Context: an optimization exercise on an open-source flow, tuned for small area, a short achievable clock period and few clock cycles. The choices shown serve that exercise and are no tape-out recipe.
In this exercise RTL edits were held to simulation tests only and were not proved equivalent to the original.
The series may have gaps, and a smaller design here may also do less where the tests do not look.

run_1/met1.png
Supply wires on this layer in gray.
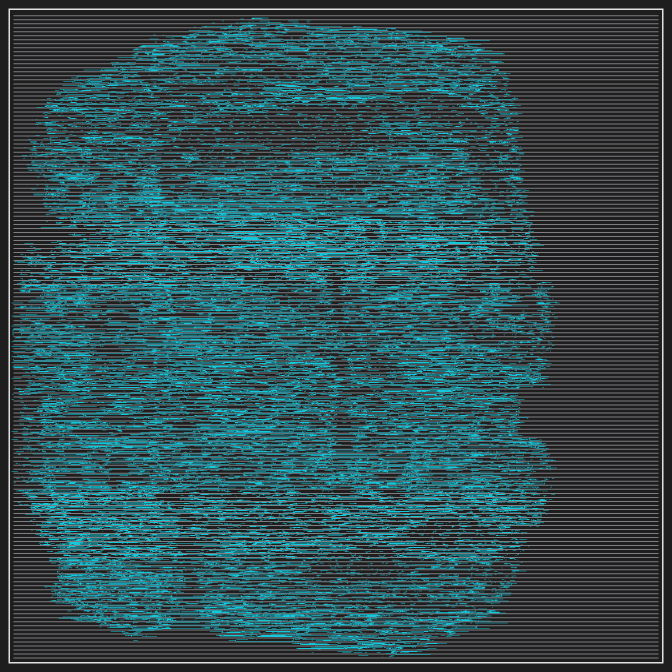
run_1/met2.png
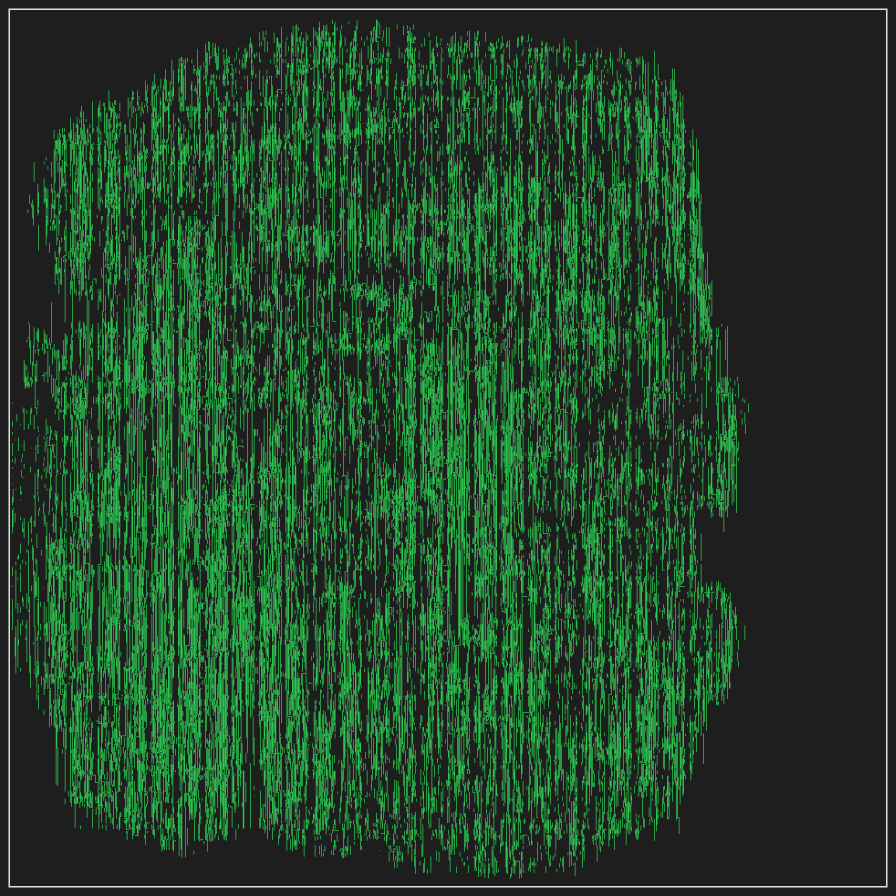
run_1/met3.png
Cells faint in the background.
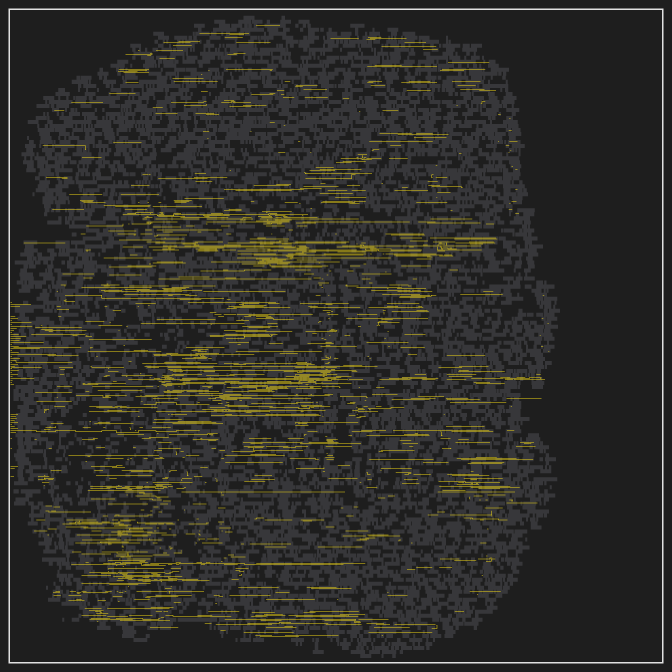
run_1/met4.png
Supply wires on this layer in gray. Cells faint in the background.
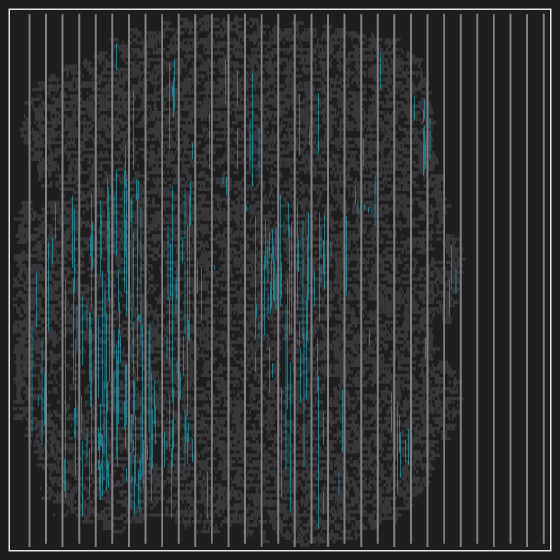
==> design/flow/design.v <==
module goldschmidt_divider (
    input wire clk,
    input wire rst_n,
    input wire start,
    input wire [15:0] numerator,       
    input wire [15:0] denominator,     
    output reg [15:0] quotient,        
    output reg valid,
    output reg error
);
reg [4:0] count;
reg [15:0]temp;
localparam [3:0]
    IDLE              = 4'h0,
    VALIDATE_INPUT    = 4'h1,
    NORMALIZE_DENOM   = 4'h2,
    LOOKUP_INIT_APPROX= 4'h3,
    CONVERT           = 4'h4, 
	 FACTOR_CALC       = 4'hB,
    FIRST_MULT        = 4'h5, 
    GOLDSCHMIDT_ITER  = 4'h6, 
    APPLY_CORRECTION  = 4'h7,
    ROUND_RESULT      = 4'h8,
    OUTPUT_RESULT     = 4'h9,
    ERROR_STATE       = 4'hF;
localparam [31:0] Q8_24_ONE = 32'h01000000;   
localparam [31:0] Q8_24_TWO = 32'h02000000;   
localparam [15:0] Q4_12_ONE = 16'h1000;       
localparam [15:0] Q4_12_HALF = 16'h0800;      
localparam MAX_ITERATIONS = 3;
reg [3:0] state, next_state;
reg [2:0] iteration_counter;
reg [31:0] num_q8_24;         
reg [31:0] denom_q8_24;       
reg [31:0] factor_q8_24;      
reg [64:0] mul_temp_64;         
reg [15:0] num_reg, denom_reg;
reg[15:0] denom_norm_reg;
reg[4:0]p; 
reg signed[5:0] shift;
reg[15:0] factor_0;
reg [1:0] fmult_count;
reg [1:0] iter_mult_count;
 always @(*) begin
    if      (denom_reg[15]) p = 15;
    else if (denom_reg[14]) p = 14;
    else if (denom_reg[13]) p = 13;
    else if (denom_reg[12]) p = 12;
    else if (denom_reg[11]) p = 11;
    else if (denom_reg[10]) p = 10;
    else if (denom_reg[9 ]) p = 9;
    else if (denom_reg[8 ]) p = 8;
    else if (denom_reg[7 ]) p = 7;
    else if (denom_reg[6 ]) p = 6;
    else if (denom_reg[5 ]) p = 5;
    else if (denom_reg[4 ]) p = 4;
    else if (denom_reg[3 ]) p = 3;
    else if (denom_reg[2 ]) p = 2;
    else if (denom_reg[1 ]) p = 1;
    else if (denom_reg[0 ]) p = 0;
    else              p = 0; 
	 shift = $signed(11 - p);
	end
reg[2:0]index;
always @(*) begin
    case (index)
      3'd0: factor_0 = 16'd8192;   
      3'd1: factor_0 = 16'd7282;   
      3'd2: factor_0 = 16'd6554;   
      3'd3: factor_0 = 16'd5958;   
      3'd4: factor_0 = 16'd5461;   
      3'd5: factor_0 = 16'd5041;   
      3'd6: factor_0 = 16'd4681;   
      3'd7: factor_0 = 16'd4369;   
      default: factor_0= 16'd0;
    endcase
  end
always @(*) begin
    next_state = state;
    case (state)
        IDLE: begin
            if (start) 
                next_state = VALIDATE_INPUT;
        end
        VALIDATE_INPUT: begin
            if (denom_reg == 16'h0000)   
                next_state = ERROR_STATE;
            else if (num_reg == 16'h0000)   
                next_state = OUTPUT_RESULT;
				else if (denom_reg==16'h1000)    
						next_state= OUTPUT_RESULT;
				else if (num_reg==denom_reg)   
						next_state=OUTPUT_RESULT;
            else
                next_state = NORMALIZE_DENOM;
        end
        NORMALIZE_DENOM: begin
            next_state = LOOKUP_INIT_APPROX;
        end
        LOOKUP_INIT_APPROX: begin
            next_state = CONVERT;
        end
        CONVERT: begin
        next_state = FIRST_MULT; 
		  end
		  FIRST_MULT: begin
            if (fmult_count == 2'd2)
					next_state = FACTOR_CALC;
				else
					next_state = FIRST_MULT;   
        end
		  FACTOR_CALC: begin
				next_state = GOLDSCHMIDT_ITER;
		  end
        GOLDSCHMIDT_ITER: begin
            if (iter_mult_count == 2'd2) begin
					if (iteration_counter == MAX_ITERATIONS - 1)
						next_state = APPLY_CORRECTION;
					else
						next_state = FACTOR_CALC;   
				end else begin
					next_state = GOLDSCHMIDT_ITER;   
				end
        end
        APPLY_CORRECTION: begin
            next_state = ROUND_RESULT;
        end
        ROUND_RESULT: begin
            next_state = OUTPUT_RESULT;
        end
        OUTPUT_RESULT: begin
            next_state = IDLE;
        end
        ERROR_STATE: begin
            next_state = IDLE;
        end
        default: next_state = IDLE;
    endcase
end
always @(posedge clk) begin
        case (state)
            NORMALIZE_DENOM: begin
                if (shift >= 0) begin
							denom_norm_reg <= denom_reg << shift;
					end else begin
							denom_norm_reg <= denom_reg >> -shift;
							end
				end
            LOOKUP_INIT_APPROX: begin
                index <= denom_norm_reg[11:8] - 4'd8;
            end
            default: ;
        endcase
end
always @(posedge clk or negedge rst_n) begin
    if (!rst_n) begin
        state <= IDLE;
        valid <= 1'b0;
        error <= 1'b0;
        quotient <= 16'h0000;
        iteration_counter <= 3'b000;
        num_reg <= 16'h0000;
        denom_reg <= 16'h0000;
        num_q8_24 <= 32'h00000000;
        denom_q8_24 <= 32'h00000000;
        factor_q8_24 <= 32'h00000000;
        mul_temp_64 <= 64'h00000000;
		  fmult_count <= 2'd0;
		  iter_mult_count <= 2'd0;
    end else begin
        state <= next_state;
        case (state)
            IDLE: begin
                valid <= 1'b0;
                error <= 1'b0;
                if (start) begin
                    num_reg <= numerator;
                    denom_reg <= denominator;
                    iteration_counter <= 3'b000;
						  fmult_count <= 2'd0;
						  iter_mult_count <= 2'd0;
                end
            end
            VALIDATE_INPUT: begin
                if (num_reg == 16'h0000) 
                    quotient <= 16'h0000;   
					else if (denom_reg==16'h1000) 
						  quotient <= num_reg;
					else if (num_reg==denom_reg)
							quotient<=16'h1000;
            end
				CONVERT: begin 
            denom_q8_24 <= {denom_norm_reg, 12'b0};  
            num_q8_24 <= {num_reg, 12'b0}; 
				factor_q8_24 <= factor_0 << 12;  
				end
				FIRST_MULT: begin
					case (fmult_count)
						2'd0: begin
							mul_temp_64 <= num_q8_24 * factor_q8_24;
							fmult_count <= 2'd1;
						end
						2'd1: begin
							num_q8_24 <= mul_temp_64[55:24];
							mul_temp_64 <= denom_q8_24 * factor_q8_24;
							fmult_count <= 2'd2;
						end
						2'd2: begin
							denom_q8_24 <= mul_temp_64[55:24];
							fmult_count <= 2'd0;
						end
					endcase
				end
				FACTOR_CALC: begin
					factor_q8_24 <= Q8_24_TWO - denom_q8_24;
				end
            GOLDSCHMIDT_ITER: begin
					 case (iter_mult_count)
						  2'd0: begin
								mul_temp_64 <= num_q8_24 * factor_q8_24;
								iter_mult_count <= 2'd1;
						  end
						  2'd1: begin
								num_q8_24 <= mul_temp_64[55:24];
								mul_temp_64 <= denom_q8_24 * factor_q8_24;
								iter_mult_count <= 2'd2;
						  end
						  2'd2: begin
								denom_q8_24 <= mul_temp_64[55:24];
								iter_mult_count <= 2'd0;
								iteration_counter <= iteration_counter + 1;
						  end
					 endcase
				end
            APPLY_CORRECTION: begin
                if (shift>=0) begin
                    num_q8_24 <= num_q8_24 << (shift);
                end else begin
                    num_q8_24 <= num_q8_24 >> (-shift);
                end
            end
            ROUND_RESULT: begin
                quotient <= num_q8_24[27:12];   
            end
            OUTPUT_RESULT: begin
                valid <= 1'b1;
                error <= 1'b0;
            end
            ERROR_STATE: begin
                valid <= 1'b1;
                error <= 1'b1;
                quotient <= 16'h0000;
            end
        endcase
    end
end
endmodule
==> design/flow/run.sh <==
#!/bin/bash
# synth_recipe.tcl (not shown) runs the flow's synth.tcl, then flattens the netlist and writes it again
# the make line also repeats each setting of config.mk as NAME=value (left out here)
make -C /OpenROAD-flow-scripts/flow DESIGN_CONFIG=/design/flow/config.mk WORK_HOME=/design/flow/orfs CLKGATE_MAP_FILE= SYNTH_SCRIPT=/design/flow/synth_recipe.tcl finish
==> design/flow/config.mk <==
export PLATFORM = sky130hd
export DESIGN_NAME = goldschmidt_divider
export DESIGN_NICKNAME = goldschmidt_divider
export VERILOG_FILES = /design/flow/design.v
export SDC_FILE = /design/flow/constraint.sdc
export NUM_CORES = 4
export LEC_CHECK = 0
export CAP_MARGIN = 20
export CORE_MARGIN = 2
export CORE_UTILIZATION = 40
export SLEW_MARGIN = 20
==> design/flow/constraint.sdc <==
create_clock -name core_clock -period 11.0 [get_ports {clk}]
set_input_delay 2.2000 -clock core_clock [delete_from_list [all_inputs] [get_ports {clk}]]
set_output_delay 2.2000 -clock core_clock [all_outputs]
set_load 0.01 [all_outputs]
==> impl_metrics.tcl, run 1 <==
set metrics [dict create \
    yosys.area.top_type_share_pct 45.40 \
    worst_hold_margin_ns 0.4905 \
    use_met3_pct 3.892 \
    seq_area_um2 5634 \
    worst_setup_hold_path_clk_slew_ns 0.06 \
    global_route_wire_length_before_repair_mm 390.6 \
    cp.depth 24 \
    global_route.peak_usage_layer "met2" \
    multi_input_combinational_gate_total 5985 \
    worstReg2RegEnd "mul_temp_64[55]" \
    dp.final_hpwl_mm 192.3 \
    drv.max_cap_violation_count 0 \
    route.layer.met1.wl_mm 101.9 \
    core_area_um2 190200 \
    design_area_um2 80370 \
    fraction_of_area_in_multi_input_gates_pct 77.59 \
    avgSynthCellArea_um2 8.991 \
    max-slew-margin-rel_pct 18.45 \
    routabilityCongestion 0.9541 \
    dr_wl_met3_mm 18.37 \
    end_point_of_the_most_critical_hold_path "factor_q8_24[20]" \
    combinational_family_with_the_most_area_after_synthesis "adder cells" \
    placedInstanceArea_um2 79370 \
    critical_path_required_ns 11.48 \
    area.share.sequential_pct 7.010 \
    die_h_um 441.7 \
    die_w_um 441.7 \
    routed_length_per_placed_instance_um 23.08 \
    grt_usage_pct 25.88 \
    dr.first_iter.drc_count 4919 \
    syn_area_um2 76640 \
    clock_sinks 222 \
    netlist_top_cells_area "fa_1, and2_1, inv_1" \
    placement.io_buffers 52 \
    critical_path.max_fanout 33 \
    area_growth_syn_to_layout_pct 4.860 \
    cts_root_buffer "clkbuf_16" \
    ys_types 93 \
    final.setup_skew_ns 0.05914 \
    seq_cell_count 222 \
    slowest_delay_ns 0.90 \
    drive_gt1_share_pct 4.587 \
    outcome "timing/DRC/antenna clean" \
    drt_pass1_iterations 8 \
    hold_class "flip-flop to flip-flop" \
    die_footprint_um2 195100 \
    multi_input_gate_area_um2 62350 \
    worst_skew_pair.late_latency_ns 0.65 \
    fp-row-count 160 \
    layout_min_cycle_time_ns 9.549 \
    timing.final.setup_violations 0 \
    grt_pass1_vias 63690 \
    area_share_nonclk_buffers_pct 2.287 \
    worstPathBufferInverterCount 4 \
    globalRoute.totalOverflow 0 \
    hold_path_depth 2 \
    drt-vias-per-instance 5.465 \
    crit_end "mul_temp_64[55]" \
    final_util_pct 42.26 \
    element_type_at_the_critical_path_end "flip-flop" \
    ys_warn_count 1 \
    cts_buffer_depth 3 \
    period_share_pct 86.81 \
    rrSetupSlack_ns 1.45 \
    worst_path_max_delay_cell "a41oi_1" \
    cell_type_group_with_the_largest_total_delay_on_the_critical_path "adder cells" \
    post_placement_setup_slack_ns 1.659 \
    wl_met2_mm 116.3 \
    layout.cells.largest_class "multi-input combinational cells" \
    synth-seq-cells 222 \
    worstPathCellList "buf_4 -> nand2_1 -> fa_1 -> fa_1 -> inv_1 -> fa_1 -> fa_1 -> fa_1 -> fa_1 -> fa_1 -> inv_1 -> fa_1 -> inv_1 -> ha_1 -> nand3_1 -> nor4_1 -> o221ai_1 -> o21ai_0 -> a31oi_1 -> a41oi_1 -> o21ai_0 -> o21ai_0 -> xnor2_1 -> o221ai_1" \
    synth_enable_flop_cells 19 \
    share_of_synthesized_area_spent_on_multiplexers_pct 3.531 \
    cts_setup_buffers 0 \
]
Testbench counts for the RTL of run 1, summed over its fixed seeds: cycles 367,940.
About met1.png:
The longest straight run is 88.8 um. The wires run mostly horizontal. The layer carries 102 mm of wire. The layer holds 41% of the routed length.
number of vias in the routed layout: 58530
Final Routed Wirelength: 247.2 mm
GRT met1 Usage: 34.91%

About met2.png:
The longest straight run is 107 um. The layer carries 116 mm of wire.
GR met2 Demand/Resource: 42.35%

About met3.png:
The wires run mostly horizontal. The longest straight run is 158 um.

About met4.png:
The longest straight run is 179 um. The layer holds 4.3% of the routed length. The wires run mostly vertical.

==> run 2: changes to the inputs <==
==> design/flow/design.v (replaced) <==
module goldschmidt_divider (
    input wire clk,
    input wire rst_n,
    input wire start,
    input wire [15:0] numerator,       
    input wire [15:0] denominator,     
    output reg [15:0] quotient,        
    output reg valid,
    output reg error
);
reg        busy;
reg [4:0]  cnt;
reg [29:0] xn;       
reg [30:0] accn;
reg [25:0] xd;       
reg [26:0] accd;
reg [24:0] y;        
reg [3:0]  lz;       
reg        eq, dz;
wire first = (cnt == 5'd1) | (cnt == 5'd4) | (cnt == 5'd9) | (cnt == 5'd14);
wire last  = (cnt == 5'd3) | (cnt == 5'd8) | (cnt == 5'd13) | (cnt == 5'd18);
wire norm  = (cnt == 5'd0);
wire done  = (cnt == 5'd19);
wire [30:0] x2n = {xn, 1'b0};
wire [26:0] x2d = {xd, 1'b0};
wire [35:0] sumn = (first ? {5'd0, x2n} : {5'd0, accn}) + x2n * y[4:0];
wire [31:0] sumd = (first ? {5'd0, x2d} : {5'd0, accd}) + x2d * y[4:0];
wire [15:0] d = xd[15:0];
wire        z3 = (d[15:8] == 8'd0);
wire [15:0] d3 = z3 ? {d[7:0], 8'd0} : d;
wire        z2 = (d3[15:12] == 4'd0);
wire [15:0] d2 = z2 ? {d3[11:0], 4'd0} : d3;
wire        z1 = (d2[15:14] == 2'd0);
wire [15:0] d1 = z1 ? {d2[13:0], 2'd0} : d2;
wire        z0 = ~d1[15];
wire [15:0] d0 = z0 ? {d1[14:0], 1'b0} : d1;
wire [11:0] dn = d0[15:4];
reg [12:0] f0m1;     
always @(*) begin
    case (dn[10:8])
        3'd0: f0m1 = 13'd8191;
        3'd1: f0m1 = 13'd7281;
        3'd2: f0m1 = 13'd6553;
        3'd3: f0m1 = 13'd5957;
        3'd4: f0m1 = 13'd5460;
        3'd5: f0m1 = 13'd5040;
        3'd6: f0m1 = 13'd4680;
        default: f0m1 = 13'd4368;
    endcase
end
wire [44:0] qsh = {15'd0, xn} << lz;
always @(posedge clk or negedge rst_n) begin
    if (!rst_n) begin
        busy  <= 1'b0;
        valid <= 1'b0;
    end else begin
        valid <= busy & done;
        if (!busy)
            busy <= start;
        else if (done)
            busy <= 1'b0;
    end
end
always @(posedge clk) begin
    cnt  <= busy ? cnt + 5'd1 : 5'd0;
    accn <= sumn[35:5];
    accd <= sumd[31:5];
    quotient <= eq ? 16'h1000 : qsh[31:16];
    error    <= dz;
    if (!busy)
        xn <= {numerator, 14'd0};
    else if (last)
        xn <= sumn[34:5];
    if (!busy)
        xd <= {10'd0, denominator};
    else if (norm)
        xd <= {dn, 14'd0};
    else if (last)
        xd <= sumd[30:5];
    if (norm)
        y <= {12'd0, f0m1};
    else if (last)
        y <= ~sumd[29:5];
    else
        y <= {5'd0, y[24:5]};
    if (norm) begin
        lz <= {z3, z2, z1, z0};
        eq <= (xn[29:14] == d);
        dz <= (d == 16'd0);
    end
end
endmodule
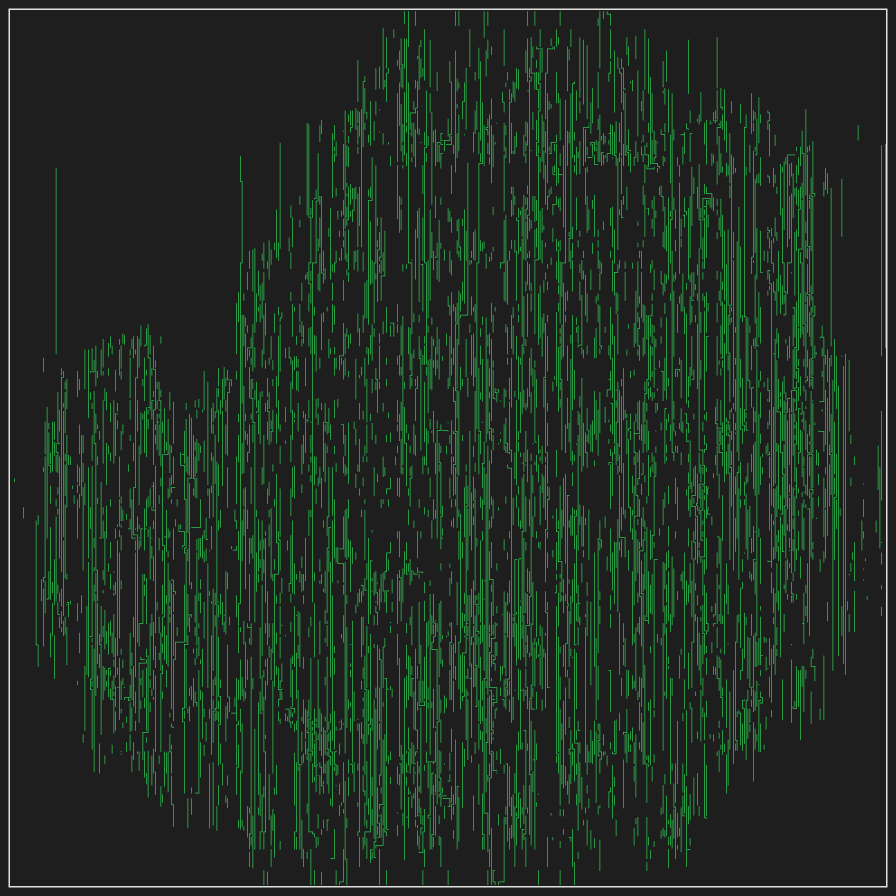
run_2/met2.png
The wires run mostly vertical. 2150 nets have wire on it. The longest straight run is 86.8 um.
Final Routed Wirelength: 52.55 mm
GR met2 Demand/Resource: 37.10%

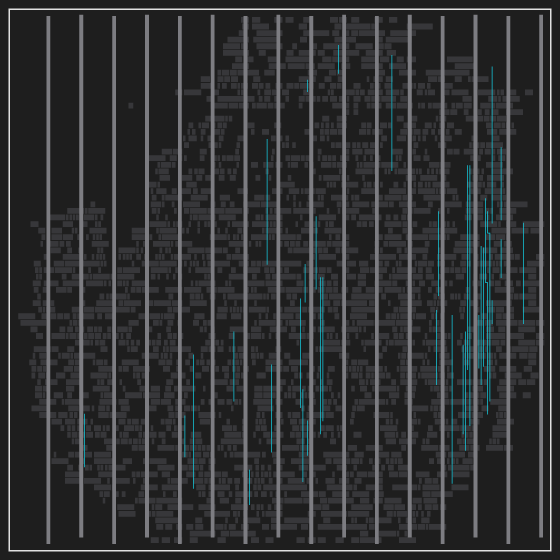
run_2/met4.png
Supply wires on this layer in gray. Cells faint in the background.
The wires run mostly vertical. The longest straight run is 107 um.

==> run 2 against run 1 <==
Effect of this change:
- synthesized cell count shrank 74%
- clock skew shrank 0.044 ns
- still clean on timing, DRC and antenna
- largest cell class unchanged
- design area shrank 74%
- critical path depth grew 3
- critical path type unchanged
- hold slack lost 0.13 ns
- setup slack gained 2.0 ns
- sequential share of layout area grew 11 points
- via count shrank 73%
==> impl_metrics.tcl, run 2 <==
set metrics [dict create \
    setup.worst_path.class "flip-flop to flip-flop" \
    hold_class "flip-flop to flip-flop" \
    postCtsResizedCells 0 \
    area.share.sequential_pct 17.99 \
    registers_with_the_highest_flip_flop_counts "accn x30, xn x30" \
    cts_setup_buffers 0 \
    fp-row-count 80 \
    floorplan.io_pins 53 \
    yosys.area_share.simple_pct 18.02 \
    hold_path_depth 0 \
    worstPathBufferInverterCount 2 \
    route.layer.met1.wl_mm 23.40 \
    mostFrequentLayoutCell "nand2_1" \
    cts_root_buffer "clkbuf_16" \
    async_set_or_reset_register_ratio_after_synthesis_pct 1.198 \
    element_type_at_the_critical_path_end "flip-flop" \
    grt_max_degree 58 \
    cts.htree.levels 4 \
    fraction_of_area_in_multi_input_gates_pct 67.96 \
    synth_top_area_cell "fa_1" \
    drive_gt1_share_pct 7.329 \
    cp.depth 27 \
    placed_cells 2807 \
    finalMaxSlewViolations 0 \
    grt_pass1_vias 15900 \
    max_freq_ghz 0.1331 \
    global_route.peak_usage_layer "met2" \
    nets 2543 \
    area_growth_syn_to_layout_pct 8.148 \
    design_area_um2 20760 \
    max-slew-margin-rel_pct 29.40 \
    n_antenna_cell 0 \
    share_of_synthesized_area_spent_on_multiplexers_pct 7.144 \
    synth-main-ff-cell "dfxtp_1" \
    area_share_nonclk_buffers_pct 3.122 \
    final.setup_skew_ns 0.01556 \
    worstSetupStartpointType "flip-flop" \
    worst_setup_hold_path_clk_slew_ns 0.07 \
    avgSynthCellArea_um2 8.554 \
    r2r_cells 27 \
    cp.arrival_ns 7.77 \
    top_layer_used "met4" \
    drt_pass1_iterations 5 \
    cts_tree "yes" \
    routed_length_per_placed_instance_um 18.51 \
    dr_wl_met3_mm 2.356 \
    worst-slew-pin-transition_ns 1.055 \
    synth_seq_area_share_pct 19.45 \
    critical_path.max_fanout 56 \
    clock_area_share_pct 2.893 \
    report.final.hold_viol_count 0 \
    total_clock_buffers_created_by_cts 17 \
    critical_path.startpoint "y[2]" \
    nClkBuffers 22 \
    ys_types 91 \
    placement.io_buffers 52 \
    layoutNonFillerInstCount 2839 \
    yosys.area.top_type_share_pct 16.27 \
    seq_cell_count 167 \
    wl_met2_mm 25.36 \
    non_clock_inverter_count 239 \
    placedInstanceArea_um2 20160 \
    die_footprint_um2 49760 \
    die_h_um 223.1 \
    global_route_wire_length_before_repair_mm 85.86 \
    worstReg2RegEnd "xn[27]" \
    worst_hold_margin_ns 0.3566 \
    die_w_um 223.1 \
    grt_usage_pct 21.88 \
    dp.final_hpwl_mm 40.55 \
    routabilityCongestion 0.9204 \
    end_point_of_the_most_critical_hold_path "error" \
    timing.final.setup_violations 0 \
    timing.final.ws_setup_ns 3.484 \
    yosys-top-cells-count "nand2_1, inv_1, and2_1, fa_1, a21oi_1" \
    globalRoute.totalOverflow 0 \
    non_clock_buffer_count 69 \
    multi_input_gate_area_um2 14110 \
    layout_min_cycle_time_ns 7.516 \
    outcome "timing/DRC/antenna clean" \
    final.setup.tns_ns 0 \
    initial_utilization_pct 40.37 \
    drtAntennaViolNets 0 \
    layout.cells.largest_class "multi-input combinational cells" \
    period_share_pct 68.32 \
    drv.max_cap_violation_count 0 \
    mappedNetlistNets 2576 \
    post_placement_setup_slack_ns 3.532 \
    compound_cell_area_share_of_the_yosys_netlist_pct 17.01 \
    postCtsHoldBufs 0 \
    syn-instance-count 2244 \
    rrSetupSlack_ns 3.48 \
    worst_path_max_delay_cell "fa_1" \
    combinational_family_with_the_most_area_after_synthesis "adder cells" \
    r2r_start "y[2]" \
    drc_errors 0 \
    met1_usage_pct 28.45 \
    top_library_cells_by_usage_in_the_layout_fill_and_taps_aside "nand2_1, inv_1, and2_1, fa_1, a21oi_1" \
    critical_path_required_ns 11.25 \
    worst_skew_pair.late_latency_ns 0.50 \
    final_util_pct 43.66 \
    seq_area_um2 3735 \
    clock_sinks 167 \
    count_leader_synth "nand2_1" \
    ys_warn_count 1 \
    layout.filler_cells 4646 \
    synth_enable_flop_cells 38 \
    antenna_found_initial 0 \
    timing.hold.worst.start "dz" \
    dr.first_iter.drc_count 1106 \
    cell_type_group_with_the_largest_total_delay_on_the_critical_path "compound AO/OA/AOI/OAI gates" \
    core_area_um2 47550 \
    netlist_top_cells_area "fa_1, dfxtp_1, ha_1" \
    rsz0062_at_grt "no" \
    tap_cells 615 \
    syn_area_um2 19190 \
    cts_buffer_depth 2 \
    slowest_delay_ns 0.57 \
    synth-seq-cells 167 \
    crit_end "xn[27]" \
    yosys.area_share.adder_pct 25.46 \
    drt-vias-per-instance 5.550 \
    multi_input_combinational_gate_total 1717 \
    post_synth_xor_area_fraction_pct 5.749 \
]
Testbench counts for the RTL of run 2, summed over its fixed seeds: cycles 336,000.
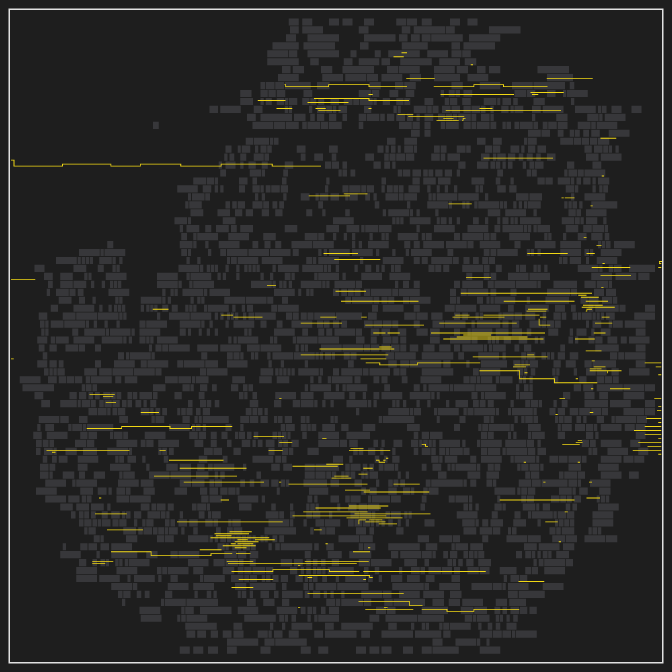
run_2/met3.png
Cells faint in the background.
The longest straight run is 44.6 um. 140 nets have wire on it.
number of vias in the routed layout: 15760
global-route track usage on met3: 3.490%

==> run 3: changes to the inputs <==
--- a/design/flow/design.v
+++ b/design/flow/design.v
@@ -19,10 +19,10 @@
 reg        eq, dz;
-wire first = (cnt == 5'd1) | (cnt == 5'd4) | (cnt == 5'd9) | (cnt == 5'd14);
-wire last  = (cnt == 5'd3) | (cnt == 5'd8) | (cnt == 5'd13) | (cnt == 5'd18);
-wire norm  = (cnt == 5'd0);
-wire done  = (cnt == 5'd19);
+reg last, norm, done;
+wire [4:0] cnt_nx = busy ? cnt + 5'd1 : 5'd0;
 wire [30:0] x2n = {xn, 1'b0};
 wire [26:0] x2d = {xd, 1'b0};
-wire [35:0] sumn = (first ? {5'd0, x2n} : {5'd0, accn}) + x2n * y[4:0];
-wire [31:0] sumd = (first ? {5'd0, x2d} : {5'd0, accd}) + x2d * y[4:0];
+wire [35:0] sumn, sumd36;
+wire [31:0] sumd = sumd36[31:0];
+gs_macc #(.W(31), .O(36)) mn (.a(accn), .x(x2n), .y(y[4:0]), .s(sumn));
+gs_macc #(.W(27), .O(36)) md (.a(accd), .x(x2d), .y(y[4:0]), .s(sumd36));
 wire [15:0] d = xd[15:0];
@@ -64,5 +64,20 @@
 always @(posedge clk) begin
-    cnt  <= busy ? cnt + 5'd1 : 5'd0;
-    accn <= sumn[35:5];
-    accd <= sumd[31:5];
+    cnt  <= cnt_nx;
+    norm <= (cnt_nx == 5'd0);
+    last <= (cnt_nx == 5'd3) | (cnt_nx == 5'd8) | (cnt_nx == 5'd13) | (cnt_nx == 5'd18);
+    done <= (cnt_nx == 5'd19);
+    if (!busy)
+        accn <= {numerator, 15'd0};
+    else if (norm)
+        accn <= x2n;
+    else if (last)
+        accn <= {sumn[34:5], 1'b0};
+    else
+        accn <= sumn[35:5];
+    if (norm)
+        accd <= {dn, 15'd0};
+    else if (last)
+        accd <= {sumd[30:5], 1'b0};
+    else
+        accd <= sumd[31:5];
     quotient <= eq ? 16'h1000 : qsh[31:16];
@@ -92 +107,23 @@
 endmodule
+module gs_macc #(parameter W = 31, parameter O = 36) (
+    input  wire [W-1:0] a,
+    input  wire [W-1:0] x,
+    input  wire [4:0]   y,
+    output wire [O-1:0] s
+);
+wire [O-1:0] p0 = {{(O-W){1'b0}}, a};
+wire [O-1:0] p1 = {{(O-W){1'b0}}, x & {W{y[0]}}};
+wire [O-1:0] p2 = {{(O-W){1'b0}}, x & {W{y[1]}}} << 1;
+wire [O-1:0] p3 = {{(O-W){1'b0}}, x & {W{y[2]}}} << 2;
+wire [O-1:0] p4 = {{(O-W){1'b0}}, x & {W{y[3]}}} << 3;
+wire [O-1:0] p5 = {{(O-W){1'b0}}, x & {W{y[4]}}} << 4;
+wire [O-1:0] s1 = p0 ^ p1 ^ p2;
+wire [O-1:0] c1 = ((p0 & p1) | (p0 & p2) | (p1 & p2)) << 1;
+wire [O-1:0] s2 = p3 ^ p4 ^ p5;
+wire [O-1:0] c2 = ((p3 & p4) | (p3 & p5) | (p4 & p5)) << 1;
+wire [O-1:0] s3 = s1 ^ c1 ^ s2;
+wire [O-1:0] c3 = ((s1 & c1) | (s1 & s2) | (c1 & s2)) << 1;
+wire [O-1:0] s4 = s3 ^ c3 ^ c2;
+wire [O-1:0] c4 = ((s3 & c3) | (s3 & c2) | (c3 & c2)) << 1;
+assign s = s4 + c4;
+endmodule
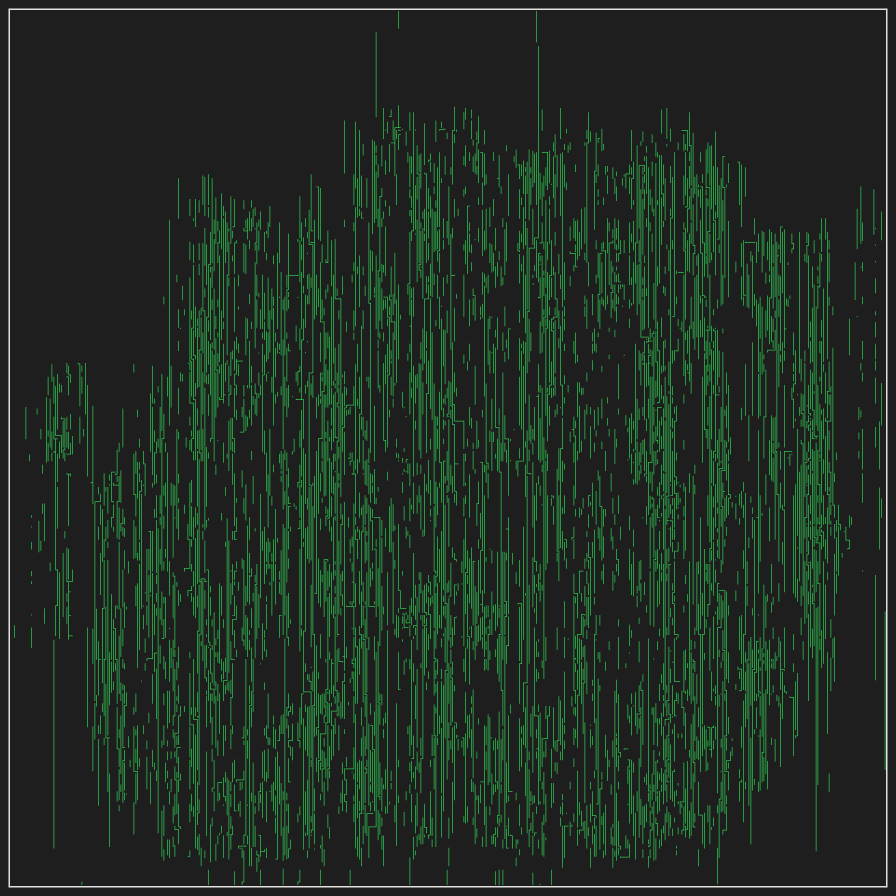
run_3/met2.png
The longest straight run is 75.1 um. The layer holds 46% of the routed length. The layer carries 23.9 mm of wire. 1988 nets have wire on it. The wires run mostly vertical.

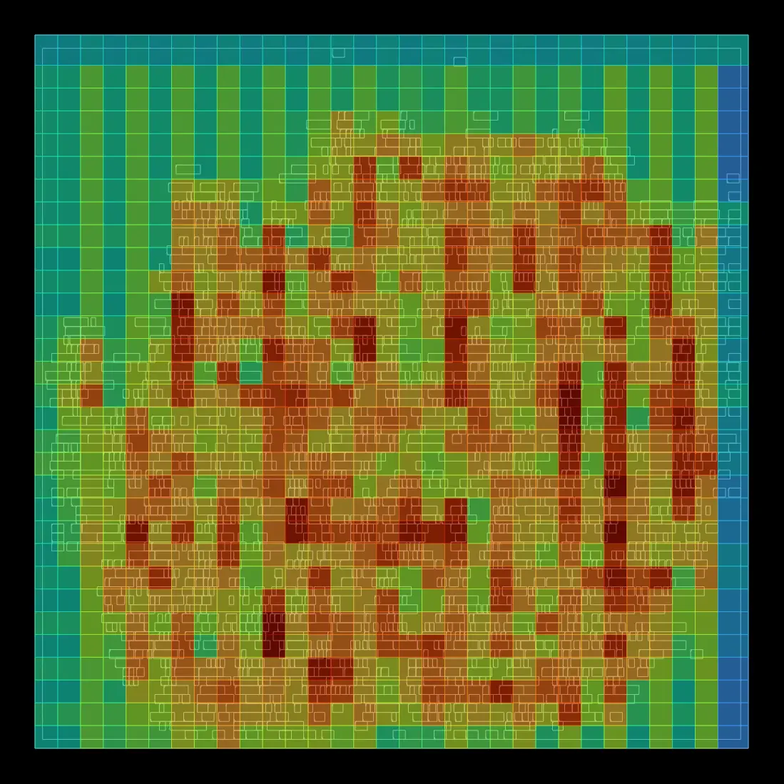
run_3/final_congestion.png
GR met2 Demand/Resource: 37.47%
layer carrying the most global-route usage: met2
global-route track usage on met3: 3.340%
GRT met1 Usage: 30.50%
GR Util All Layers: 22.98%

==> run 3 against run 2 <==
Effect of this change:
- first-iteration DRC count down 9.6%
- wire length fell by 1.7%
- clock-buffer cell count decreased by 1
- setup slack improved by 1.5 ns
- still clean on timing, DRC and antenna
- non-clock buffer count down 1
- sequential cell count rose by 3
- clock skew fell by 0.0015 ns
- via count decreased by 6.0%
==> impl_metrics.tcl, run 3 <==
set metrics [dict create \
    outcome "timing/DRC/antenna clean" \
    cp.depth 16 \
    crit_path_frequent_cell "fa_1" \
    synth-seq-cells 170 \
    total_clock_buffers_created_by_cts 17 \
    tap_cells 592 \
    final.setup_skew_ns 0.01403 \
    clock_area_share_pct 2.985 \
    r2r_start "y[4]" \
    mappedNetlistNets 2435 \
    die_h_um 216.2 \
    nClkBuffers 21 \
    count_leader_synth "nand2_1" \
    combinational_family_with_the_most_area_after_synthesis "adder cells" \
    postCtsHoldBufs 0 \
    clock_sinks 170 \
    global_route_wire_length_before_repair_mm 84.03 \
    drc_errors 0 \
    mostFrequentLayoutCell "nand2_1" \
    ys_types 81 \
    design_area_um2 19450 \
    dr_wl_met3_mm 3.059 \
    placedInstanceArea_um2 18870 \
    top_library_cells_by_usage_in_the_layout_fill_and_taps_aside "nand2_1, inv_1, fa_1, and2_1, a21oi_1" \
    yosys.area_share.simple_pct 17.35 \
    multi_input_combinational_gate_total 1521 \
    r2r_cells 16 \
    globalRoute.totalOverflow 0 \
    period_share_pct 55.13 \
    timing.hold.worst.start "dz" \
    synth_enable_flop_cells 38 \
    seq_cell_count 170 \
    worstPathCellList "buf_4 -> nand2_1 -> fa_1 -> fa_1 -> inv_1 -> fa_1 -> ha_1 -> a21o_1 -> a211oi_1 -> a21oi_1 -> o31a_1 -> a21boi_0 -> o41ai_1 -> xnor2_1 -> mux2_2 -> o21ai_0" \
    worstPathBufferInverterCount 2 \
    hold_path_depth 0 \
    die_w_um 216.2 \
    post_placement_setup_slack_ns 5.036 \
    hold_class "flip-flop to flip-flop" \
    area.share.sequential_pct 19.58 \
    timing.final.setup_violations 0 \
    grt_max_degree 57 \
    rsz0062_at_grt "no" \
    yosys-top-cells-count "nand2_1, inv_1, fa_1, and2_1, dfxtp_1" \
    worstSetupStartpointType "flip-flop" \
    netlist_top_cells_area "fa_1, dfxtp_1, edfxtp_1" \
    placed_cells 2639 \
    fp-row-count 77 \
    layoutNonFillerInstCount 2671 \
    post_synth_xor_area_fraction_pct 3.258 \
    max-slew-margin-rel_pct 36.41 \
    dr.first_iter.drc_count 1000 \
    non_clock_buffer_count 68 \
    routed_length_per_placed_instance_um 19.34 \
    dr_total_vias 14810 \
    yosys.area.top_type_share_pct 23.78 \
    grt_pass1_vias 15350 \
    die_footprint_um2 46740 \
    crit_end "accn[28]" \
    fraction_of_area_in_multi_input_gates_pct 64.77 \
    critical_path.startpoint "y[4]" \
    non_clock_inverter_count 288 \
    synth_top_area_cell "fa_1" \
    synth_seq_area_share_pct 21.06 \
    element_type_at_the_critical_path_end "flip-flop" \
    rrSetupSlack_ns 4.94 \
    cp.arrival_ns 6.40 \
    cts_root_buffer "clkbuf_16" \
    routabilityCongestion 0.9063 \
    area_share_nonclk_buffers_pct 3.294 \
    area_growth_syn_to_layout_pct 7.975 \
    drt-vias-per-instance 5.543 \
    final_util_pct 43.88 \
    syn-instance-count 2119 \
    synth-main-ff-cell "dfxtp_1" \
    critical_path_required_ns 11.34 \
    placement.io_buffers 52 \
    finalMaxSlewViolations 0 \
    final.setup.tns_ns 0 \
    seq_area_um2 3809 \
    worst_hold_margin_ns 0.3626 \
    initial_utilization_pct 40.64 \
    compound_cell_area_share_of_the_yosys_netlist_pct 16.00 \
    worst_setup_hold_path_clk_slew_ns 0.08 \
    dp.final_hpwl_mm 37.75 \
    max_freq_ghz 0.1649 \
    cts_buffer_depth 2 \
    timing.final.ws_setup_ns 4.935 \
    nets 2382 \
    critical_path.max_fanout 31 \
    layout.cells.largest_class "multi-input combinational cells" \
    share_of_synthesized_area_spent_on_multiplexers_pct 4.883 \
    drive_gt1_share_pct 4.810 \
    postCtsResizedCells 0 \
    drv.max_cap_violation_count 0 \
    async_set_or_reset_register_ratio_after_synthesis_pct 1.176 \
    floorplan.io_pins 53 \
    worst_skew_pair.late_latency_ns 0.48 \
    cts_tree "yes" \
    antenna_found_initial 0 \
    drtAntennaViolNets 0 \
    worst_path_max_delay_cell "dfxtp_2" \
    report.final.hold_viol_count 0 \
    end_point_of_the_most_critical_hold_path "error" \
    multi_input_gate_area_um2 12600 \
    worstReg2RegEnd "accn[28]" \
    layout_min_cycle_time_ns 6.065 \
    syn_area_um2 18010 \
    worst-slew-pin-transition_ns 0.9515 \
    core_area_um2 44320 \
    layout.filler_cells 4414 \
    n_antenna_cell 0 \
    setup.worst_path.class "flip-flop to flip-flop" \
    cts.htree.levels 4 \
    cell_type_group_with_the_largest_total_delay_on_the_critical_path "compound AO/OA/AOI/OAI gates" \
    avgSynthCellArea_um2 8.500 \
    drt_pass1_iterations 5 \
    registers_with_the_highest_flip_flop_counts "accn x30, xn x30" \
    ys_warn_count 1 \
    cts_setup_buffers 0 \
    yosys.area_share.adder_pct 28.44 \
    slowest_delay_ns 0.73 \
]
Testbench counts for the RTL of run 3, summed over its fixed seeds: cycles 336,000.
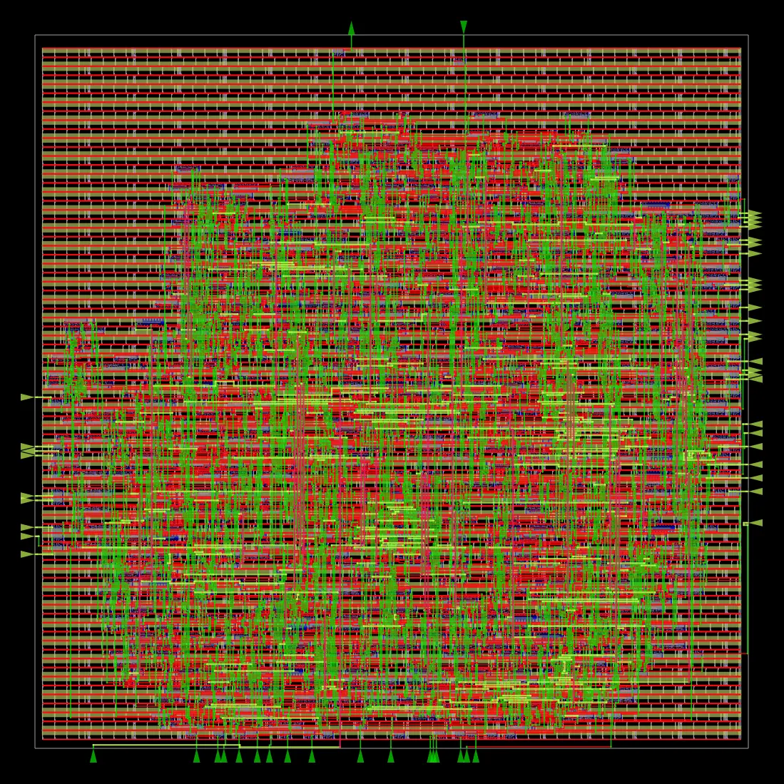
run_3/final_routing.png
routed wire length on met2: 23.93 mm
highest metal layer used by the detailed router: met4
wire length on met1: 22.65 mm
Final Routed Wirelength: 51.65 mm

==> run 4: changes to the inputs <==
--- a/design/flow/config.mk
+++ b/design/flow/config.mk
@@ -10,2 +10,3 @@
 export CORE_UTILIZATION = 40
+export SETUP_SLACK_MARGIN = 5
 export SLEW_MARGIN = 20
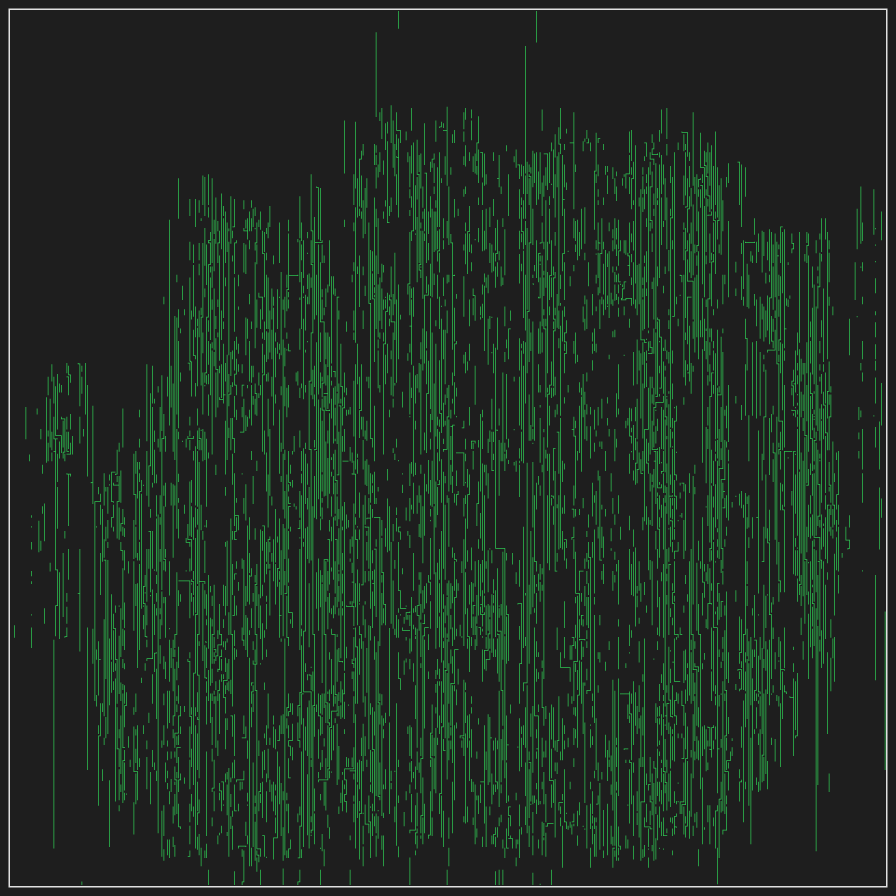
run_4/met2.png
The layer carries 23.9 mm of wire. The layer holds 46% of the routed length. 1980 nets have wire on it. The wires run mostly vertical. The longest straight run is 78.5 um.
Final Routed Wirelength: 51.67 mm
number of vias in the routed layout: 14830

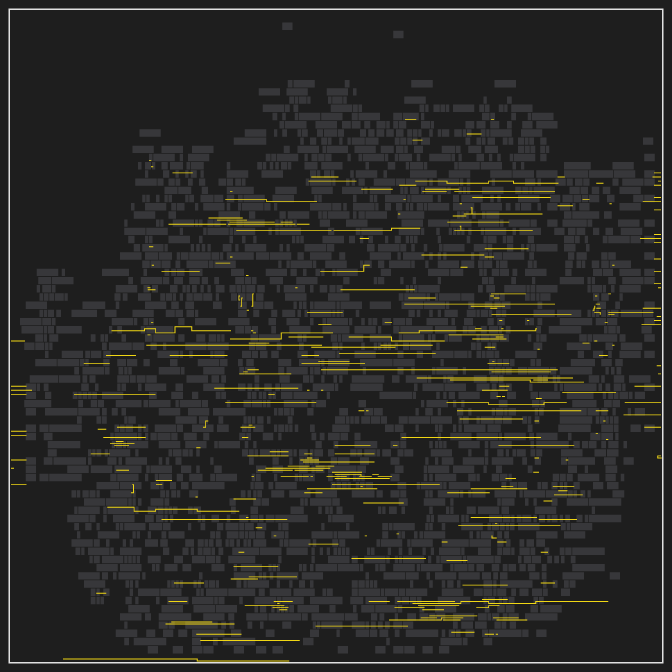
run_4/met3.png
Cells faint in the background.
The layer carries 2950 um of wire. 161 nets have wire on it. The longest straight run is 78.2 um.

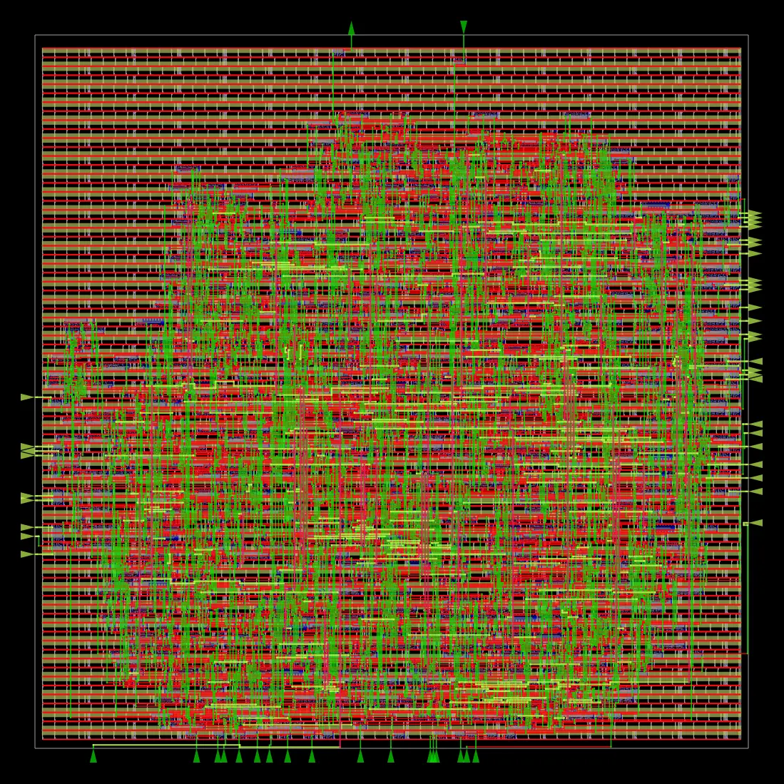
run_4/final_routing.png
routed wire length on met2: 23.92 mm
total length of routed met3 wires: 2.948 mm
wire length on met1: 22.81 mm
routed length per placed instance: 19.34 um

==> run 4 against run 3 <==
Effect of this change:
- still clean
- non-clock buffer count unchanged
- final cell count stayed put
- wire length hardly changed
- fmax is 7.5% higher
- via count is 0.14% higher
- global-route usage unchanged
- sequential cell count is the same
- critical endpoint unchanged
==> impl_metrics.tcl, run 4 <==
set metrics [dict create \
    outcome "timing/DRC/antenna clean" \
    initial_utilization_pct 40.64 \
    placement.io_buffers 52 \
    cts_root_buffer "clkbuf_16" \
    drt-vias-per-instance 5.551 \
    hold_path_depth 0 \
    netlist_top_cells_area "fa_1, dfxtp_1, edfxtp_1" \
    timing.final.setup_violations 0 \
    cts_setup_buffers 0 \
    grt_pass1_vias 15350 \
    area_share_nonclk_buffers_pct 3.366 \
    worst_hold_margin_ns 0.3620 \
    multi_input_combinational_gate_total 1521 \
    die_footprint_um2 46740 \
    synth-seq-cells 170 \
    layout_min_cycle_time_ns 5.643 \
    grt_usage_pct 22.98 \
    r2r_cells 16 \
    drt_pass1_iterations 5 \
    worstPathBufferInverterCount 2 \
    yosys.area_share.adder_pct 28.44 \
    element_type_at_the_critical_path_end "flip-flop" \
    registers_with_the_highest_flip_flop_counts "accn x30, xn x30" \
    grt_max_degree 57 \
    worstReg2RegEnd "accn[28]" \
    rsz0062_at_grt "no" \
    non_clock_buffer_count 68 \
    floorplan.io_pins 53 \
    synth_seq_area_share_pct 21.06 \
    top_layer_used "met4" \
    postCtsResizedCells 1 \
    critical_path_required_ns 11.34 \
    mappedNetlistNets 2435 \
    layout.filler_cells 4411 \
    cts.htree.levels 4 \
    yosys.area.top_type_share_pct 23.78 \
    die_h_um 216.2 \
    drc_errors 0 \
    hold_class "flip-flop to flip-flop" \
    finalMaxSlewViolations 0 \
    nClkBuffers 21 \
    yosys-top-cells-count "nand2_1, inv_1, fa_1, and2_1, dfxtp_1" \
    compound_cell_area_share_of_the_yosys_netlist_pct 16.00 \
    share_of_synthesized_area_spent_on_multiplexers_pct 4.883 \
    worst_path_max_delay_cell "dfxtp_4" \
    post_synth_xor_area_fraction_pct 3.258 \
    clock_area_share_pct 2.980 \
    cts_tree "yes" \
    drtAntennaViolNets 0 \
    worst_skew_pair.late_latency_ns 0.48 \
    core_area_um2 44320 \
    area_growth_syn_to_layout_pct 8.141 \
    drive_gt1_share_pct 4.906 \
    non_clock_inverter_count 288 \
    global_route.peak_usage_layer "met2" \
    ys_types 81 \
    critical_path.max_fanout 31 \
    seq_cell_count 170 \
    cts_buffer_depth 2 \
    post_placement_setup_slack_ns 5.036 \
    grtUsageMet2_pct 37.47 \
    area.share.sequential_pct 19.57 \
    crit_end "accn[28]" \
    synth_enable_flop_cells 38 \
    worst_setup_hold_path_clk_slew_ns 0.08 \
    dr.first_iter.drc_count 1056 \
    syn-instance-count 2119 \
]
==> run 5: changes to the inputs <==
--- a/design/flow/design.v
+++ b/design/flow/design.v
@@ -18,4 +18,4 @@
 reg [3:0]  lz;       
-reg        eq, dz;
-reg last, norm, done;
+reg        eq, dz, d3one;
+reg last, done;
 wire [4:0] cnt_nx = busy ? cnt + 5'd1 : 5'd0;
@@ -27,3 +27,3 @@
 gs_macc #(.W(27), .O(36)) md (.a(accd), .x(x2d), .y(y[4:0]), .s(sumd36));
-wire [15:0] d = xd[15:0];
+wire [15:0] d = denominator;
 wire        z3 = (d[15:8] == 8'd0);
@@ -50,3 +50,4 @@
 end
-wire [44:0] qsh = {15'd0, xn} << lz;
+wire [29:0] n4  = xn + (d3one ? 30'd0 : {9'd0, accn[30:10]});
+wire [44:0] qsh = {15'd0, n4} << lz;
 always @(posedge clk or negedge rst_n) begin
@@ -65,41 +66,26 @@
     cnt  <= cnt_nx;
-    norm <= (cnt_nx == 5'd0);
-    last <= (cnt_nx == 5'd3) | (cnt_nx == 5'd8) | (cnt_nx == 5'd13) | (cnt_nx == 5'd18);
-    done <= (cnt_nx == 5'd19);
-    if (!busy)
-        accn <= {numerator, 15'd0};
-    else if (norm)
-        accn <= x2n;
-    else if (last)
-        accn <= {sumn[34:5], 1'b0};
-    else
-        accn <= sumn[35:5];
-    if (norm)
-        accd <= {dn, 15'd0};
-    else if (last)
-        accd <= {sumd[30:5], 1'b0};
-    else
-        accd <= sumd[31:5];
+    last <= (cnt_nx == 5'd2) | (cnt_nx == 5'd7) | (cnt_nx == 5'd12);
+    done <= (cnt_nx == 5'd16);
     quotient <= eq ? 16'h1000 : qsh[31:16];
     error    <= dz;
-    if (!busy)
-        xn <= {numerator, 14'd0};
-    else if (last)
-        xn <= sumn[34:5];
-    if (!busy)
-        xd <= {10'd0, denominator};
-    else if (norm)
-        xd <= {dn, 14'd0};
-    else if (last)
-        xd <= sumd[30:5];
-    if (norm)
-        y <= {12'd0, f0m1};
-    else if (last)
-        y <= ~sumd[29:5];
-    else
-        y <= {5'd0, y[24:5]};
-    if (norm) begin
-        lz <= {z3, z2, z1, z0};
-        eq <= (xn[29:14] == d);
-        dz <= (d == 16'd0);
+    if (!busy) begin
+        xn   <= {numerator, 14'd0};
+        accn <= {numerator, 15'd0};
+        xd   <= {dn, 14'd0};
+        accd <= {dn, 15'd0};
+        y    <= {12'd0, f0m1};
+        lz   <= {z3, z2, z1, z0};
+        eq   <= (numerator == denominator);
+        dz   <= (denominator == 16'd0);
+    end else if (last) begin
+        xn   <= sumn[34:5];
+        accn <= {sumn[34:5], 1'b0};
+        xd   <= sumd[30:5];
+        accd <= {sumd[30:5], 1'b0};
+        y    <= ~sumd[29:5];
+        d3one <= sumd[29];
+    end else begin
+        accn <= sumn[35:5];
+        accd <= sumd[31:5];
+        y    <= {5'd0, y[24:5]};
     end
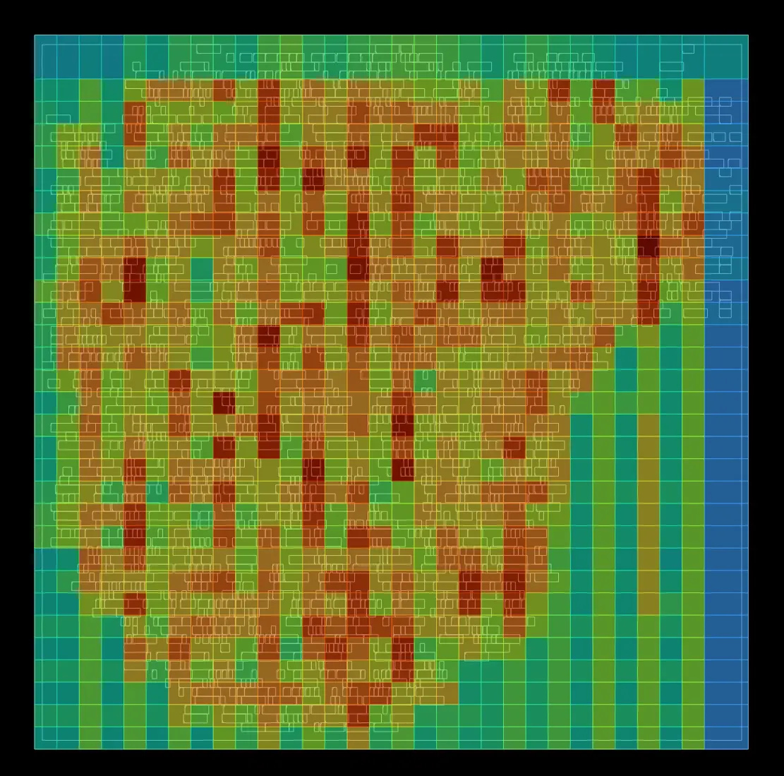
run_5/final_congestion.png
GR met2 Demand/Resource: 36.70%
GRT met1 Usage: 29.88%
routed length per placed instance: 18.29 um

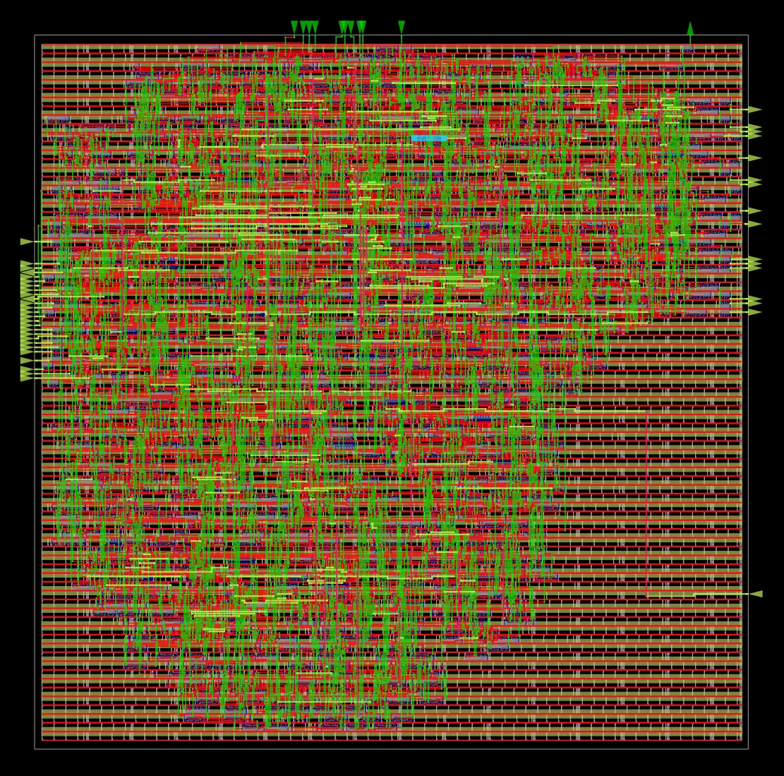
run_5/final_routing.png
wire length on met1: 23.16 mm
Final Routed Wirelength: 51.06 mm

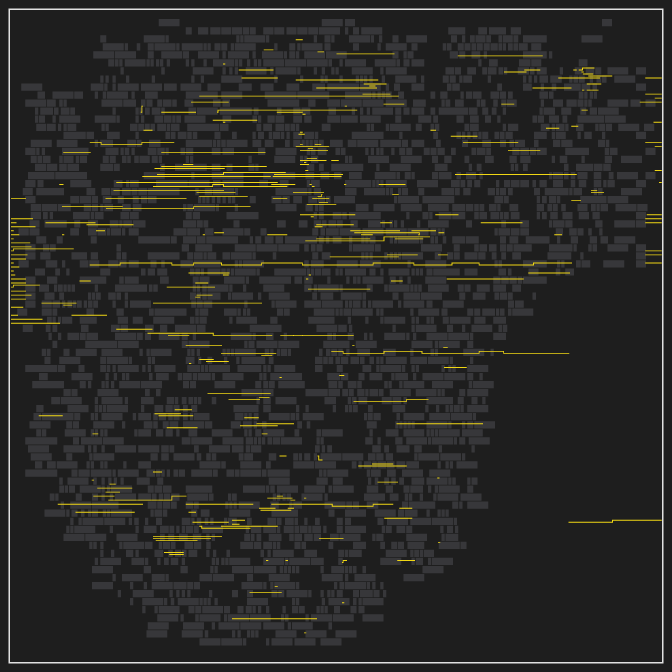
run_5/met3.png
Cells faint in the background.
The layer carries 2780 um of wire. The layer holds 5.5% of the routed length.
number of vias in the routed layout: 15300
global-route track usage on met3: 3.904%

==> run 5 against run 4 <==
Effect of this change:
- still clean on timing, DRC and antenna
- critical path depth up 1
- synthesized area is 4.1% higher
- final cell count grew 4.5%
- critical endpoint is now xn[29]
==> impl_metrics.tcl, run 5 <==
set metrics [dict create \
    outcome "timing/DRC/antenna clean" \
    cts_setup_buffers 0 \
    drtAntennaViolNets 0 \
    drt-vias-per-instance 5.482 \
    critical_path.startpoint "y[4]" \
    critical_path.max_fanout 47 \
    nets 2508 \
    yosys.area_share.adder_pct 28.75 \
    global_route.peak_usage_layer "met2" \
    antenna_found_initial 3 \
    seq_area_um2 3775 \
    cp.arrival_ns 5.93 \
    die_w_um 220.5 \
    synth-main-ff-cell "dfxtp_1" \
    count_leader_synth "nand2_1" \
    cts.htree.levels 4 \
    worst_setup_hold_path_clk_slew_ns 0.09 \
    max-slew-margin-rel_pct 27.07 \
    dp.final_hpwl_mm 38.73 \
    worst_path_max_delay_cell "fa_1" \
    period_share_pct 51.76 \
    design_area_um2 20390 \
    finalMaxSlewViolations 0 \
    final.setup.tns_ns 0 \
    r2r_start "y[4]" \
    drc_errors 0 \
    clock_area_share_pct 3.099 \
    multi_input_combinational_gate_total 1635 \
    combinational_family_with_the_most_area_after_synthesis "adder cells" \
    post_placement_setup_slack_ns 4.938 \
    tap_cells 607 \
    slowest_delay_ns 0.53 \
    die_footprint_um2 48640 \
    drive_gt1_share_pct 5.266 \
    placement.io_buffers 52 \
    area_growth_syn_to_layout_pct 8.719 \
    placedInstanceArea_um2 19740 \
    seq_cell_count 170 \
    rsz0062_at_grt "yes" \
    non_clock_inverter_count 278 \
    drv.max_cap_violation_count 0 \
    fp-row-count 79 \
    final_util_pct 43.89 \
    initial_utilization_pct 40.37 \
    cts_buffer_depth 2 \
    area_share_nonclk_buffers_pct 3.270 \
    timing.final.ws_setup_ns 5.307 \
    worst_hold_margin_ns 0.3514 \
    max_freq_ghz 0.1756 \
    synth_enable_flop_cells 35 \
    mappedNetlistNets 2530 \
    n_antenna_cell 0 \
    ys_warn_count 1 \
    routabilityCongestion 0.8742 \
    synth-seq-cells 170 \
    critical_path_required_ns 11.24 \
    ys_types 99 \
    worstReg2RegEnd "xn[29]" \
    report.final.hold_viol_count 0 \
    top_layer_used "met5" \
    postCtsHoldBufs 0 \
    global_route_wire_length_before_repair_mm 83.85 \
    final.setup_skew_ns 0.01757 \
    cell_type_group_with_the_largest_total_delay_on_the_critical_path "adder cells" \
    dr_wl_met3_mm 2.784 \
    synth_top_area_cell "fa_1" \
    end_point_of_the_most_critical_hold_path "error" \
    grt_max_degree 58 \
    setup.worst_path.class "flip-flop to flip-flop" \
    dr.first_iter.drc_count 978 \
    syn_area_um2 18760 \
    layout.filler_cells 4579 \
    avgSynthCellArea_um2 8.553 \
    crit_path_frequent_cell "fa_1" \
    hold_class "flip-flop to flip-flop" \
    worst_skew_pair.late_latency_ns 0.49 \
    grt_usage_pct 22.16 \
    element_type_at_the_critical_path_end "flip-flop" \
]
Testbench counts for the RTL of run 5, summed over its fixed seeds: cycles 288,000.
==> run 6: a larger rewrite; changed files in full <==
==> design/flow/design.v <==
module goldschmidt_divider (
    input wire clk,
    input wire rst_n,
    input wire start,
    input wire [15:0] numerator,       
    input wire [15:0] denominator,     
    output wire [15:0] quotient,       
    output reg valid,
    output wire error
);
reg        busy;
reg [2:0]  cnt;
reg [28:0] xn;       
reg [29:0] accn;
reg [24:0] xd;       
reg [25:0] accd;
reg [24:0] y;        
reg [3:0]  lz;       
reg        eq, dz, d3one;
wire [2:0] cnt_nx = busy ? cnt + 3'd1 : 3'd0;
wire       fin    = cnt[0];      
wire [42:0] sumn;
wire [38:0] sumd;
gs_mac #(.W(30), .O(43)) mn (.a(accn), .x({xn, 1'b0}), .y(y[12:0]), .s(sumn));
gs_mac #(.W(26), .O(39)) md (.a(accd), .x({xd, 1'b0}), .y(y[12:0]), .s(sumd));
wire [15:0] d = denominator;
wire        z3 = (d[15:8] == 8'd0);
wire [15:0] d3 = z3 ? {d[7:0], 8'd0} : d;
wire        z2 = (d3[15:12] == 4'd0);
wire [15:0] d2 = z2 ? {d3[11:0], 4'd0} : d3;
wire        z1 = (d2[15:14] == 2'd0);
wire [15:0] d1 = z1 ? {d2[13:0], 2'd0} : d2;
wire        z0 = ~d1[15];
wire [15:0] d0 = z0 ? {d1[14:0], 1'b0} : d1;
wire [11:0] dn = d0[15:4];
reg [12:0] f0m1;     
always @(*) begin
    case (dn[10:8])
        3'd0: f0m1 = 13'd8191;
        3'd1: f0m1 = 13'd7281;
        3'd2: f0m1 = 13'd6553;
        3'd3: f0m1 = 13'd5957;
        3'd4: f0m1 = 13'd5460;
        3'd5: f0m1 = 13'd5040;
        3'd6: f0m1 = 13'd4680;
        default: f0m1 = 13'd4368;
    endcase
end
wire [28:0] n4  = xn + (d3one ? 29'd0 : {11'd0, accn[29:12]});
wire [43:0] qsh = {15'd0, n4} << lz;
assign quotient = eq ? 16'h1000 : qsh[31:16];
assign error    = dz;
always @(posedge clk or negedge rst_n) begin
    if (!rst_n) begin
        busy  <= 1'b0;
        valid <= 1'b0;
    end else begin
        valid <= busy & (cnt == 3'd5);
        if (!busy)
            busy <= start;
        else if (cnt == 3'd5)
            busy <= 1'b0;
    end
end
always @(posedge clk) begin
    cnt <= cnt_nx;
    if (!busy) begin
        xn   <= {2'd0, numerator, 11'd0};
        accn <= {2'd0, numerator, 12'd0};
        xd   <= {2'd0, dn, 11'd0};
        accd <= {2'd0, dn, 12'd0};
        y    <= {12'd0, f0m1};
        lz   <= {z3, z2, z1, z0};
        eq   <= (numerator == denominator);
        dz   <= (denominator == 16'd0);
    end else if (fin) begin
        accn <= sumn[42:13];
        accd <= sumd[38:13];
        y    <= {13'd0, y[24:13]};
    end else begin
        xn   <= sumn[40:12];
        accn <= {sumn[40:12], 1'b0};
        xd   <= sumd[36:12];
        accd <= {sumd[36:12], 1'b0};
        y    <= ~sumd[36:12];
        d3one <= sumd[36];
    end
end
endmodule
module gs_mac #(parameter W = 30, parameter O = 43) (
    input  wire [W-1:0] a,
    input  wire [W-1:0] x,
    input  wire [12:0]  y,
    output wire [O-1:0] s
);
wire [O-1:0] p0 = {{(O-W){1'b0}}, x & {W{y[0]}}} << 0;
wire [O-1:0] p1 = {{(O-W){1'b0}}, x & {W{y[1]}}} << 1;
wire [O-1:0] p2 = {{(O-W){1'b0}}, x & {W{y[2]}}} << 2;
wire [O-1:0] p3 = {{(O-W){1'b0}}, x & {W{y[3]}}} << 3;
wire [O-1:0] p4 = {{(O-W){1'b0}}, x & {W{y[4]}}} << 4;
wire [O-1:0] p5 = {{(O-W){1'b0}}, x & {W{y[5]}}} << 5;
wire [O-1:0] p6 = {{(O-W){1'b0}}, x & {W{y[6]}}} << 6;
wire [O-1:0] p7 = {{(O-W){1'b0}}, x & {W{y[7]}}} << 7;
wire [O-1:0] p8 = {{(O-W){1'b0}}, x & {W{y[8]}}} << 8;
wire [O-1:0] p9 = {{(O-W){1'b0}}, x & {W{y[9]}}} << 9;
wire [O-1:0] p10 = {{(O-W){1'b0}}, x & {W{y[10]}}} << 10;
wire [O-1:0] p11 = {{(O-W){1'b0}}, x & {W{y[11]}}} << 11;
wire [O-1:0] p12 = {{(O-W){1'b0}}, x & {W{y[12]}}} << 12;
wire [O-1:0] pa = {{(O-W){1'b0}}, a};
wire [O-1:0] m0s = p0 ^ p1 ^ p2;
wire [O-1:0] m0c = ((p0 & p1) | (p0 & p2) | (p1 & p2)) << 1;
wire [O-1:0] m1s = p3 ^ p4 ^ p5;
wire [O-1:0] m1c = ((p3 & p4) | (p3 & p5) | (p4 & p5)) << 1;
wire [O-1:0] m2s = p6 ^ p7 ^ p8;
wire [O-1:0] m2c = ((p6 & p7) | (p6 & p8) | (p7 & p8)) << 1;
wire [O-1:0] m3s = p9 ^ p10 ^ p11;
wire [O-1:0] m3c = ((p9 & p10) | (p9 & p11) | (p10 & p11)) << 1;
wire [O-1:0] l0s0 = m0s ^ m0c ^ m1s;
wire [O-1:0] l0c0 = ((m0s & m0c) | (m0s & m1s) | (m0c & m1s)) << 1;
wire [O-1:0] l0s1 = m1c ^ m2s ^ m2c;
wire [O-1:0] l0c1 = ((m1c & m2s) | (m1c & m2c) | (m2s & m2c)) << 1;
wire [O-1:0] l0s2 = m3s ^ m3c ^ p12;
wire [O-1:0] l0c2 = ((m3s & m3c) | (m3s & p12) | (m3c & p12)) << 1;
wire [O-1:0] l1s0 = l0s0 ^ l0c0 ^ l0s1;
wire [O-1:0] l1c0 = ((l0s0 & l0c0) | (l0s0 & l0s1) | (l0c0 & l0s1)) << 1;
wire [O-1:0] l1s1 = l0c1 ^ l0s2 ^ l0c2;
wire [O-1:0] l1c1 = ((l0c1 & l0s2) | (l0c1 & l0c2) | (l0s2 & l0c2)) << 1;
wire [O-1:0] l2s0 = l1s0 ^ l1c0 ^ l1s1;
wire [O-1:0] l2c0 = ((l1s0 & l1c0) | (l1s0 & l1s1) | (l1c0 & l1s1)) << 1;
wire [O-1:0] l3s0 = l2s0 ^ l2c0 ^ l1c1;
wire [O-1:0] l3c0 = ((l2s0 & l2c0) | (l2s0 & l1c1) | (l2c0 & l1c1)) << 1;
wire [O-1:0] l4s0 = l3s0 ^ l3c0 ^ pa;
wire [O-1:0] l4c0 = ((l3s0 & l3c0) | (l3s0 & pa) | (l3c0 & pa)) << 1;
assign s = l4s0 + l4c0;
endmodule
==> run 6 against run 5 <==
Effect of this change:
- design area increased by 96%
- clock-buffer cell count is 3 higher
- highest routed layer unchanged
- die area rose by 64%
- hold slack better by 0.13 ns
- register-to-register slack lost 0.82 ns
- sequential share of layout area shrank 10 points
- wire length up 110%
==> impl_metrics.tcl, run 6 <==
set metrics [dict create \
    outcome "timing/DRC/antenna clean" \
    crit_end "accd[19]" \
    synth_seq_area_share_pct 10.50 \
    rrSetupSlack_ns 4.48 \
    layout_min_cycle_time_ns 6.515 \
    drtAntennaViolNets 0 \
    nets 4542 \
    dr_wl_met3_mm 8.211 \
    yosys.area_share.simple_pct 17.87 \
    worstReg2RegEnd "accd[19]" \
    final.setup.tns_ns 0 \
    post_placement_setup_slack_ns 3.588 \
    report.final.hold_viol_count 0 \
    netlist_top_cells_area "fa_1, and2_1, ha_1" \
    cts_buffer_depth 2 \
    syn_area_um2 31070 \
    placement.io_buffers 52 \
    die_footprint_um2 79920 \
    seq_area_um2 3349 \
    timing.hold.worst.start "y[21]" \
    r2r_start "y[11]" \
    timing.final.setup_violations 0 \
    multi_input_gate_area_um2 27650 \
    final.setup_skew_ns 0.01812 \
    yosys-top-cells-count "inv_1, fa_1, and2_1, nand2_1, ha_1" \
    global_route_wire_length_before_repair_mm 159.3 \
    synth-main-ff-cell "dfxtp_1" \
    critical_path.startpoint "y[11]" \
    hold_class "flip-flop to flip-flop" \
    hold_path_depth 2 \
    top_layer_used "met5" \
    cp.arrival_ns 6.85 \
    total_clock_buffers_created_by_cts 17 \
    grt_usage_pct 26.39 \
    setup.worst_path.class "flip-flop to flip-flop" \
    grt_max_degree 55 \
    area_share_nonclk_buffers_pct 12.02 \
    drive_gt1_share_pct 25.31 \
    drv.max_cap_violation_count 0 \
    element_type_at_the_critical_path_end "flip-flop" \
    max-slew-margin-rel_pct 25.27 \
    routabilityCongestion 0.9009 \
    die_w_um 282.7 \
    post_synth_xor_area_fraction_pct 2.589 \
    cts.htree.levels 4 \
    worst_hold_margin_ns 0.4850 \
    antenna_found_initial 12 \
    non_clock_inverter_count 628 \
    slowest_delay_ns 0.52 \
    ys_warn_count 1 \
    grt_pass1_vias 26820 \
    synth-seq-cells 145 \
    worst_path_max_delay_cell "fa_1" \
    drc_errors 0 \
    combinational_family_with_the_most_area_after_synthesis "adder cells" \
    synth_top_area_cell "fa_1" \
    avgSynthCellArea_um2 8.942 \
    registers_with_the_highest_flip_flop_counts "accn x29, xn x29" \
    area.share.sequential_pct 8.364 \
    initial_utilization_pct 40.24 \
    cts_root_buffer "clkbuf_16" \
    die_h_um 282.7 \
    nClkBuffers 20 \
    critical_path_required_ns 11.34 \
    postCtsResizedCells 483 \
    worst_setup_hold_path_clk_slew_ns 0.07 \
    globalRoute.totalOverflow 0 \
    layout.filler_cells 6783 \
]
Testbench counts for the RTL of run 6, summed over its fixed seeds: cycles 112,000.
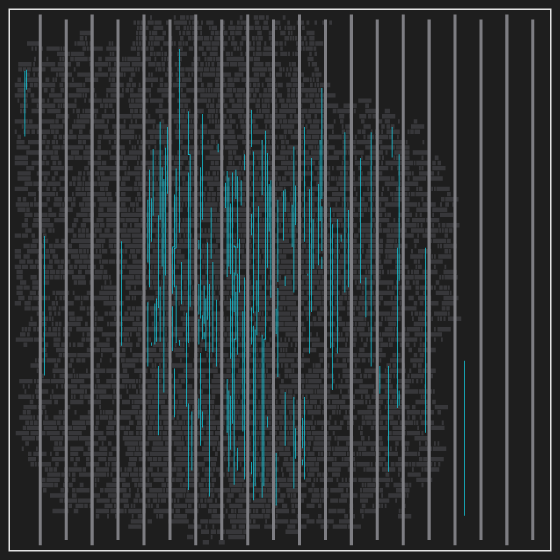
run_6/met4.png
Supply wires on this layer in gray. Cells faint in the background.
The longest straight run is 131 um. The layer carries 5590 um of wire.
number of vias in the routed layout: 26180
Final Routed Wirelength: 107.3 mm

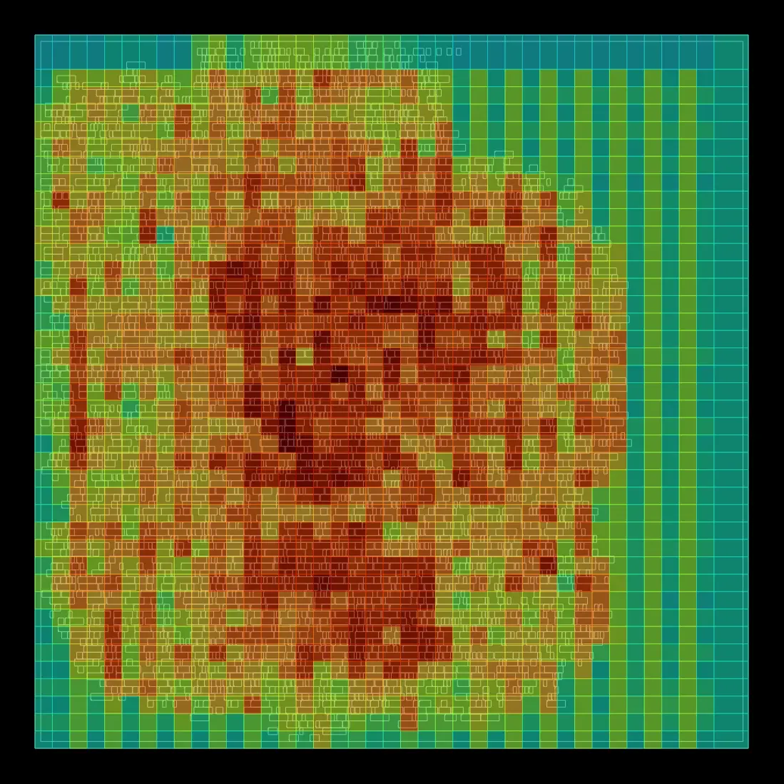
run_6/final_congestion.png
global-route track usage on met3: 3.886%
GR met2 Demand/Resource: 43.39%
GRT met1 Usage: 35.47%
utilization after layout: 51.87%
routed length per placed instance: 22.53 um

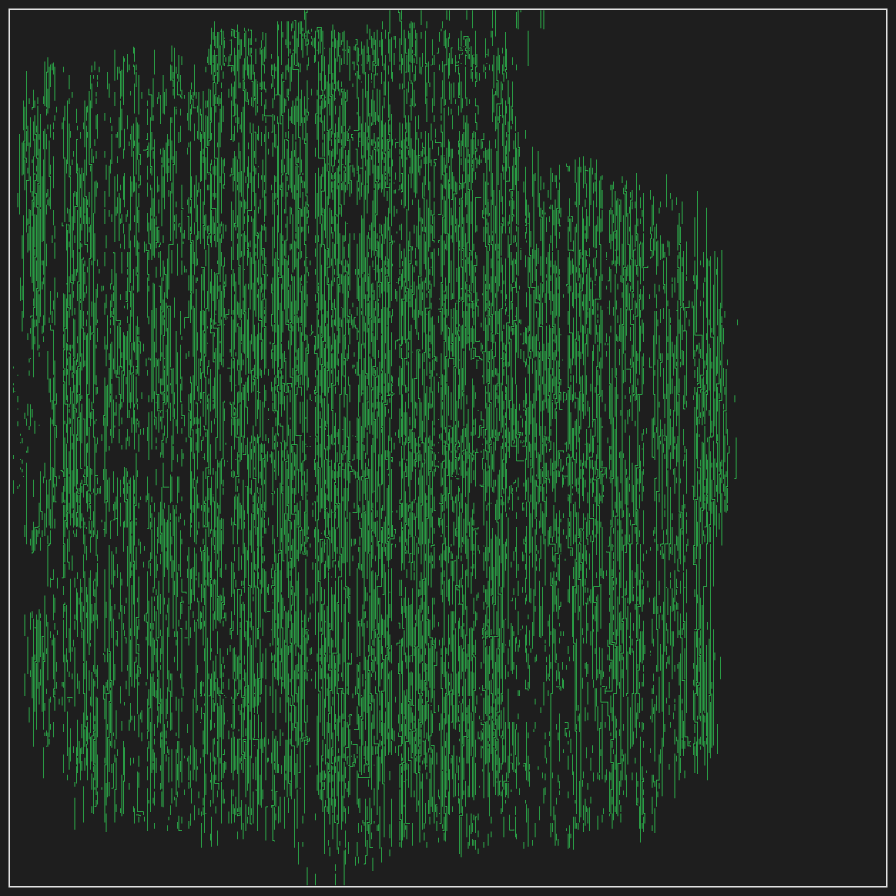
run_6/met2.png
The longest straight run is 96.0 um. The layer carries 50.2 mm of wire. The layer holds 47% of the routed length. 3987 nets have wire on it. The wires run mostly vertical.

--- run 7 (changed files replaced; the others as in run 6) ---
==> design/flow/design.v <==
module goldschmidt_divider (
    input wire clk,
    input wire rst_n,
    input wire start,
    input wire [15:0] numerator,       
    input wire [15:0] denominator,     
    output wire [15:0] quotient,       
    output reg valid,
    output wire error
);
reg        busy;
reg [2:0]  cnt;
reg [28:0] xn;       
reg [29:0] accn;
reg [24:0] xd;       
reg [25:0] accd;
reg [24:0] y;        
reg [3:0]  lz;       
reg        eq, dz, d3one;
wire [2:0] cnt_nx = busy ? cnt + 3'd1 : 3'd0;
wire       fin    = cnt[0];      
wire [42:0] sumn;
wire [38:0] sumd;
gs_mac #(.W(30), .O(43)) mn (.a(accn), .x({xn, 1'b0}), .y(y[12:0]), .s(sumn));
gs_mac #(.W(26), .O(39)) md (.a(accd), .x({xd, 1'b0}), .y(y[12:0]), .s(sumd));
wire [15:0] d = denominator;
wire        z3 = (d[15:8] == 8'd0);
wire [15:0] d3 = z3 ? {d[7:0], 8'd0} : d;
wire        z2 = (d3[15:12] == 4'd0);
wire [15:0] d2 = z2 ? {d3[11:0], 4'd0} : d3;
wire        z1 = (d2[15:14] == 2'd0);
wire [15:0] d1 = z1 ? {d2[13:0], 2'd0} : d2;
wire        z0 = ~d1[15];
wire [15:0] d0 = z0 ? {d1[14:0], 1'b0} : d1;
wire [11:0] dn = d0[15:4];
reg [12:0] f0m1;     
always @(*) begin
    case (dn[10:8])
        3'd0: f0m1 = 13'd8191;
        3'd1: f0m1 = 13'd7281;
        3'd2: f0m1 = 13'd6553;
        3'd3: f0m1 = 13'd5957;
        3'd4: f0m1 = 13'd5460;
        3'd5: f0m1 = 13'd5040;
        3'd6: f0m1 = 13'd4680;
        default: f0m1 = 13'd4368;
    endcase
end
wire [28:0] n4  = xn + (d3one ? 29'd0 : {11'd0, accn[29:12]});
wire [43:0] qsh = {15'd0, n4} << lz;
assign quotient = eq ? 16'h1000 : qsh[31:16];
assign error    = dz;
always @(posedge clk or negedge rst_n) begin
    if (!rst_n) begin
        busy  <= 1'b0;
        valid <= 1'b0;
    end else begin
        valid <= busy & (cnt == 3'd5);
        if (!busy)
            busy <= start;
        else if (cnt == 3'd5)
            busy <= 1'b0;
    end
end
always @(posedge clk) begin
    cnt <= cnt_nx;
    if (!busy) begin
        xn   <= {2'd0, numerator, 11'd0};
        accn <= {2'd0, numerator, 12'd0};
        xd   <= {2'd0, dn, 11'd0};
        accd <= {2'd0, dn, 12'd0};
        y    <= {12'd0, f0m1};
        lz   <= {z3, z2, z1, z0};
        eq   <= (numerator == denominator);
        dz   <= (denominator == 16'd0);
    end else if (fin) begin
        accn <= sumn[42:13];
        accd <= sumd[38:13];
        y    <= {13'd0, y[24:13]};
    end else begin
        xn   <= sumn[40:12];
        accn <= {sumn[40:12], 1'b0};
        xd   <= sumd[36:12];
        accd <= {sumd[36:12], 1'b0};
        y    <= ~sumd[36:12];
        d3one <= sumd[36];
    end
end
endmodule
module gs_mac #(parameter W = 30, parameter O = 43) (
    input  wire [W-1:0] a,
    input  wire [W-1:0] x,
    input  wire [12:0] y,
    output wire [O-1:0] s
);
wire [14:0] yy = {2'b00, y};
wire [W+1:0] x1 = {2'b00, x};
wire [W+1:0] x2 = {1'b0, x, 1'b0};
wire b0h = yy[1], b0m = yy[0], b0l = 1'b0;
wire one0 = b0m ^ b0l;
wire two0 = (b0h & ~b0m & ~b0l) | (~b0h & b0m & b0l);
wire neg0 = b0h & ~(b0m & b0l);
wire [W+1:0] q0 = ({(W+2){one0}} & x1 | {(W+2){two0}} & x2) ^ {(W+2){neg0}};
wire b1h = yy[3], b1m = yy[2], b1l = yy[1];
wire one1 = b1m ^ b1l;
wire two1 = (b1h & ~b1m & ~b1l) | (~b1h & b1m & b1l);
wire neg1 = b1h & ~(b1m & b1l);
wire [W+1:0] q1 = ({(W+2){one1}} & x1 | {(W+2){two1}} & x2) ^ {(W+2){neg1}};
wire b2h = yy[5], b2m = yy[4], b2l = yy[3];
wire one2 = b2m ^ b2l;
wire two2 = (b2h & ~b2m & ~b2l) | (~b2h & b2m & b2l);
wire neg2 = b2h & ~(b2m & b2l);
wire [W+1:0] q2 = ({(W+2){one2}} & x1 | {(W+2){two2}} & x2) ^ {(W+2){neg2}};
wire b3h = yy[7], b3m = yy[6], b3l = yy[5];
wire one3 = b3m ^ b3l;
wire two3 = (b3h & ~b3m & ~b3l) | (~b3h & b3m & b3l);
wire neg3 = b3h & ~(b3m & b3l);
wire [W+1:0] q3 = ({(W+2){one3}} & x1 | {(W+2){two3}} & x2) ^ {(W+2){neg3}};
wire b4h = yy[9], b4m = yy[8], b4l = yy[7];
wire one4 = b4m ^ b4l;
wire two4 = (b4h & ~b4m & ~b4l) | (~b4h & b4m & b4l);
wire neg4 = b4h & ~(b4m & b4l);
wire [W+1:0] q4 = ({(W+2){one4}} & x1 | {(W+2){two4}} & x2) ^ {(W+2){neg4}};
wire b5h = yy[11], b5m = yy[10], b5l = yy[9];
wire one5 = b5m ^ b5l;
wire two5 = (b5h & ~b5m & ~b5l) | (~b5h & b5m & b5l);
wire neg5 = b5h & ~(b5m & b5l);
wire [W+1:0] q5 = ({(W+2){one5}} & x1 | {(W+2){two5}} & x2) ^ {(W+2){neg5}};
wire b6h = yy[13], b6m = yy[12], b6l = yy[11];
wire one6 = b6m ^ b6l;
wire two6 = (b6h & ~b6m & ~b6l) | (~b6h & b6m & b6l);
wire neg6 = b6h & ~(b6m & b6l);
wire [W+1:0] q6 = ({(W+2){one6}} & x1 | {(W+2){two6}} & x2) ^ {(W+2){neg6}};
wire [O-1:0] r0 = ({{(O-W-2){1'b0}}, ~q0[W+1], q0[W:0]} << 0);
wire [O-1:0] r1 = ({{(O-W-2){1'b0}}, ~q1[W+1], q1[W:0]} << 2) | ({{(O-1){1'b0}}, neg0} << 0);
wire [O-1:0] r2 = ({{(O-W-2){1'b0}}, ~q2[W+1], q2[W:0]} << 4) | ({{(O-1){1'b0}}, neg1} << 2);
wire [O-1:0] r3 = ({{(O-W-2){1'b0}}, ~q3[W+1], q3[W:0]} << 6) | ({{(O-1){1'b0}}, neg2} << 4);
wire [O-1:0] r4 = ({{(O-W-2){1'b0}}, ~q4[W+1], q4[W:0]} << 8) | ({{(O-1){1'b0}}, neg3} << 6);
wire [O-1:0] r5 = ({{(O-W-2){1'b0}}, ~q5[W+1], q5[W:0]} << 10) | ({{(O-1){1'b0}}, neg4} << 8);
wire [O-1:0] r6 = ({{(O-W-2){1'b0}}, ~q6[W+1], q6[W:0]} << 12) | ({{(O-1){1'b0}}, neg5} << 10);
wire [O-1:0] kc = {O{1'b0}} - (({{(O-1){1'b0}}, 1'b1} << (W+1+0)) + ({{(O-1){1'b0}}, 1'b1} << (W+1+2)) + ({{(O-1){1'b0}}, 1'b1} << (W+1+4)) + ({{(O-1){1'b0}}, 1'b1} << (W+1+6)) + ({{(O-1){1'b0}}, 1'b1} << (W+1+8)) + ({{(O-1){1'b0}}, 1'b1} << (W+1+10)) + ({{(O-1){1'b0}}, 1'b1} << (W+1+12)));
wire [O-1:0] ra = {{(O-W){1'b0}}, a};
wire [O-1:0] t0s0 = r0 ^ r1 ^ r2;
wire [O-1:0] t0c0 = ((r0 & r1) | (r0 & r2) | (r1 & r2)) << 1;
wire [O-1:0] t0s1 = r3 ^ r4 ^ r5;
wire [O-1:0] t0c1 = ((r3 & r4) | (r3 & r5) | (r4 & r5)) << 1;
wire [O-1:0] t0s2 = r6 ^ kc ^ ra;
wire [O-1:0] t0c2 = ((r6 & kc) | (r6 & ra) | (kc & ra)) << 1;
wire [O-1:0] t1s0 = t0s0 ^ t0c0 ^ t0s1;
wire [O-1:0] t1c0 = ((t0s0 & t0c0) | (t0s0 & t0s1) | (t0c0 & t0s1)) << 1;
wire [O-1:0] t1s1 = t0c1 ^ t0s2 ^ t0c2;
wire [O-1:0] t1c1 = ((t0c1 & t0s2) | (t0c1 & t0c2) | (t0s2 & t0c2)) << 1;
wire [O-1:0] t2s0 = t1s0 ^ t1c0 ^ t1s1;
wire [O-1:0] t2c0 = ((t1s0 & t1c0) | (t1s0 & t1s1) | (t1c0 & t1s1)) << 1;
wire [O-1:0] t3s0 = t2s0 ^ t2c0 ^ t1c1;
wire [O-1:0] t3c0 = ((t2s0 & t2c0) | (t2s0 & t1c1) | (t2c0 & t1c1)) << 1;
assign s = t3s0 + t3c0;
endmodule
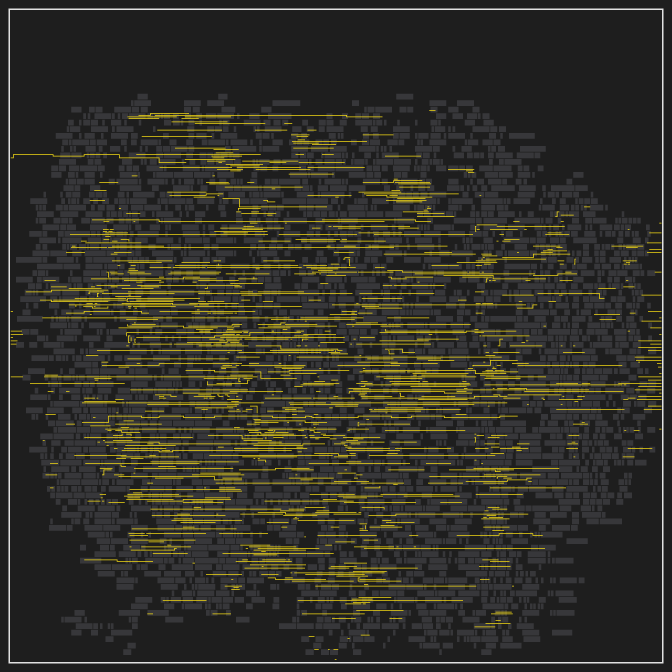
run_7/met3.png
Cells faint in the background.
The layer holds 11% of the routed length. The longest straight run is 119 um. 477 nets have wire on it.
Final Routed Wirelength: 114.9 mm
global-route track usage on met3: 6.227%

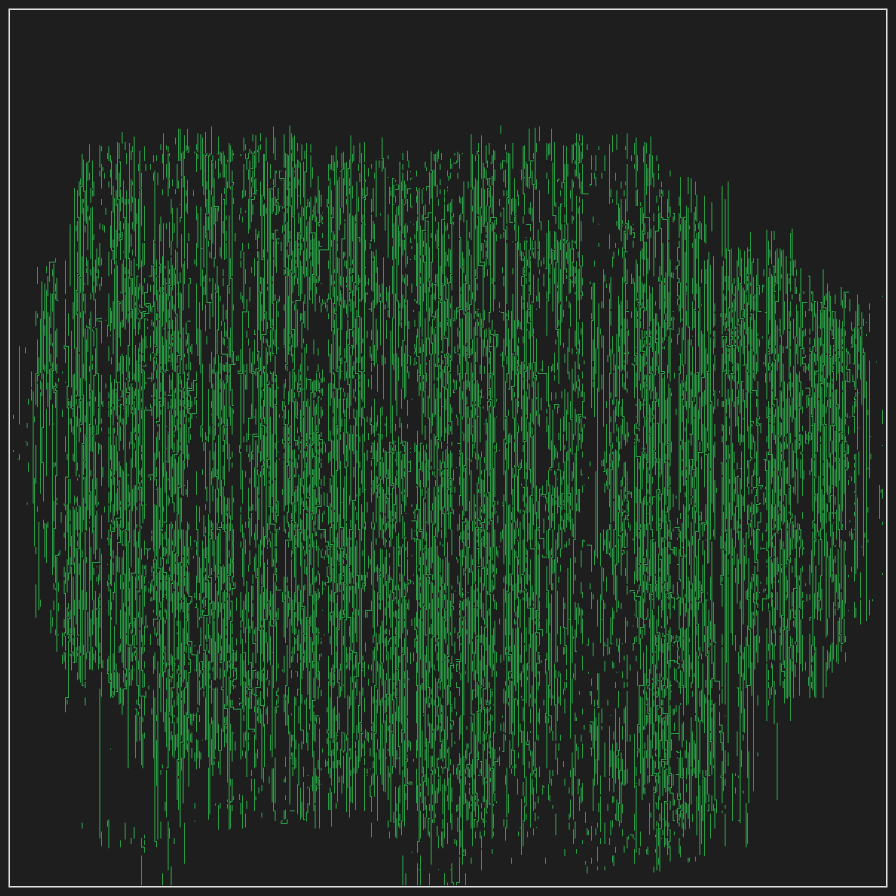
run_7/met2.png
The layer carries 50.1 mm of wire. 3383 nets have wire on it.
number of vias in the routed layout: 27410
GR met2 Demand/Resource: 45.93%

==> run 7 against run 6 <==
Effect of this change:
- still clean on timing, DRC and antenna
- design area down 9.1%
- register-to-register slack better by 0.39 ns
- wire length grew 7.0%
- sequential share of layout area grew 0.74 points
- first-iteration DRC count is 56% higher
- synthesized area shrank 8.0%
- highest routed layer unchanged
==> impl_metrics.tcl, run 7 <==
set metrics [dict create \
    layout.cells.largest_class "multi-input combinational cells" \
    grt_pass1_vias 26280 \
    die_h_um 271.3 \
    dr.first_iter.drc_count 3222 \
    wl_met2_mm 50.12 \
    mappedNetlistNets 3982 \
    n_antenna_cell 2 \
    nets 4126 \
    drc_errors 0 \
    count_leader_synth "inv_1" \
    r2r_cells 24 \
    share_of_synthesized_area_spent_on_multiplexers_pct 1.567 \
    yosys.area.top_type_share_pct 22.77 \
    synth_seq_area_share_pct 11.42 \
    postCtsResizedCells 364 \
    max-slew-margin-rel_pct 37.50 \
    avgSynthCellArea_um2 8.343 \
    timing.final.ws_setup_ns 4.713 \
    seq_area_um2 3314 \
    worst_hold_margin_ns 0.4706 \
    worst_skew_pair.late_latency_ns 0.51 \
    drt-vias-per-instance 6.044 \
    top_library_cells_by_usage_in_the_layout_fill_and_taps_aside "inv_1, xnor2_1, fa_1, a22oi_1, nand2_1" \
    critical_path_required_ns 8.80 \
    worstSetupStartpointType "flip-flop" \
    clock_area_share_pct 1.594 \
    slowest_delay_ns 0.43 \
    area_share_nonclk_buffers_pct 11.76 \
    critical_path.max_fanout 7 \
    non_clock_inverter_count 547 \
    die_footprint_um2 73600 \
    worstPathBufferInverterCount 10 \
    r2r_start "y[9]" \
    route.layer.met1.wl_mm 45.52 \
    worstPathCellList "buf_6 -> buf_12 -> buf_4 -> nor2b_4 -> ha_4 -> a21oi_4 -> o211ai_1 -> buf_4 -> buf_4 -> a31oi_4 -> buf_12 -> a21oi_4 -> o31ai_2 -> a211oi_2 -> buf_4 -> mux2i_1 -> buf_4 -> buf_4 -> nand2_2 -> a221oi_2 -> buf_2" \
    worst_setup_hold_path_clk_slew_ns 0.07 \
    dr_wl_met3_mm 12.09 \
    synth-seq-cells 145 \
    area.share.sequential_pct 9.101 \
    initial_utilization_pct 40.18 \
    global_route.peak_usage_layer "met2" \
    yosys.area_share.simple_pct 9.379 \
    outcome "timing/DRC/antenna clean" \
    seq_cell_count 145 \
    crit_end "quotient[7]" \
    non_clock_buffer_count 383 \
    timing.hold.worst.start "xn[1]" \
    setup.worst_path.class "flip-flop to primary output" \
    cts_setup_buffers 130 \
    combinational_family_with_the_most_area_after_synthesis "adder cells" \
    mostFrequentLayoutCell "inv_1" \
    max_freq_ghz 0.1591 \
    syn-instance-count 3425 \
    synth-main-ff-cell "dfxtp_1" \
    layoutNonFillerInstCount 4534 \
    drive_gt1_share_pct 22.84 \
    placed_cells 4214 \
    area_growth_syn_to_layout_pct 27.44 \
    element_type_at_the_critical_path_end "primary output" \
    timing.final.setup_violations 0 \
    rrSetupSlack_ns 4.87 \
    globalRoute.totalOverflow 0 \
]
Testbench counts for the RTL of run 7, summed over its fixed seeds: cycles 112,000.
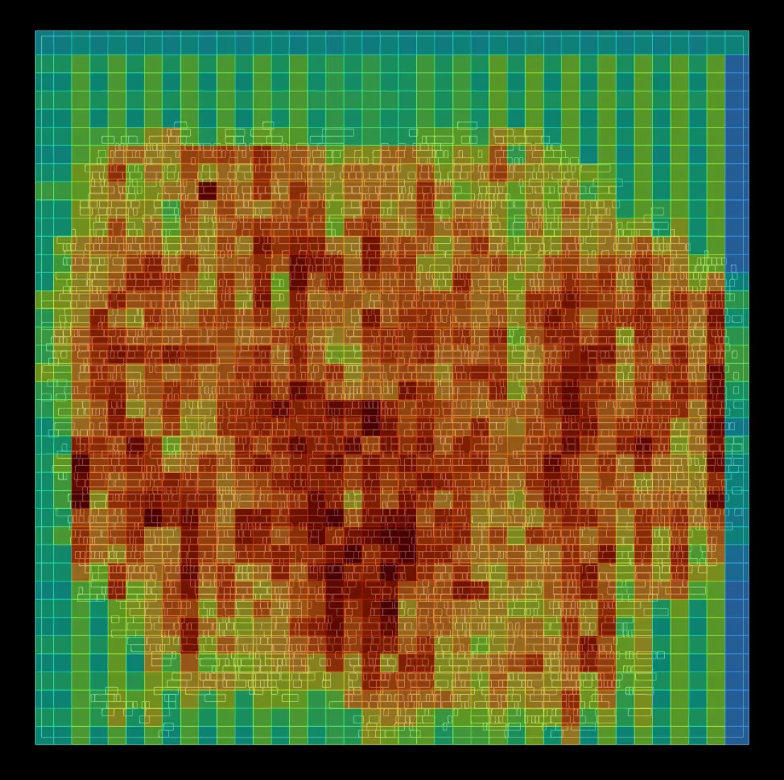
run_7/final_congestion.png
GRT met1 Usage: 38.97%
GR Util All Layers: 29.55%
routed length per placed instance: 25.34 um
utilization after layout: 51.21%

==> run 8: changes to the inputs <==
--- a/design/flow/config.mk
+++ b/design/flow/config.mk
@@ -10,3 +10,2 @@
 export CORE_UTILIZATION = 40
-export SETUP_SLACK_MARGIN = 5
 export SLEW_MARGIN = 20
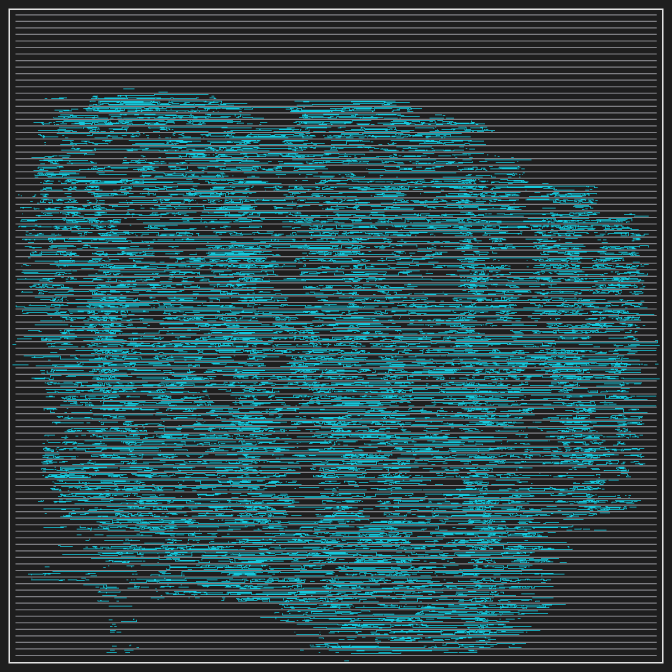
run_8/met1.png
Supply wires on this layer in gray.
The layer holds 43% of the routed length. The longest straight run is 71.3 um.
Final Routed Wirelength: 98.05 mm
number of vias in the routed layout: 24920
GRT met1 Usage: 36.00%

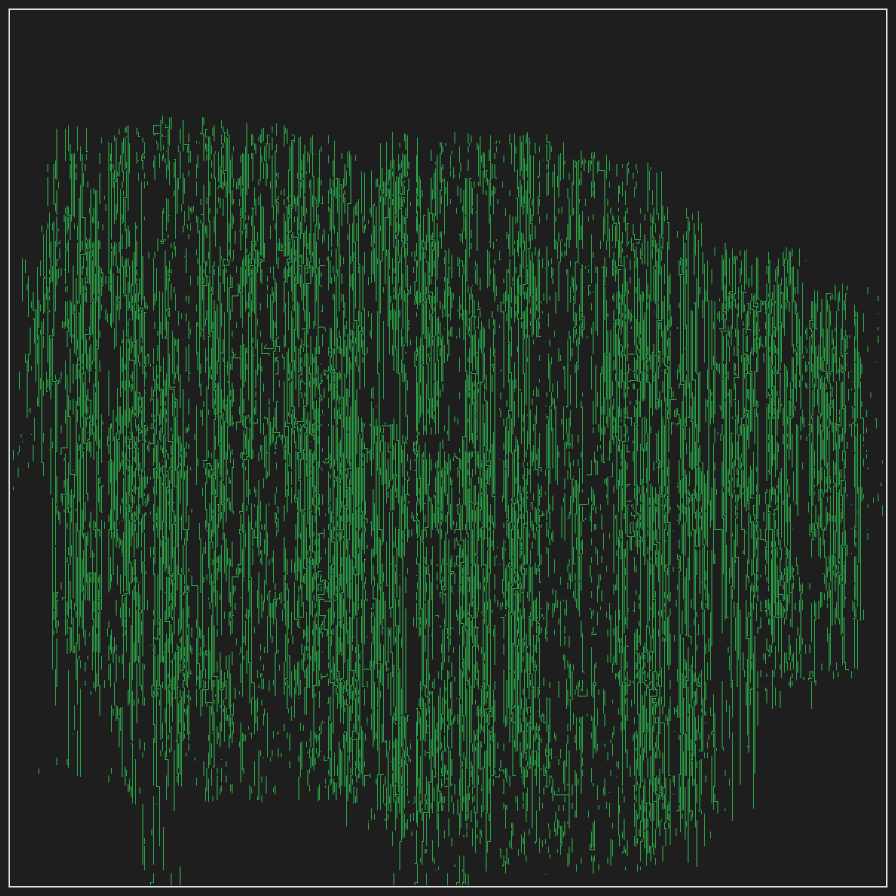
run_8/met2.png
The wires run mostly vertical. The longest straight run is 70.4 um. The layer holds 45% of the routed length. 3014 nets have wire on it. The layer carries 43.8 mm of wire.

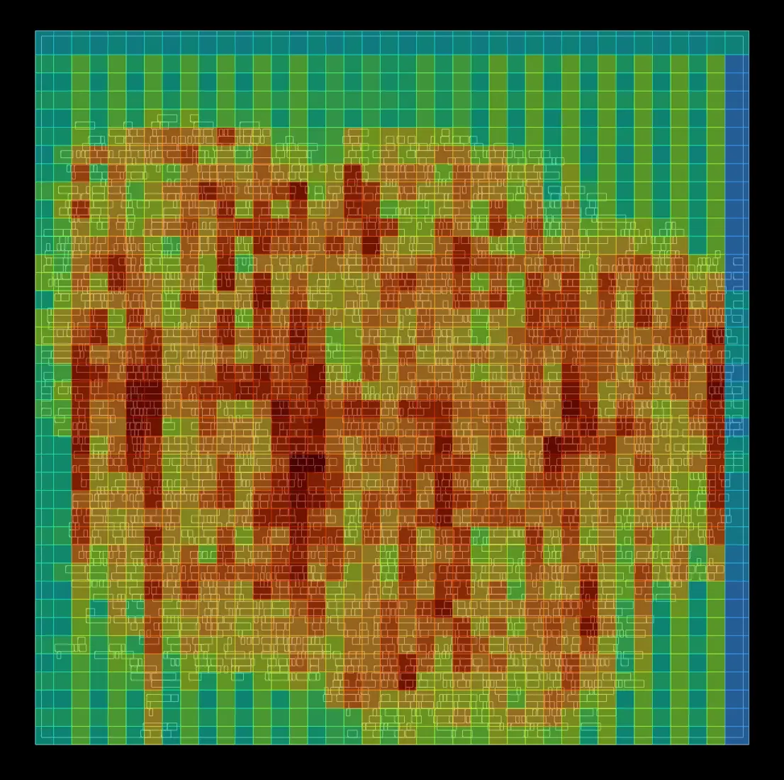
run_8/final_congestion.png
utilization after layout: 42.59%
global-route track usage on met3: 5.820%
GR Util All Layers: 26.57%
routed length per placed instance: 23.11 um
GR met2 Demand/Resource: 41.53%

==> run 8 against run 7 <==
Effect of this change:
- still clean
- synthesized area unchanged
- non-clock buffer count is 289 lower
- register-to-register slack worse by 1.9 ns
- design area fell by 17%
- fmax shrank 22%
- wire length down 15%
- setup slack lost 1.8 ns
- first-iteration DRC count is 19% lower
- critical endpoint is now accd[23]
- largest cell class unchanged
==> impl_metrics.tcl, run 8 <==
set metrics [dict create \
    global_route_wire_length_before_repair_mm 151.2 \
    floorplan.io_pins 53 \
    r2r_cells 22 \
    critical_path.max_fanout 38 \
    layoutNonFillerInstCount 4242 \
    max_freq_ghz 0.1242 \
    multi_input_combinational_gate_total 2474 \
    top_library_cells_by_usage_in_the_layout_fill_and_taps_aside "inv_1, xnor2_1, fa_1, a22oi_1, nand2_1" \
    dr_wl_met3_mm 9.154 \
    total_clock_buffers_created_by_cts 17 \
    synth_seq_area_share_pct 11.42 \
    worstSetupStartpointType "flip-flop" \
    element_type_at_the_critical_path_end "flip-flop" \
    area_growth_syn_to_layout_pct 5.985 \
    drt-vias-per-instance 5.876 \
    cp.depth 22 \
    n_antenna_cell 2 \
    grt_max_degree 64 \
    crit_path_frequent_cell "fa_1" \
    worstPathCellList "buf_4 -> nand3b_1 -> o21ai_4 -> buf_4 -> a22oi_1 -> xnor2_1 -> fa_1 -> inv_1 -> fa_1 -> fa_1 -> inv_1 -> fa_1 -> ha_1 -> and4_1 -> and4_1 -> a211oi_1 -> a211oi_1 -> o21ai_0 -> o31ai_1 -> a21oi_1 -> xor2_1 -> a221oi_1" \
    avgSynthCellArea_um2 8.343 \
    cts_buffer_depth 2 \
    layout.filler_cells 7225 \
    crit_end "accd[23]" \
    mappedNetlistNets 3982 \
    antenna_found_initial 3 \
    end_point_of_the_most_critical_hold_path "xd[23]" \
    count_leader_synth "inv_1" \
    grt_pass1_vias 24570 \
    post_synth_xor_area_fraction_pct 13.24 \
    layout_min_cycle_time_ns 8.049 \
    cts_root_buffer "clkbuf_16" \
    worstPathBufferInverterCount 4 \
    netlist_top_cells_area "fa_1, xnor2_1, ha_1" \
    global_route.peak_usage_layer "met2" \
    ys_types 91 \
    die_footprint_um2 73600 \
    combinational_family_with_the_most_area_after_synthesis "adder cells" \
    area_share_nonclk_buffers_pct 2.760 \
    final.setup_skew_ns 0.01548 \
    syn-instance-count 3425 \
    seq_area_um2 3268 \
    cell_type_group_with_the_largest_total_delay_on_the_critical_path "compound AO/OA/AOI/OAI gates" \
    drv.max_cap_violation_count 0 \
    post_placement_setup_slack_ns 3.185 \
    die_w_um 271.3 \
    globalRoute.totalOverflow 0 \
    dp.final_hpwl_mm 71.69 \
    wl_met2_mm 43.76 \
    rrSetupSlack_ns 2.95 \
    timing.hold.worst.start "xd[23]" \
    outcome "timing/DRC/antenna clean" \
    async_set_or_reset_register_ratio_after_synthesis_pct 1.379 \
    worst_setup_hold_path_clk_slew_ns 0.07 \
    hold_class "flip-flop to flip-flop" \
    placedInstanceArea_um2 29710 \
    clock_sinks 145 \
    period_share_pct 73.17 \
    report.final.hold_viol_count 0 \
    ys_warn_count 1 \
    cts.htree.levels 4 \
    setup.worst_path.class "flip-flop to flip-flop" \
    yosys.area_share.simple_pct 9.379 \
    nets 3834 \
    postCtsHoldBufs 0 \
    clock_area_share_pct 1.896 \
    hold_path_depth 2 \
    area.share.sequential_pct 10.79 \
    critical_path_required_ns 11.32 \
    dr.first_iter.drc_count 2608 \
    initial_utilization_pct 40.18 \
    share_of_synthesized_area_spent_on_multiplexers_pct 1.567 \
    multi_input_gate_area_um2 22370 \
    registers_with_the_highest_flip_flop_counts "accn x29, xn x29" \
    drt_pass1_iterations 6 \
    postCtsResizedCells 0 \
    cts_tree "yes" \
    compound_cell_area_share_of_the_yosys_netlist_pct 22.38 \
    cts_setup_buffers 0 \
    worst_hold_margin_ns 0.4455 \
    worst_path_max_delay_cell "a211oi_1" \
    r2r_start "y[1]" \
    synth-seq-cells 145 \
]
run_8/met3.png
Cells faint in the background.
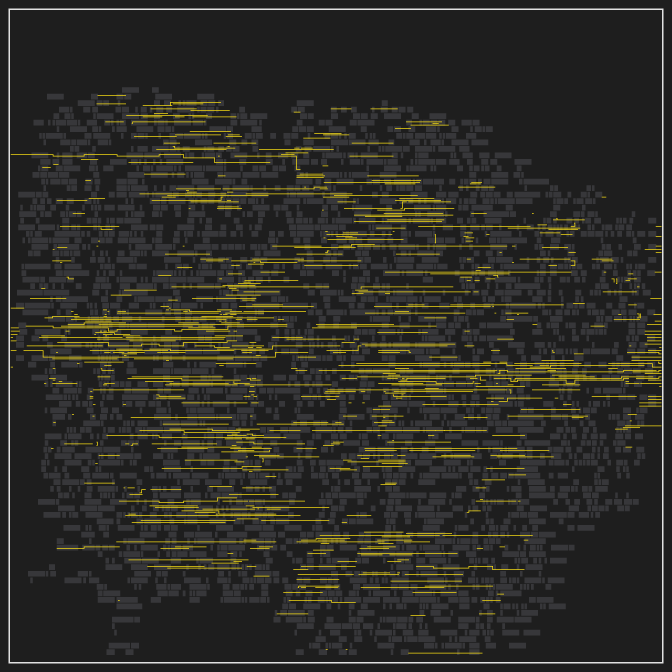

==> run 9: changes to the inputs <==
--- a/design/flow/design.v
+++ b/design/flow/design.v
@@ -16,3 +16,4 @@
 reg [25:0] accd;
-reg [24:0] y;        
+reg [11:0] yh;       
+reg [6:0]  one_n, two_n, neg_n, one_d, two_d, neg_d;
 reg [3:0]  lz;       
@@ -23,4 +24,19 @@
 wire [38:0] sumd;
-gs_mac #(.W(30), .O(43)) mn (.a(accn), .x({xn, 1'b0}), .y(y[12:0]), .s(sumn));
-gs_mac #(.W(26), .O(39)) md (.a(accd), .x({xd, 1'b0}), .y(y[12:0]), .s(sumd));
+gs_mac #(.W(30), .O(43)) mn (.a(accn), .x({xn, 1'b0}), .one(one_n), .two(two_n), .neg(neg_n), .s(sumn));
+gs_mac #(.W(26), .O(39)) md (.a(accd), .x({xd, 1'b0}), .one(one_d), .two(two_d), .neg(neg_d), .s(sumd));
+function [20:0] booth;       
+    input [12:0] v;
+    reg [15:0] w;
+    integer i;
+    begin
+        w = {2'b00, v, 1'b0};
+        for (i = 0; i < 7; i = i + 1) begin
+            booth[i]      = w[2*i+1] ^ w[2*i];
+            booth[7 + i]  = (w[2*i+2] & ~w[2*i+1] & ~w[2*i]) | (~w[2*i+2] & w[2*i+1] & w[2*i]);
+            booth[14 + i] = w[2*i+2] & ~(w[2*i+1] & w[2*i]);
+        end
+    end
+endfunction
+wire [12:0] nxdig = ~sumd[24:12];    
+wire [20:0] bnext = !busy ? booth(f0m1) : fin ? booth({1'b0, yh}) : booth(nxdig);
 wire [15:0] d = denominator;
@@ -66,2 +82,4 @@
     cnt <= cnt_nx;
+    {neg_n, two_n, one_n} <= bnext;
+    {neg_d, two_d, one_d} <= bnext;
     if (!busy) begin
@@ -71,3 +89,2 @@
         accd <= {2'd0, dn, 12'd0};
-        y    <= {12'd0, f0m1};
         lz   <= {z3, z2, z1, z0};
@@ -78,3 +95,2 @@
         accd <= sumd[38:13];
-        y    <= {13'd0, y[24:13]};
     end else begin
@@ -84,3 +100,3 @@
         accd <= {sumd[36:12], 1'b0};
-        y    <= ~sumd[36:12];
+        yh   <= ~sumd[36:25];
         d3one <= sumd[36];
@@ -92,42 +108,20 @@
     input  wire [W-1:0] x,
-    input  wire [12:0] y,
+    input  wire [6:0] one, two, neg,    
     output wire [O-1:0] s
 );
-wire [14:0] yy = {2'b00, y};
 wire [W+1:0] x1 = {2'b00, x};
 wire [W+1:0] x2 = {1'b0, x, 1'b0};
-wire b0h = yy[1], b0m = yy[0], b0l = 1'b0;
-wire one0 = b0m ^ b0l;
-wire two0 = (b0h & ~b0m & ~b0l) | (~b0h & b0m & b0l);
-wire neg0 = b0h & ~(b0m & b0l);
+wire one0 = one[0], two0 = two[0], neg0 = neg[0];
 wire [W+1:0] q0 = ({(W+2){one0}} & x1 | {(W+2){two0}} & x2) ^ {(W+2){neg0}};
-wire b1h = yy[3], b1m = yy[2], b1l = yy[1];
-wire one1 = b1m ^ b1l;
-wire two1 = (b1h & ~b1m & ~b1l) | (~b1h & b1m & b1l);
-wire neg1 = b1h & ~(b1m & b1l);
+wire one1 = one[1], two1 = two[1], neg1 = neg[1];
 wire [W+1:0] q1 = ({(W+2){one1}} & x1 | {(W+2){two1}} & x2) ^ {(W+2){neg1}};
-wire b2h = yy[5], b2m = yy[4], b2l = yy[3];
-wire one2 = b2m ^ b2l;
-wire two2 = (b2h & ~b2m & ~b2l) | (~b2h & b2m & b2l);
-wire neg2 = b2h & ~(b2m & b2l);
+wire one2 = one[2], two2 = two[2], neg2 = neg[2];
 wire [W+1:0] q2 = ({(W+2){one2}} & x1 | {(W+2){two2}} & x2) ^ {(W+2){neg2}};
-wire b3h = yy[7], b3m = yy[6], b3l = yy[5];
-wire one3 = b3m ^ b3l;
-wire two3 = (b3h & ~b3m & ~b3l) | (~b3h & b3m & b3l);
-wire neg3 = b3h & ~(b3m & b3l);
+wire one3 = one[3], two3 = two[3], neg3 = neg[3];
 wire [W+1:0] q3 = ({(W+2){one3}} & x1 | {(W+2){two3}} & x2) ^ {(W+2){neg3}};
-wire b4h = yy[9], b4m = yy[8], b4l = yy[7];
-wire one4 = b4m ^ b4l;
-wire two4 = (b4h & ~b4m & ~b4l) | (~b4h & b4m & b4l);
-wire neg4 = b4h & ~(b4m & b4l);
+wire one4 = one[4], two4 = two[4], neg4 = neg[4];
 wire [W+1:0] q4 = ({(W+2){one4}} & x1 | {(W+2){two4}} & x2) ^ {(W+2){neg4}};
-wire b5h = yy[11], b5m = yy[10], b5l = yy[9];
-wire one5 = b5m ^ b5l;
-wire two5 = (b5h & ~b5m & ~b5l) | (~b5h & b5m & b5l);
-wire neg5 = b5h & ~(b5m & b5l);
+wire one5 = one[5], two5 = two[5], neg5 = neg[5];
 wire [W+1:0] q5 = ({(W+2){one5}} & x1 | {(W+2){two5}} & x2) ^ {(W+2){neg5}};
-wire b6h = yy[13], b6m = yy[12], b6l = yy[11];
-wire one6 = b6m ^ b6l;
-wire two6 = (b6h & ~b6m & ~b6l) | (~b6h & b6m & b6l);
-wire neg6 = b6h & ~(b6m & b6l);
+wire one6 = one[6], two6 = two[6], neg6 = neg[6];
 wire [W+1:0] q6 = ({(W+2){one6}} & x1 | {(W+2){two6}} & x2) ^ {(W+2){neg6}};
--- a/design/flow/config.mk
+++ b/design/flow/config.mk
@@ -10,2 +10,3 @@
 export CORE_UTILIZATION = 40
+export SETUP_SLACK_MARGIN = 5
 export SLEW_MARGIN = 20
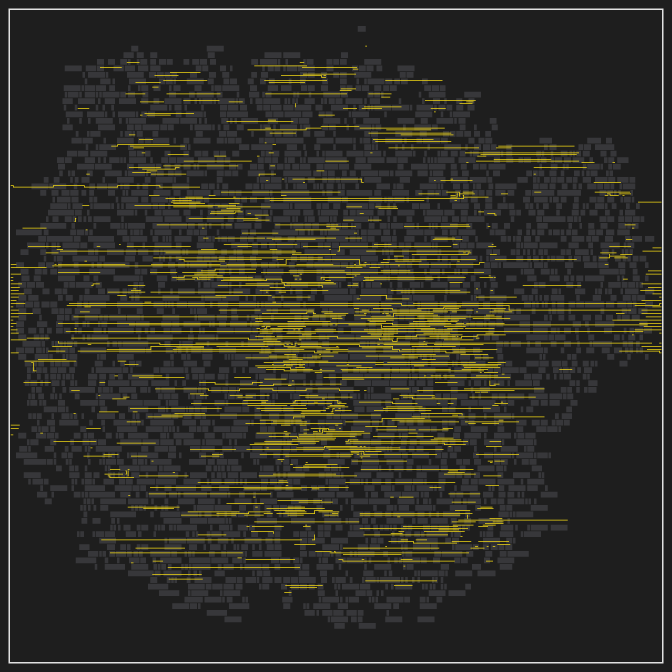
run_9/met3.png
Cells faint in the background.
The longest straight run is 239 um. The layer carries 11800 um of wire. The wires run mostly horizontal. 366 nets have wire on it. The layer holds 11% of the routed length.
number of vias in the routed layout: 24940
global-route track usage on met3: 6.979%
Final Routed Wirelength: 103.9 mm

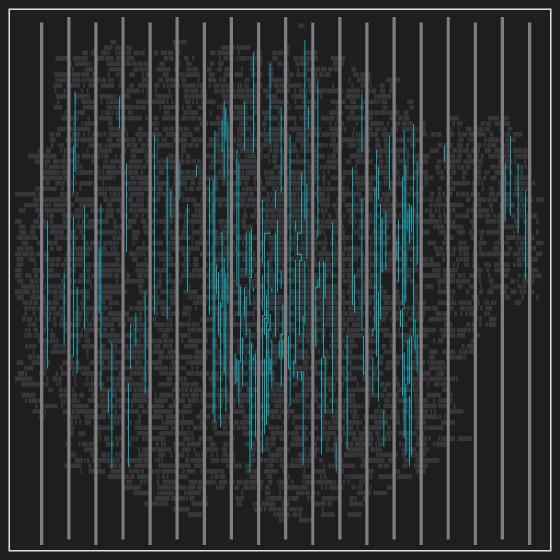
run_9/met4.png
Supply wires on this layer in gray. Cells faint in the background.
The wires run mostly vertical. The layer holds 5.3% of the routed length. 98 nets have wire on it.

==> run 9 against run 8 <==
Effect of this change:
- still clean on timing, DRC and antenna
- clock skew is 0.0017 ns lower
- register-to-register slack better by 2.0 ns
- first-iteration DRC count hardly changed
- sequential cell count is 7 higher
- sequential share of layout area is 0.25 points higher
- synthesized area is 0.69% lower
- non-clock buffer count is 142 higher
- critical endpoint is now quotient[2]
- largest cell class unchanged
==> impl_metrics.tcl, run 9 <==
set metrics [dict create \
    outcome "timing/DRC/antenna clean" \
    yosys-top-cells-count "inv_1, xnor2_1, fa_1, a22oi_1, clkbuf_1" \
    n_antenna_cell 0 \
    die_h_um 270.4 \
    globalRoute.totalOverflow 0 \
    design_area_um2 32900 \
    postCtsHoldBufs 0 \
    timing.hold.worst.start "cnt[2]" \
    cts_root_buffer "clkbuf_16" \
    count_leader_synth "inv_1" \
    r2r_cells 21 \
    worst_skew_pair.late_latency_ns 0.47 \
    grt_pass1_vias 24480 \
    final.setup_skew_ns 0.01374 \
    fp-row-count 97 \
    layout.cells.largest_class "multi-input combinational cells" \
    drt-vias-per-instance 5.915 \
    drc_errors 0 \
    non_clock_inverter_count 545 \
    async_set_or_reset_register_ratio_after_synthesis_pct 1.316 \
    report.final.hold_viol_count 0 \
    end_point_of_the_most_critical_hold_path "cnt[2]" \
    grt_max_degree 57 \
    floorplan.io_pins 53 \
    total_clock_buffers_created_by_cts 17 \
    routed_length_per_placed_instance_um 24.65 \
    fraction_of_area_in_multi_input_gates_pct 68.55 \
    drive_gt1_share_pct 13.71 \
    clock_sinks 152 \
    netlist_top_cells_area "fa_1, xnor2_1, ha_1" \
    slowest_delay_ns 0.49 \
    grtUsageMet2_pct 43.70 \
    avgSynthCellArea_um2 8.700 \
    layout.filler_cells 6818 \
    max-slew-margin-rel_pct 28.28 \
    multi_input_gate_area_um2 22560 \
    worstSetupStartpointType "flip-flop" \
    worstPathCellList "buf_12 -> and2b_2 -> ha_1 -> and4b_1 -> o31a_1 -> o21a_4 -> o211ai_4 -> a21oi_2 -> or3_4 -> mux2_4 -> mux4_2 -> buf_4 -> a21o_1 -> a21oi_2 -> buf_2" \
    crit_path_frequent_cell "a21oi_2" \
    worst-slew-pin-transition_ns 1.075 \
    critical_path.startpoint "d3one" \
    mostFrequentLayoutCell "inv_1" \
    cell_type_group_with_the_largest_total_delay_on_the_critical_path "compound AO/OA/AOI/OAI gates" \
    cp.arrival_ns 4.40 \
    nClkBuffers 18 \
    drt_pass1_iterations 6 \
    cts.htree.levels 4 \
    critical_path_required_ns 8.80 \
    grt_usage_pct 27.49 \
    worst_hold_margin_ns 0.5179 \
    compound_cell_area_share_of_the_yosys_netlist_pct 21.63 \
    cp.depth 15 \
    syn-instance-count 3262 \
    placedInstanceArea_um2 29430 \
    top_library_cells_by_usage_in_the_layout_fill_and_taps_aside "inv_1, xnor2_1, fa_1, a22oi_1, ha_1" \
    rsz0062_at_grt "yes" \
    layoutNonFillerInstCount 4216 \
    yosys.area_share.simple_pct 7.645 \
    finalMaxSlewViolations 0 \
    post_placement_setup_slack_ns 3.943 \
    share_of_synthesized_area_spent_on_multiplexers_pct 2.050 \
    dr_wl_met3_mm 11.77 \
    global_route_wire_length_before_repair_mm 153.2 \
    timing.final.setup_violations 0 \
    tap_cells 940 \
    setup.worst_path.class "flip-flop to primary output" \
    dp.final_hpwl_mm 64.09 \
    max_freq_ghz 0.1515 \
    worstPathBufferInverterCount 3 \
    initial_utilization_pct 40.45 \
    global_route.peak_usage_layer "met2" \
    seq_cell_count 152 \
    die_w_um 270.4 \
    area_growth_syn_to_layout_pct 15.94 \
    combinational_family_with_the_most_area_after_synthesis "adder cells" \
    placement.io_buffers 52 \
    synth-seq-cells 152 \
    synth_top_area_cell "fa_1" \
    multi_input_combinational_gate_total 2311 \
    period_share_pct 60.03 \
    wl_met2_mm 45.88 \
    final.setup.tns_ns 0 \
    synth_enable_flop_cells 47 \
    cts_buffer_depth 2 \
    seq_area_um2 3633 \
]
Testbench counts for the RTL of run 9, summed over its fixed seeds: cycles 112,000.
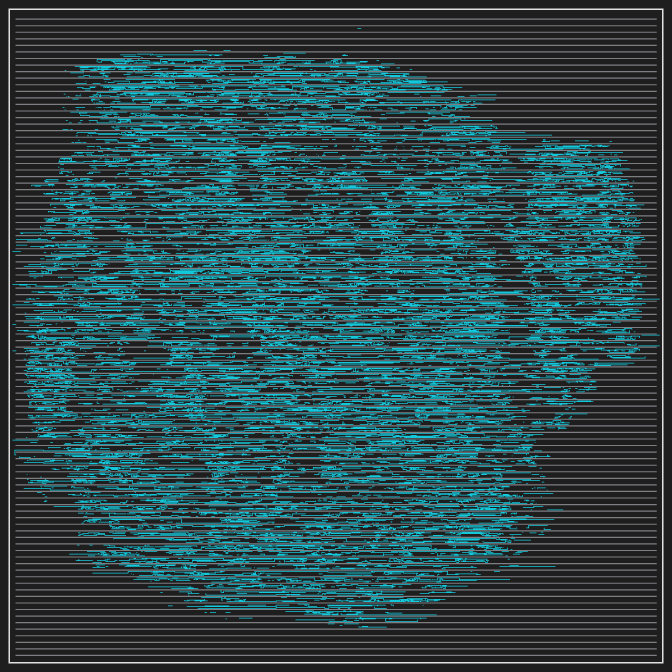
run_9/met1.png
Supply wires on this layer in gray.
The layer carries 40.7 mm of wire. The layer holds 39% of the routed length. 3548 nets have wire on it. The longest straight run is 69.8 um. The wires run mostly horizontal.
GRT met1 Usage: 35.45%


==> gallery <==
M4 wires.
Supply wires on this layer in gray. Cells faint in the background.
panel A
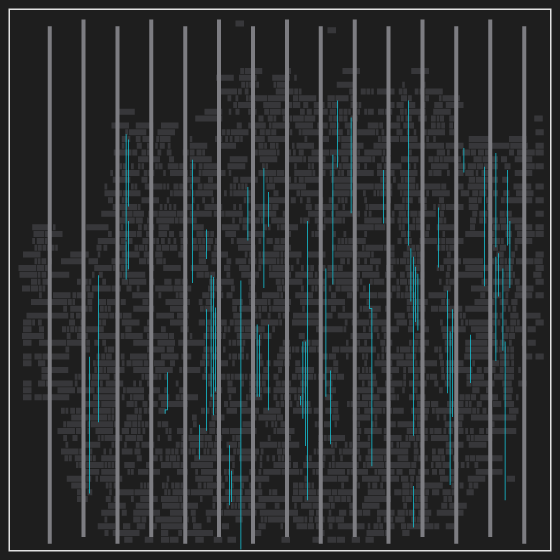
panel B
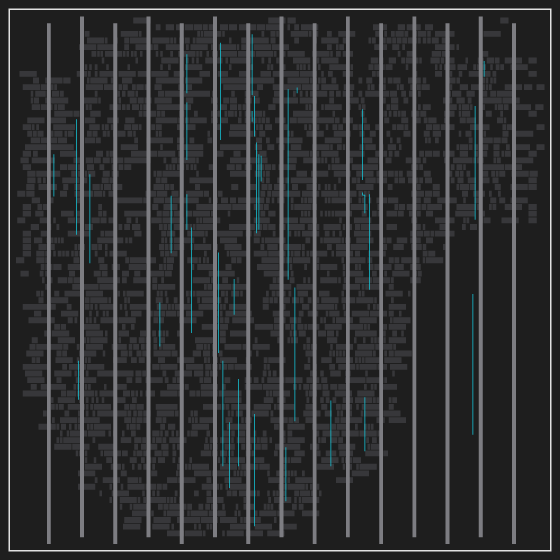
panel C
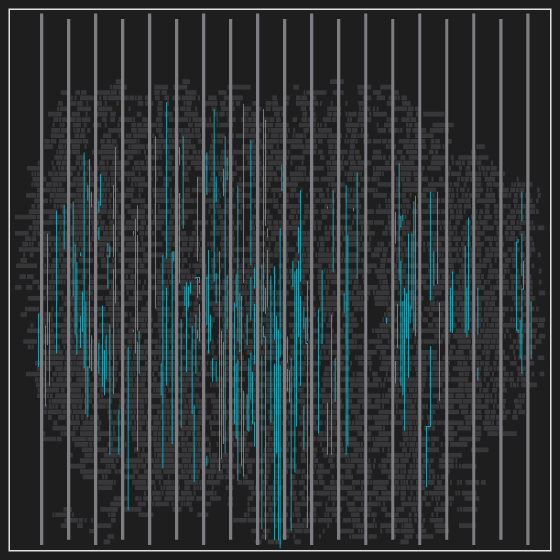
panel D
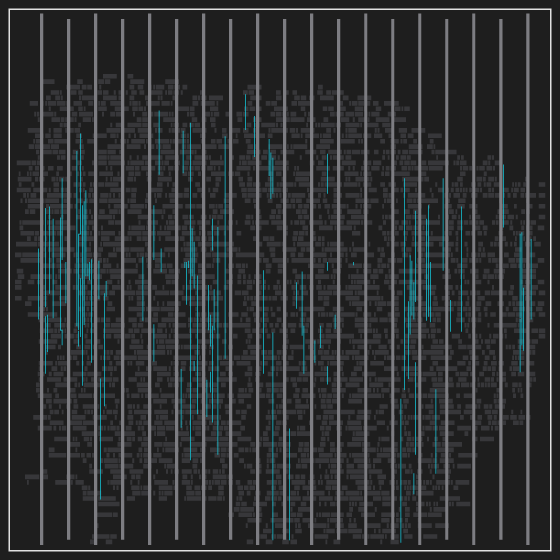
For run 8, see panel D.
For run 5, see panel B.
For run 7, see panel C.
For run 4, see panel A.


## Gallery

The routed nets.
picture 1
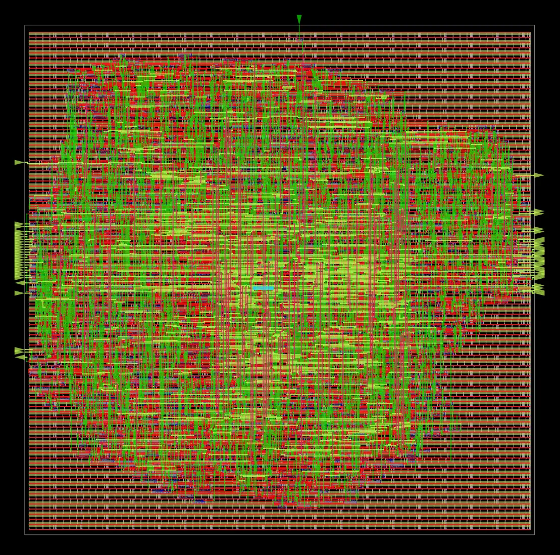
picture 2
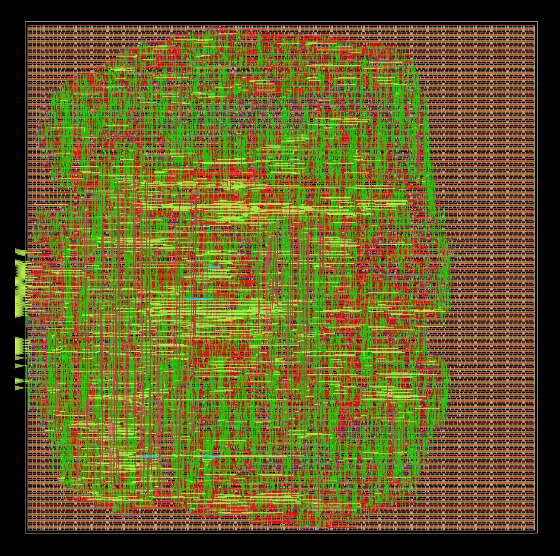
picture 3
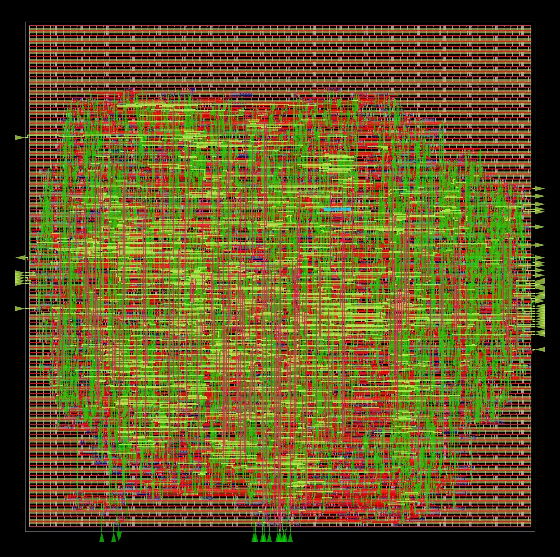
picture 4
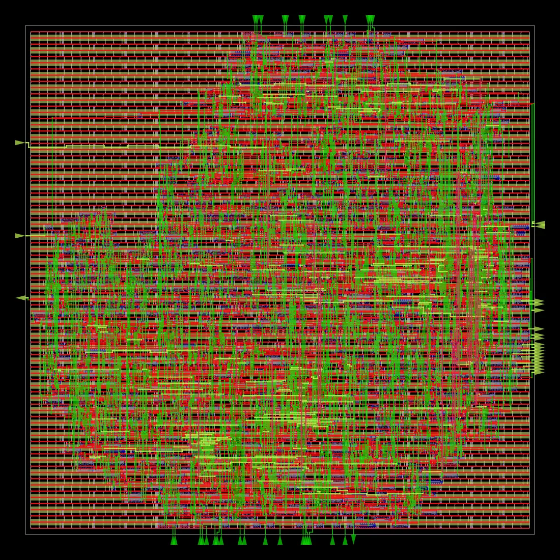
picture 5
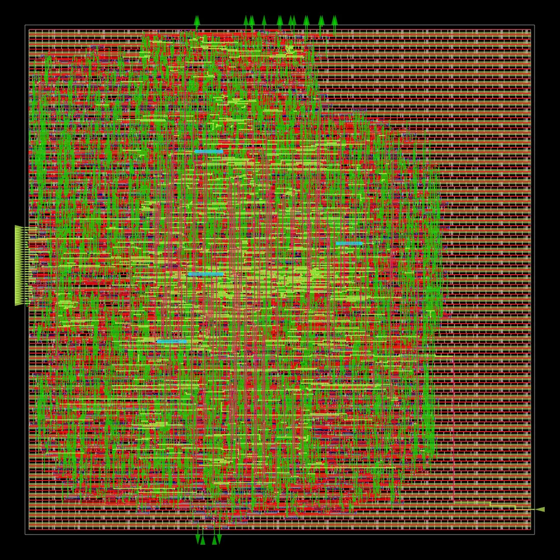
Of these, least wire per cell: picture 4
Of these, most wire: picture 2
Run 6 is picture 5.
Run 2 is picture 4.
Run 9 is picture 1.
Run 1 is picture 2.
Run 7 is picture 3.

-- re-timing with driven ports --
In the flow no input, the clock included, has a driving cell. The finished layouts below were timed again as built, in two steps. Step 1 (the two cells are an assumption about what drives the block):
set clk [get_ports {clk}]
set_driving_cell -lib_cell sky130_fd_sc_hd__clkbuf_16 $clk
set_driving_cell -lib_cell sky130_fd_sc_hd__buf_2 [delete_from_list [all_inputs] $clk]
Step 2 moves the port delays by t, midway between the first and last clock arrival at a register: inputs arrive t later, outputs are due t later. That takes back most of the time a late clock gives input paths. Three values: no drivers, after step 1, after step 2; two values: the first two.
| run | shift t [ns] | setup WS [ns] | worst data-port slew with drivers (ns) | pins driven straight from the clock port |
|---|---|---|---|---|
| run 1 | 0.670 | 1.451 / 1.451 / 1.451 | 0.06 | 1 |
| run 2 | 0.540 | 3.484 / 3.484 / 3.484 | 0.06 | 1 |
| run 3 | 0.527 | 4.935 / 4.935 / 4.935 | 0.05 | 1 |
| run 4 | 0.528 | 5.357 / 5.357 / 5.357 | 0.05 | 1 |
| run 5 | 0.532 | 5.307 / 5.307 / 4.868 | 0.07 | 1 |
| run 6 | 0.496 | 4.485 / 4.485 / 4.485 | 0.04 | 1 |
| run 7 | 0.562 | 4.713 / 4.650 / 4.870 | 0.11 | 1 |
| run 8 | 0.559 | 2.951 / 2.951 / 2.951 | 0.05 | 1 |
| run 9 | 0.522 | 4.397 / 4.339 / 4.704 | 0.04 | 1 |
After both steps every run listed still meets setup and hold. The setup slack of run 5, which loses most, moves by 0.000 ns with the drivers and by -0.439 ns with both steps.
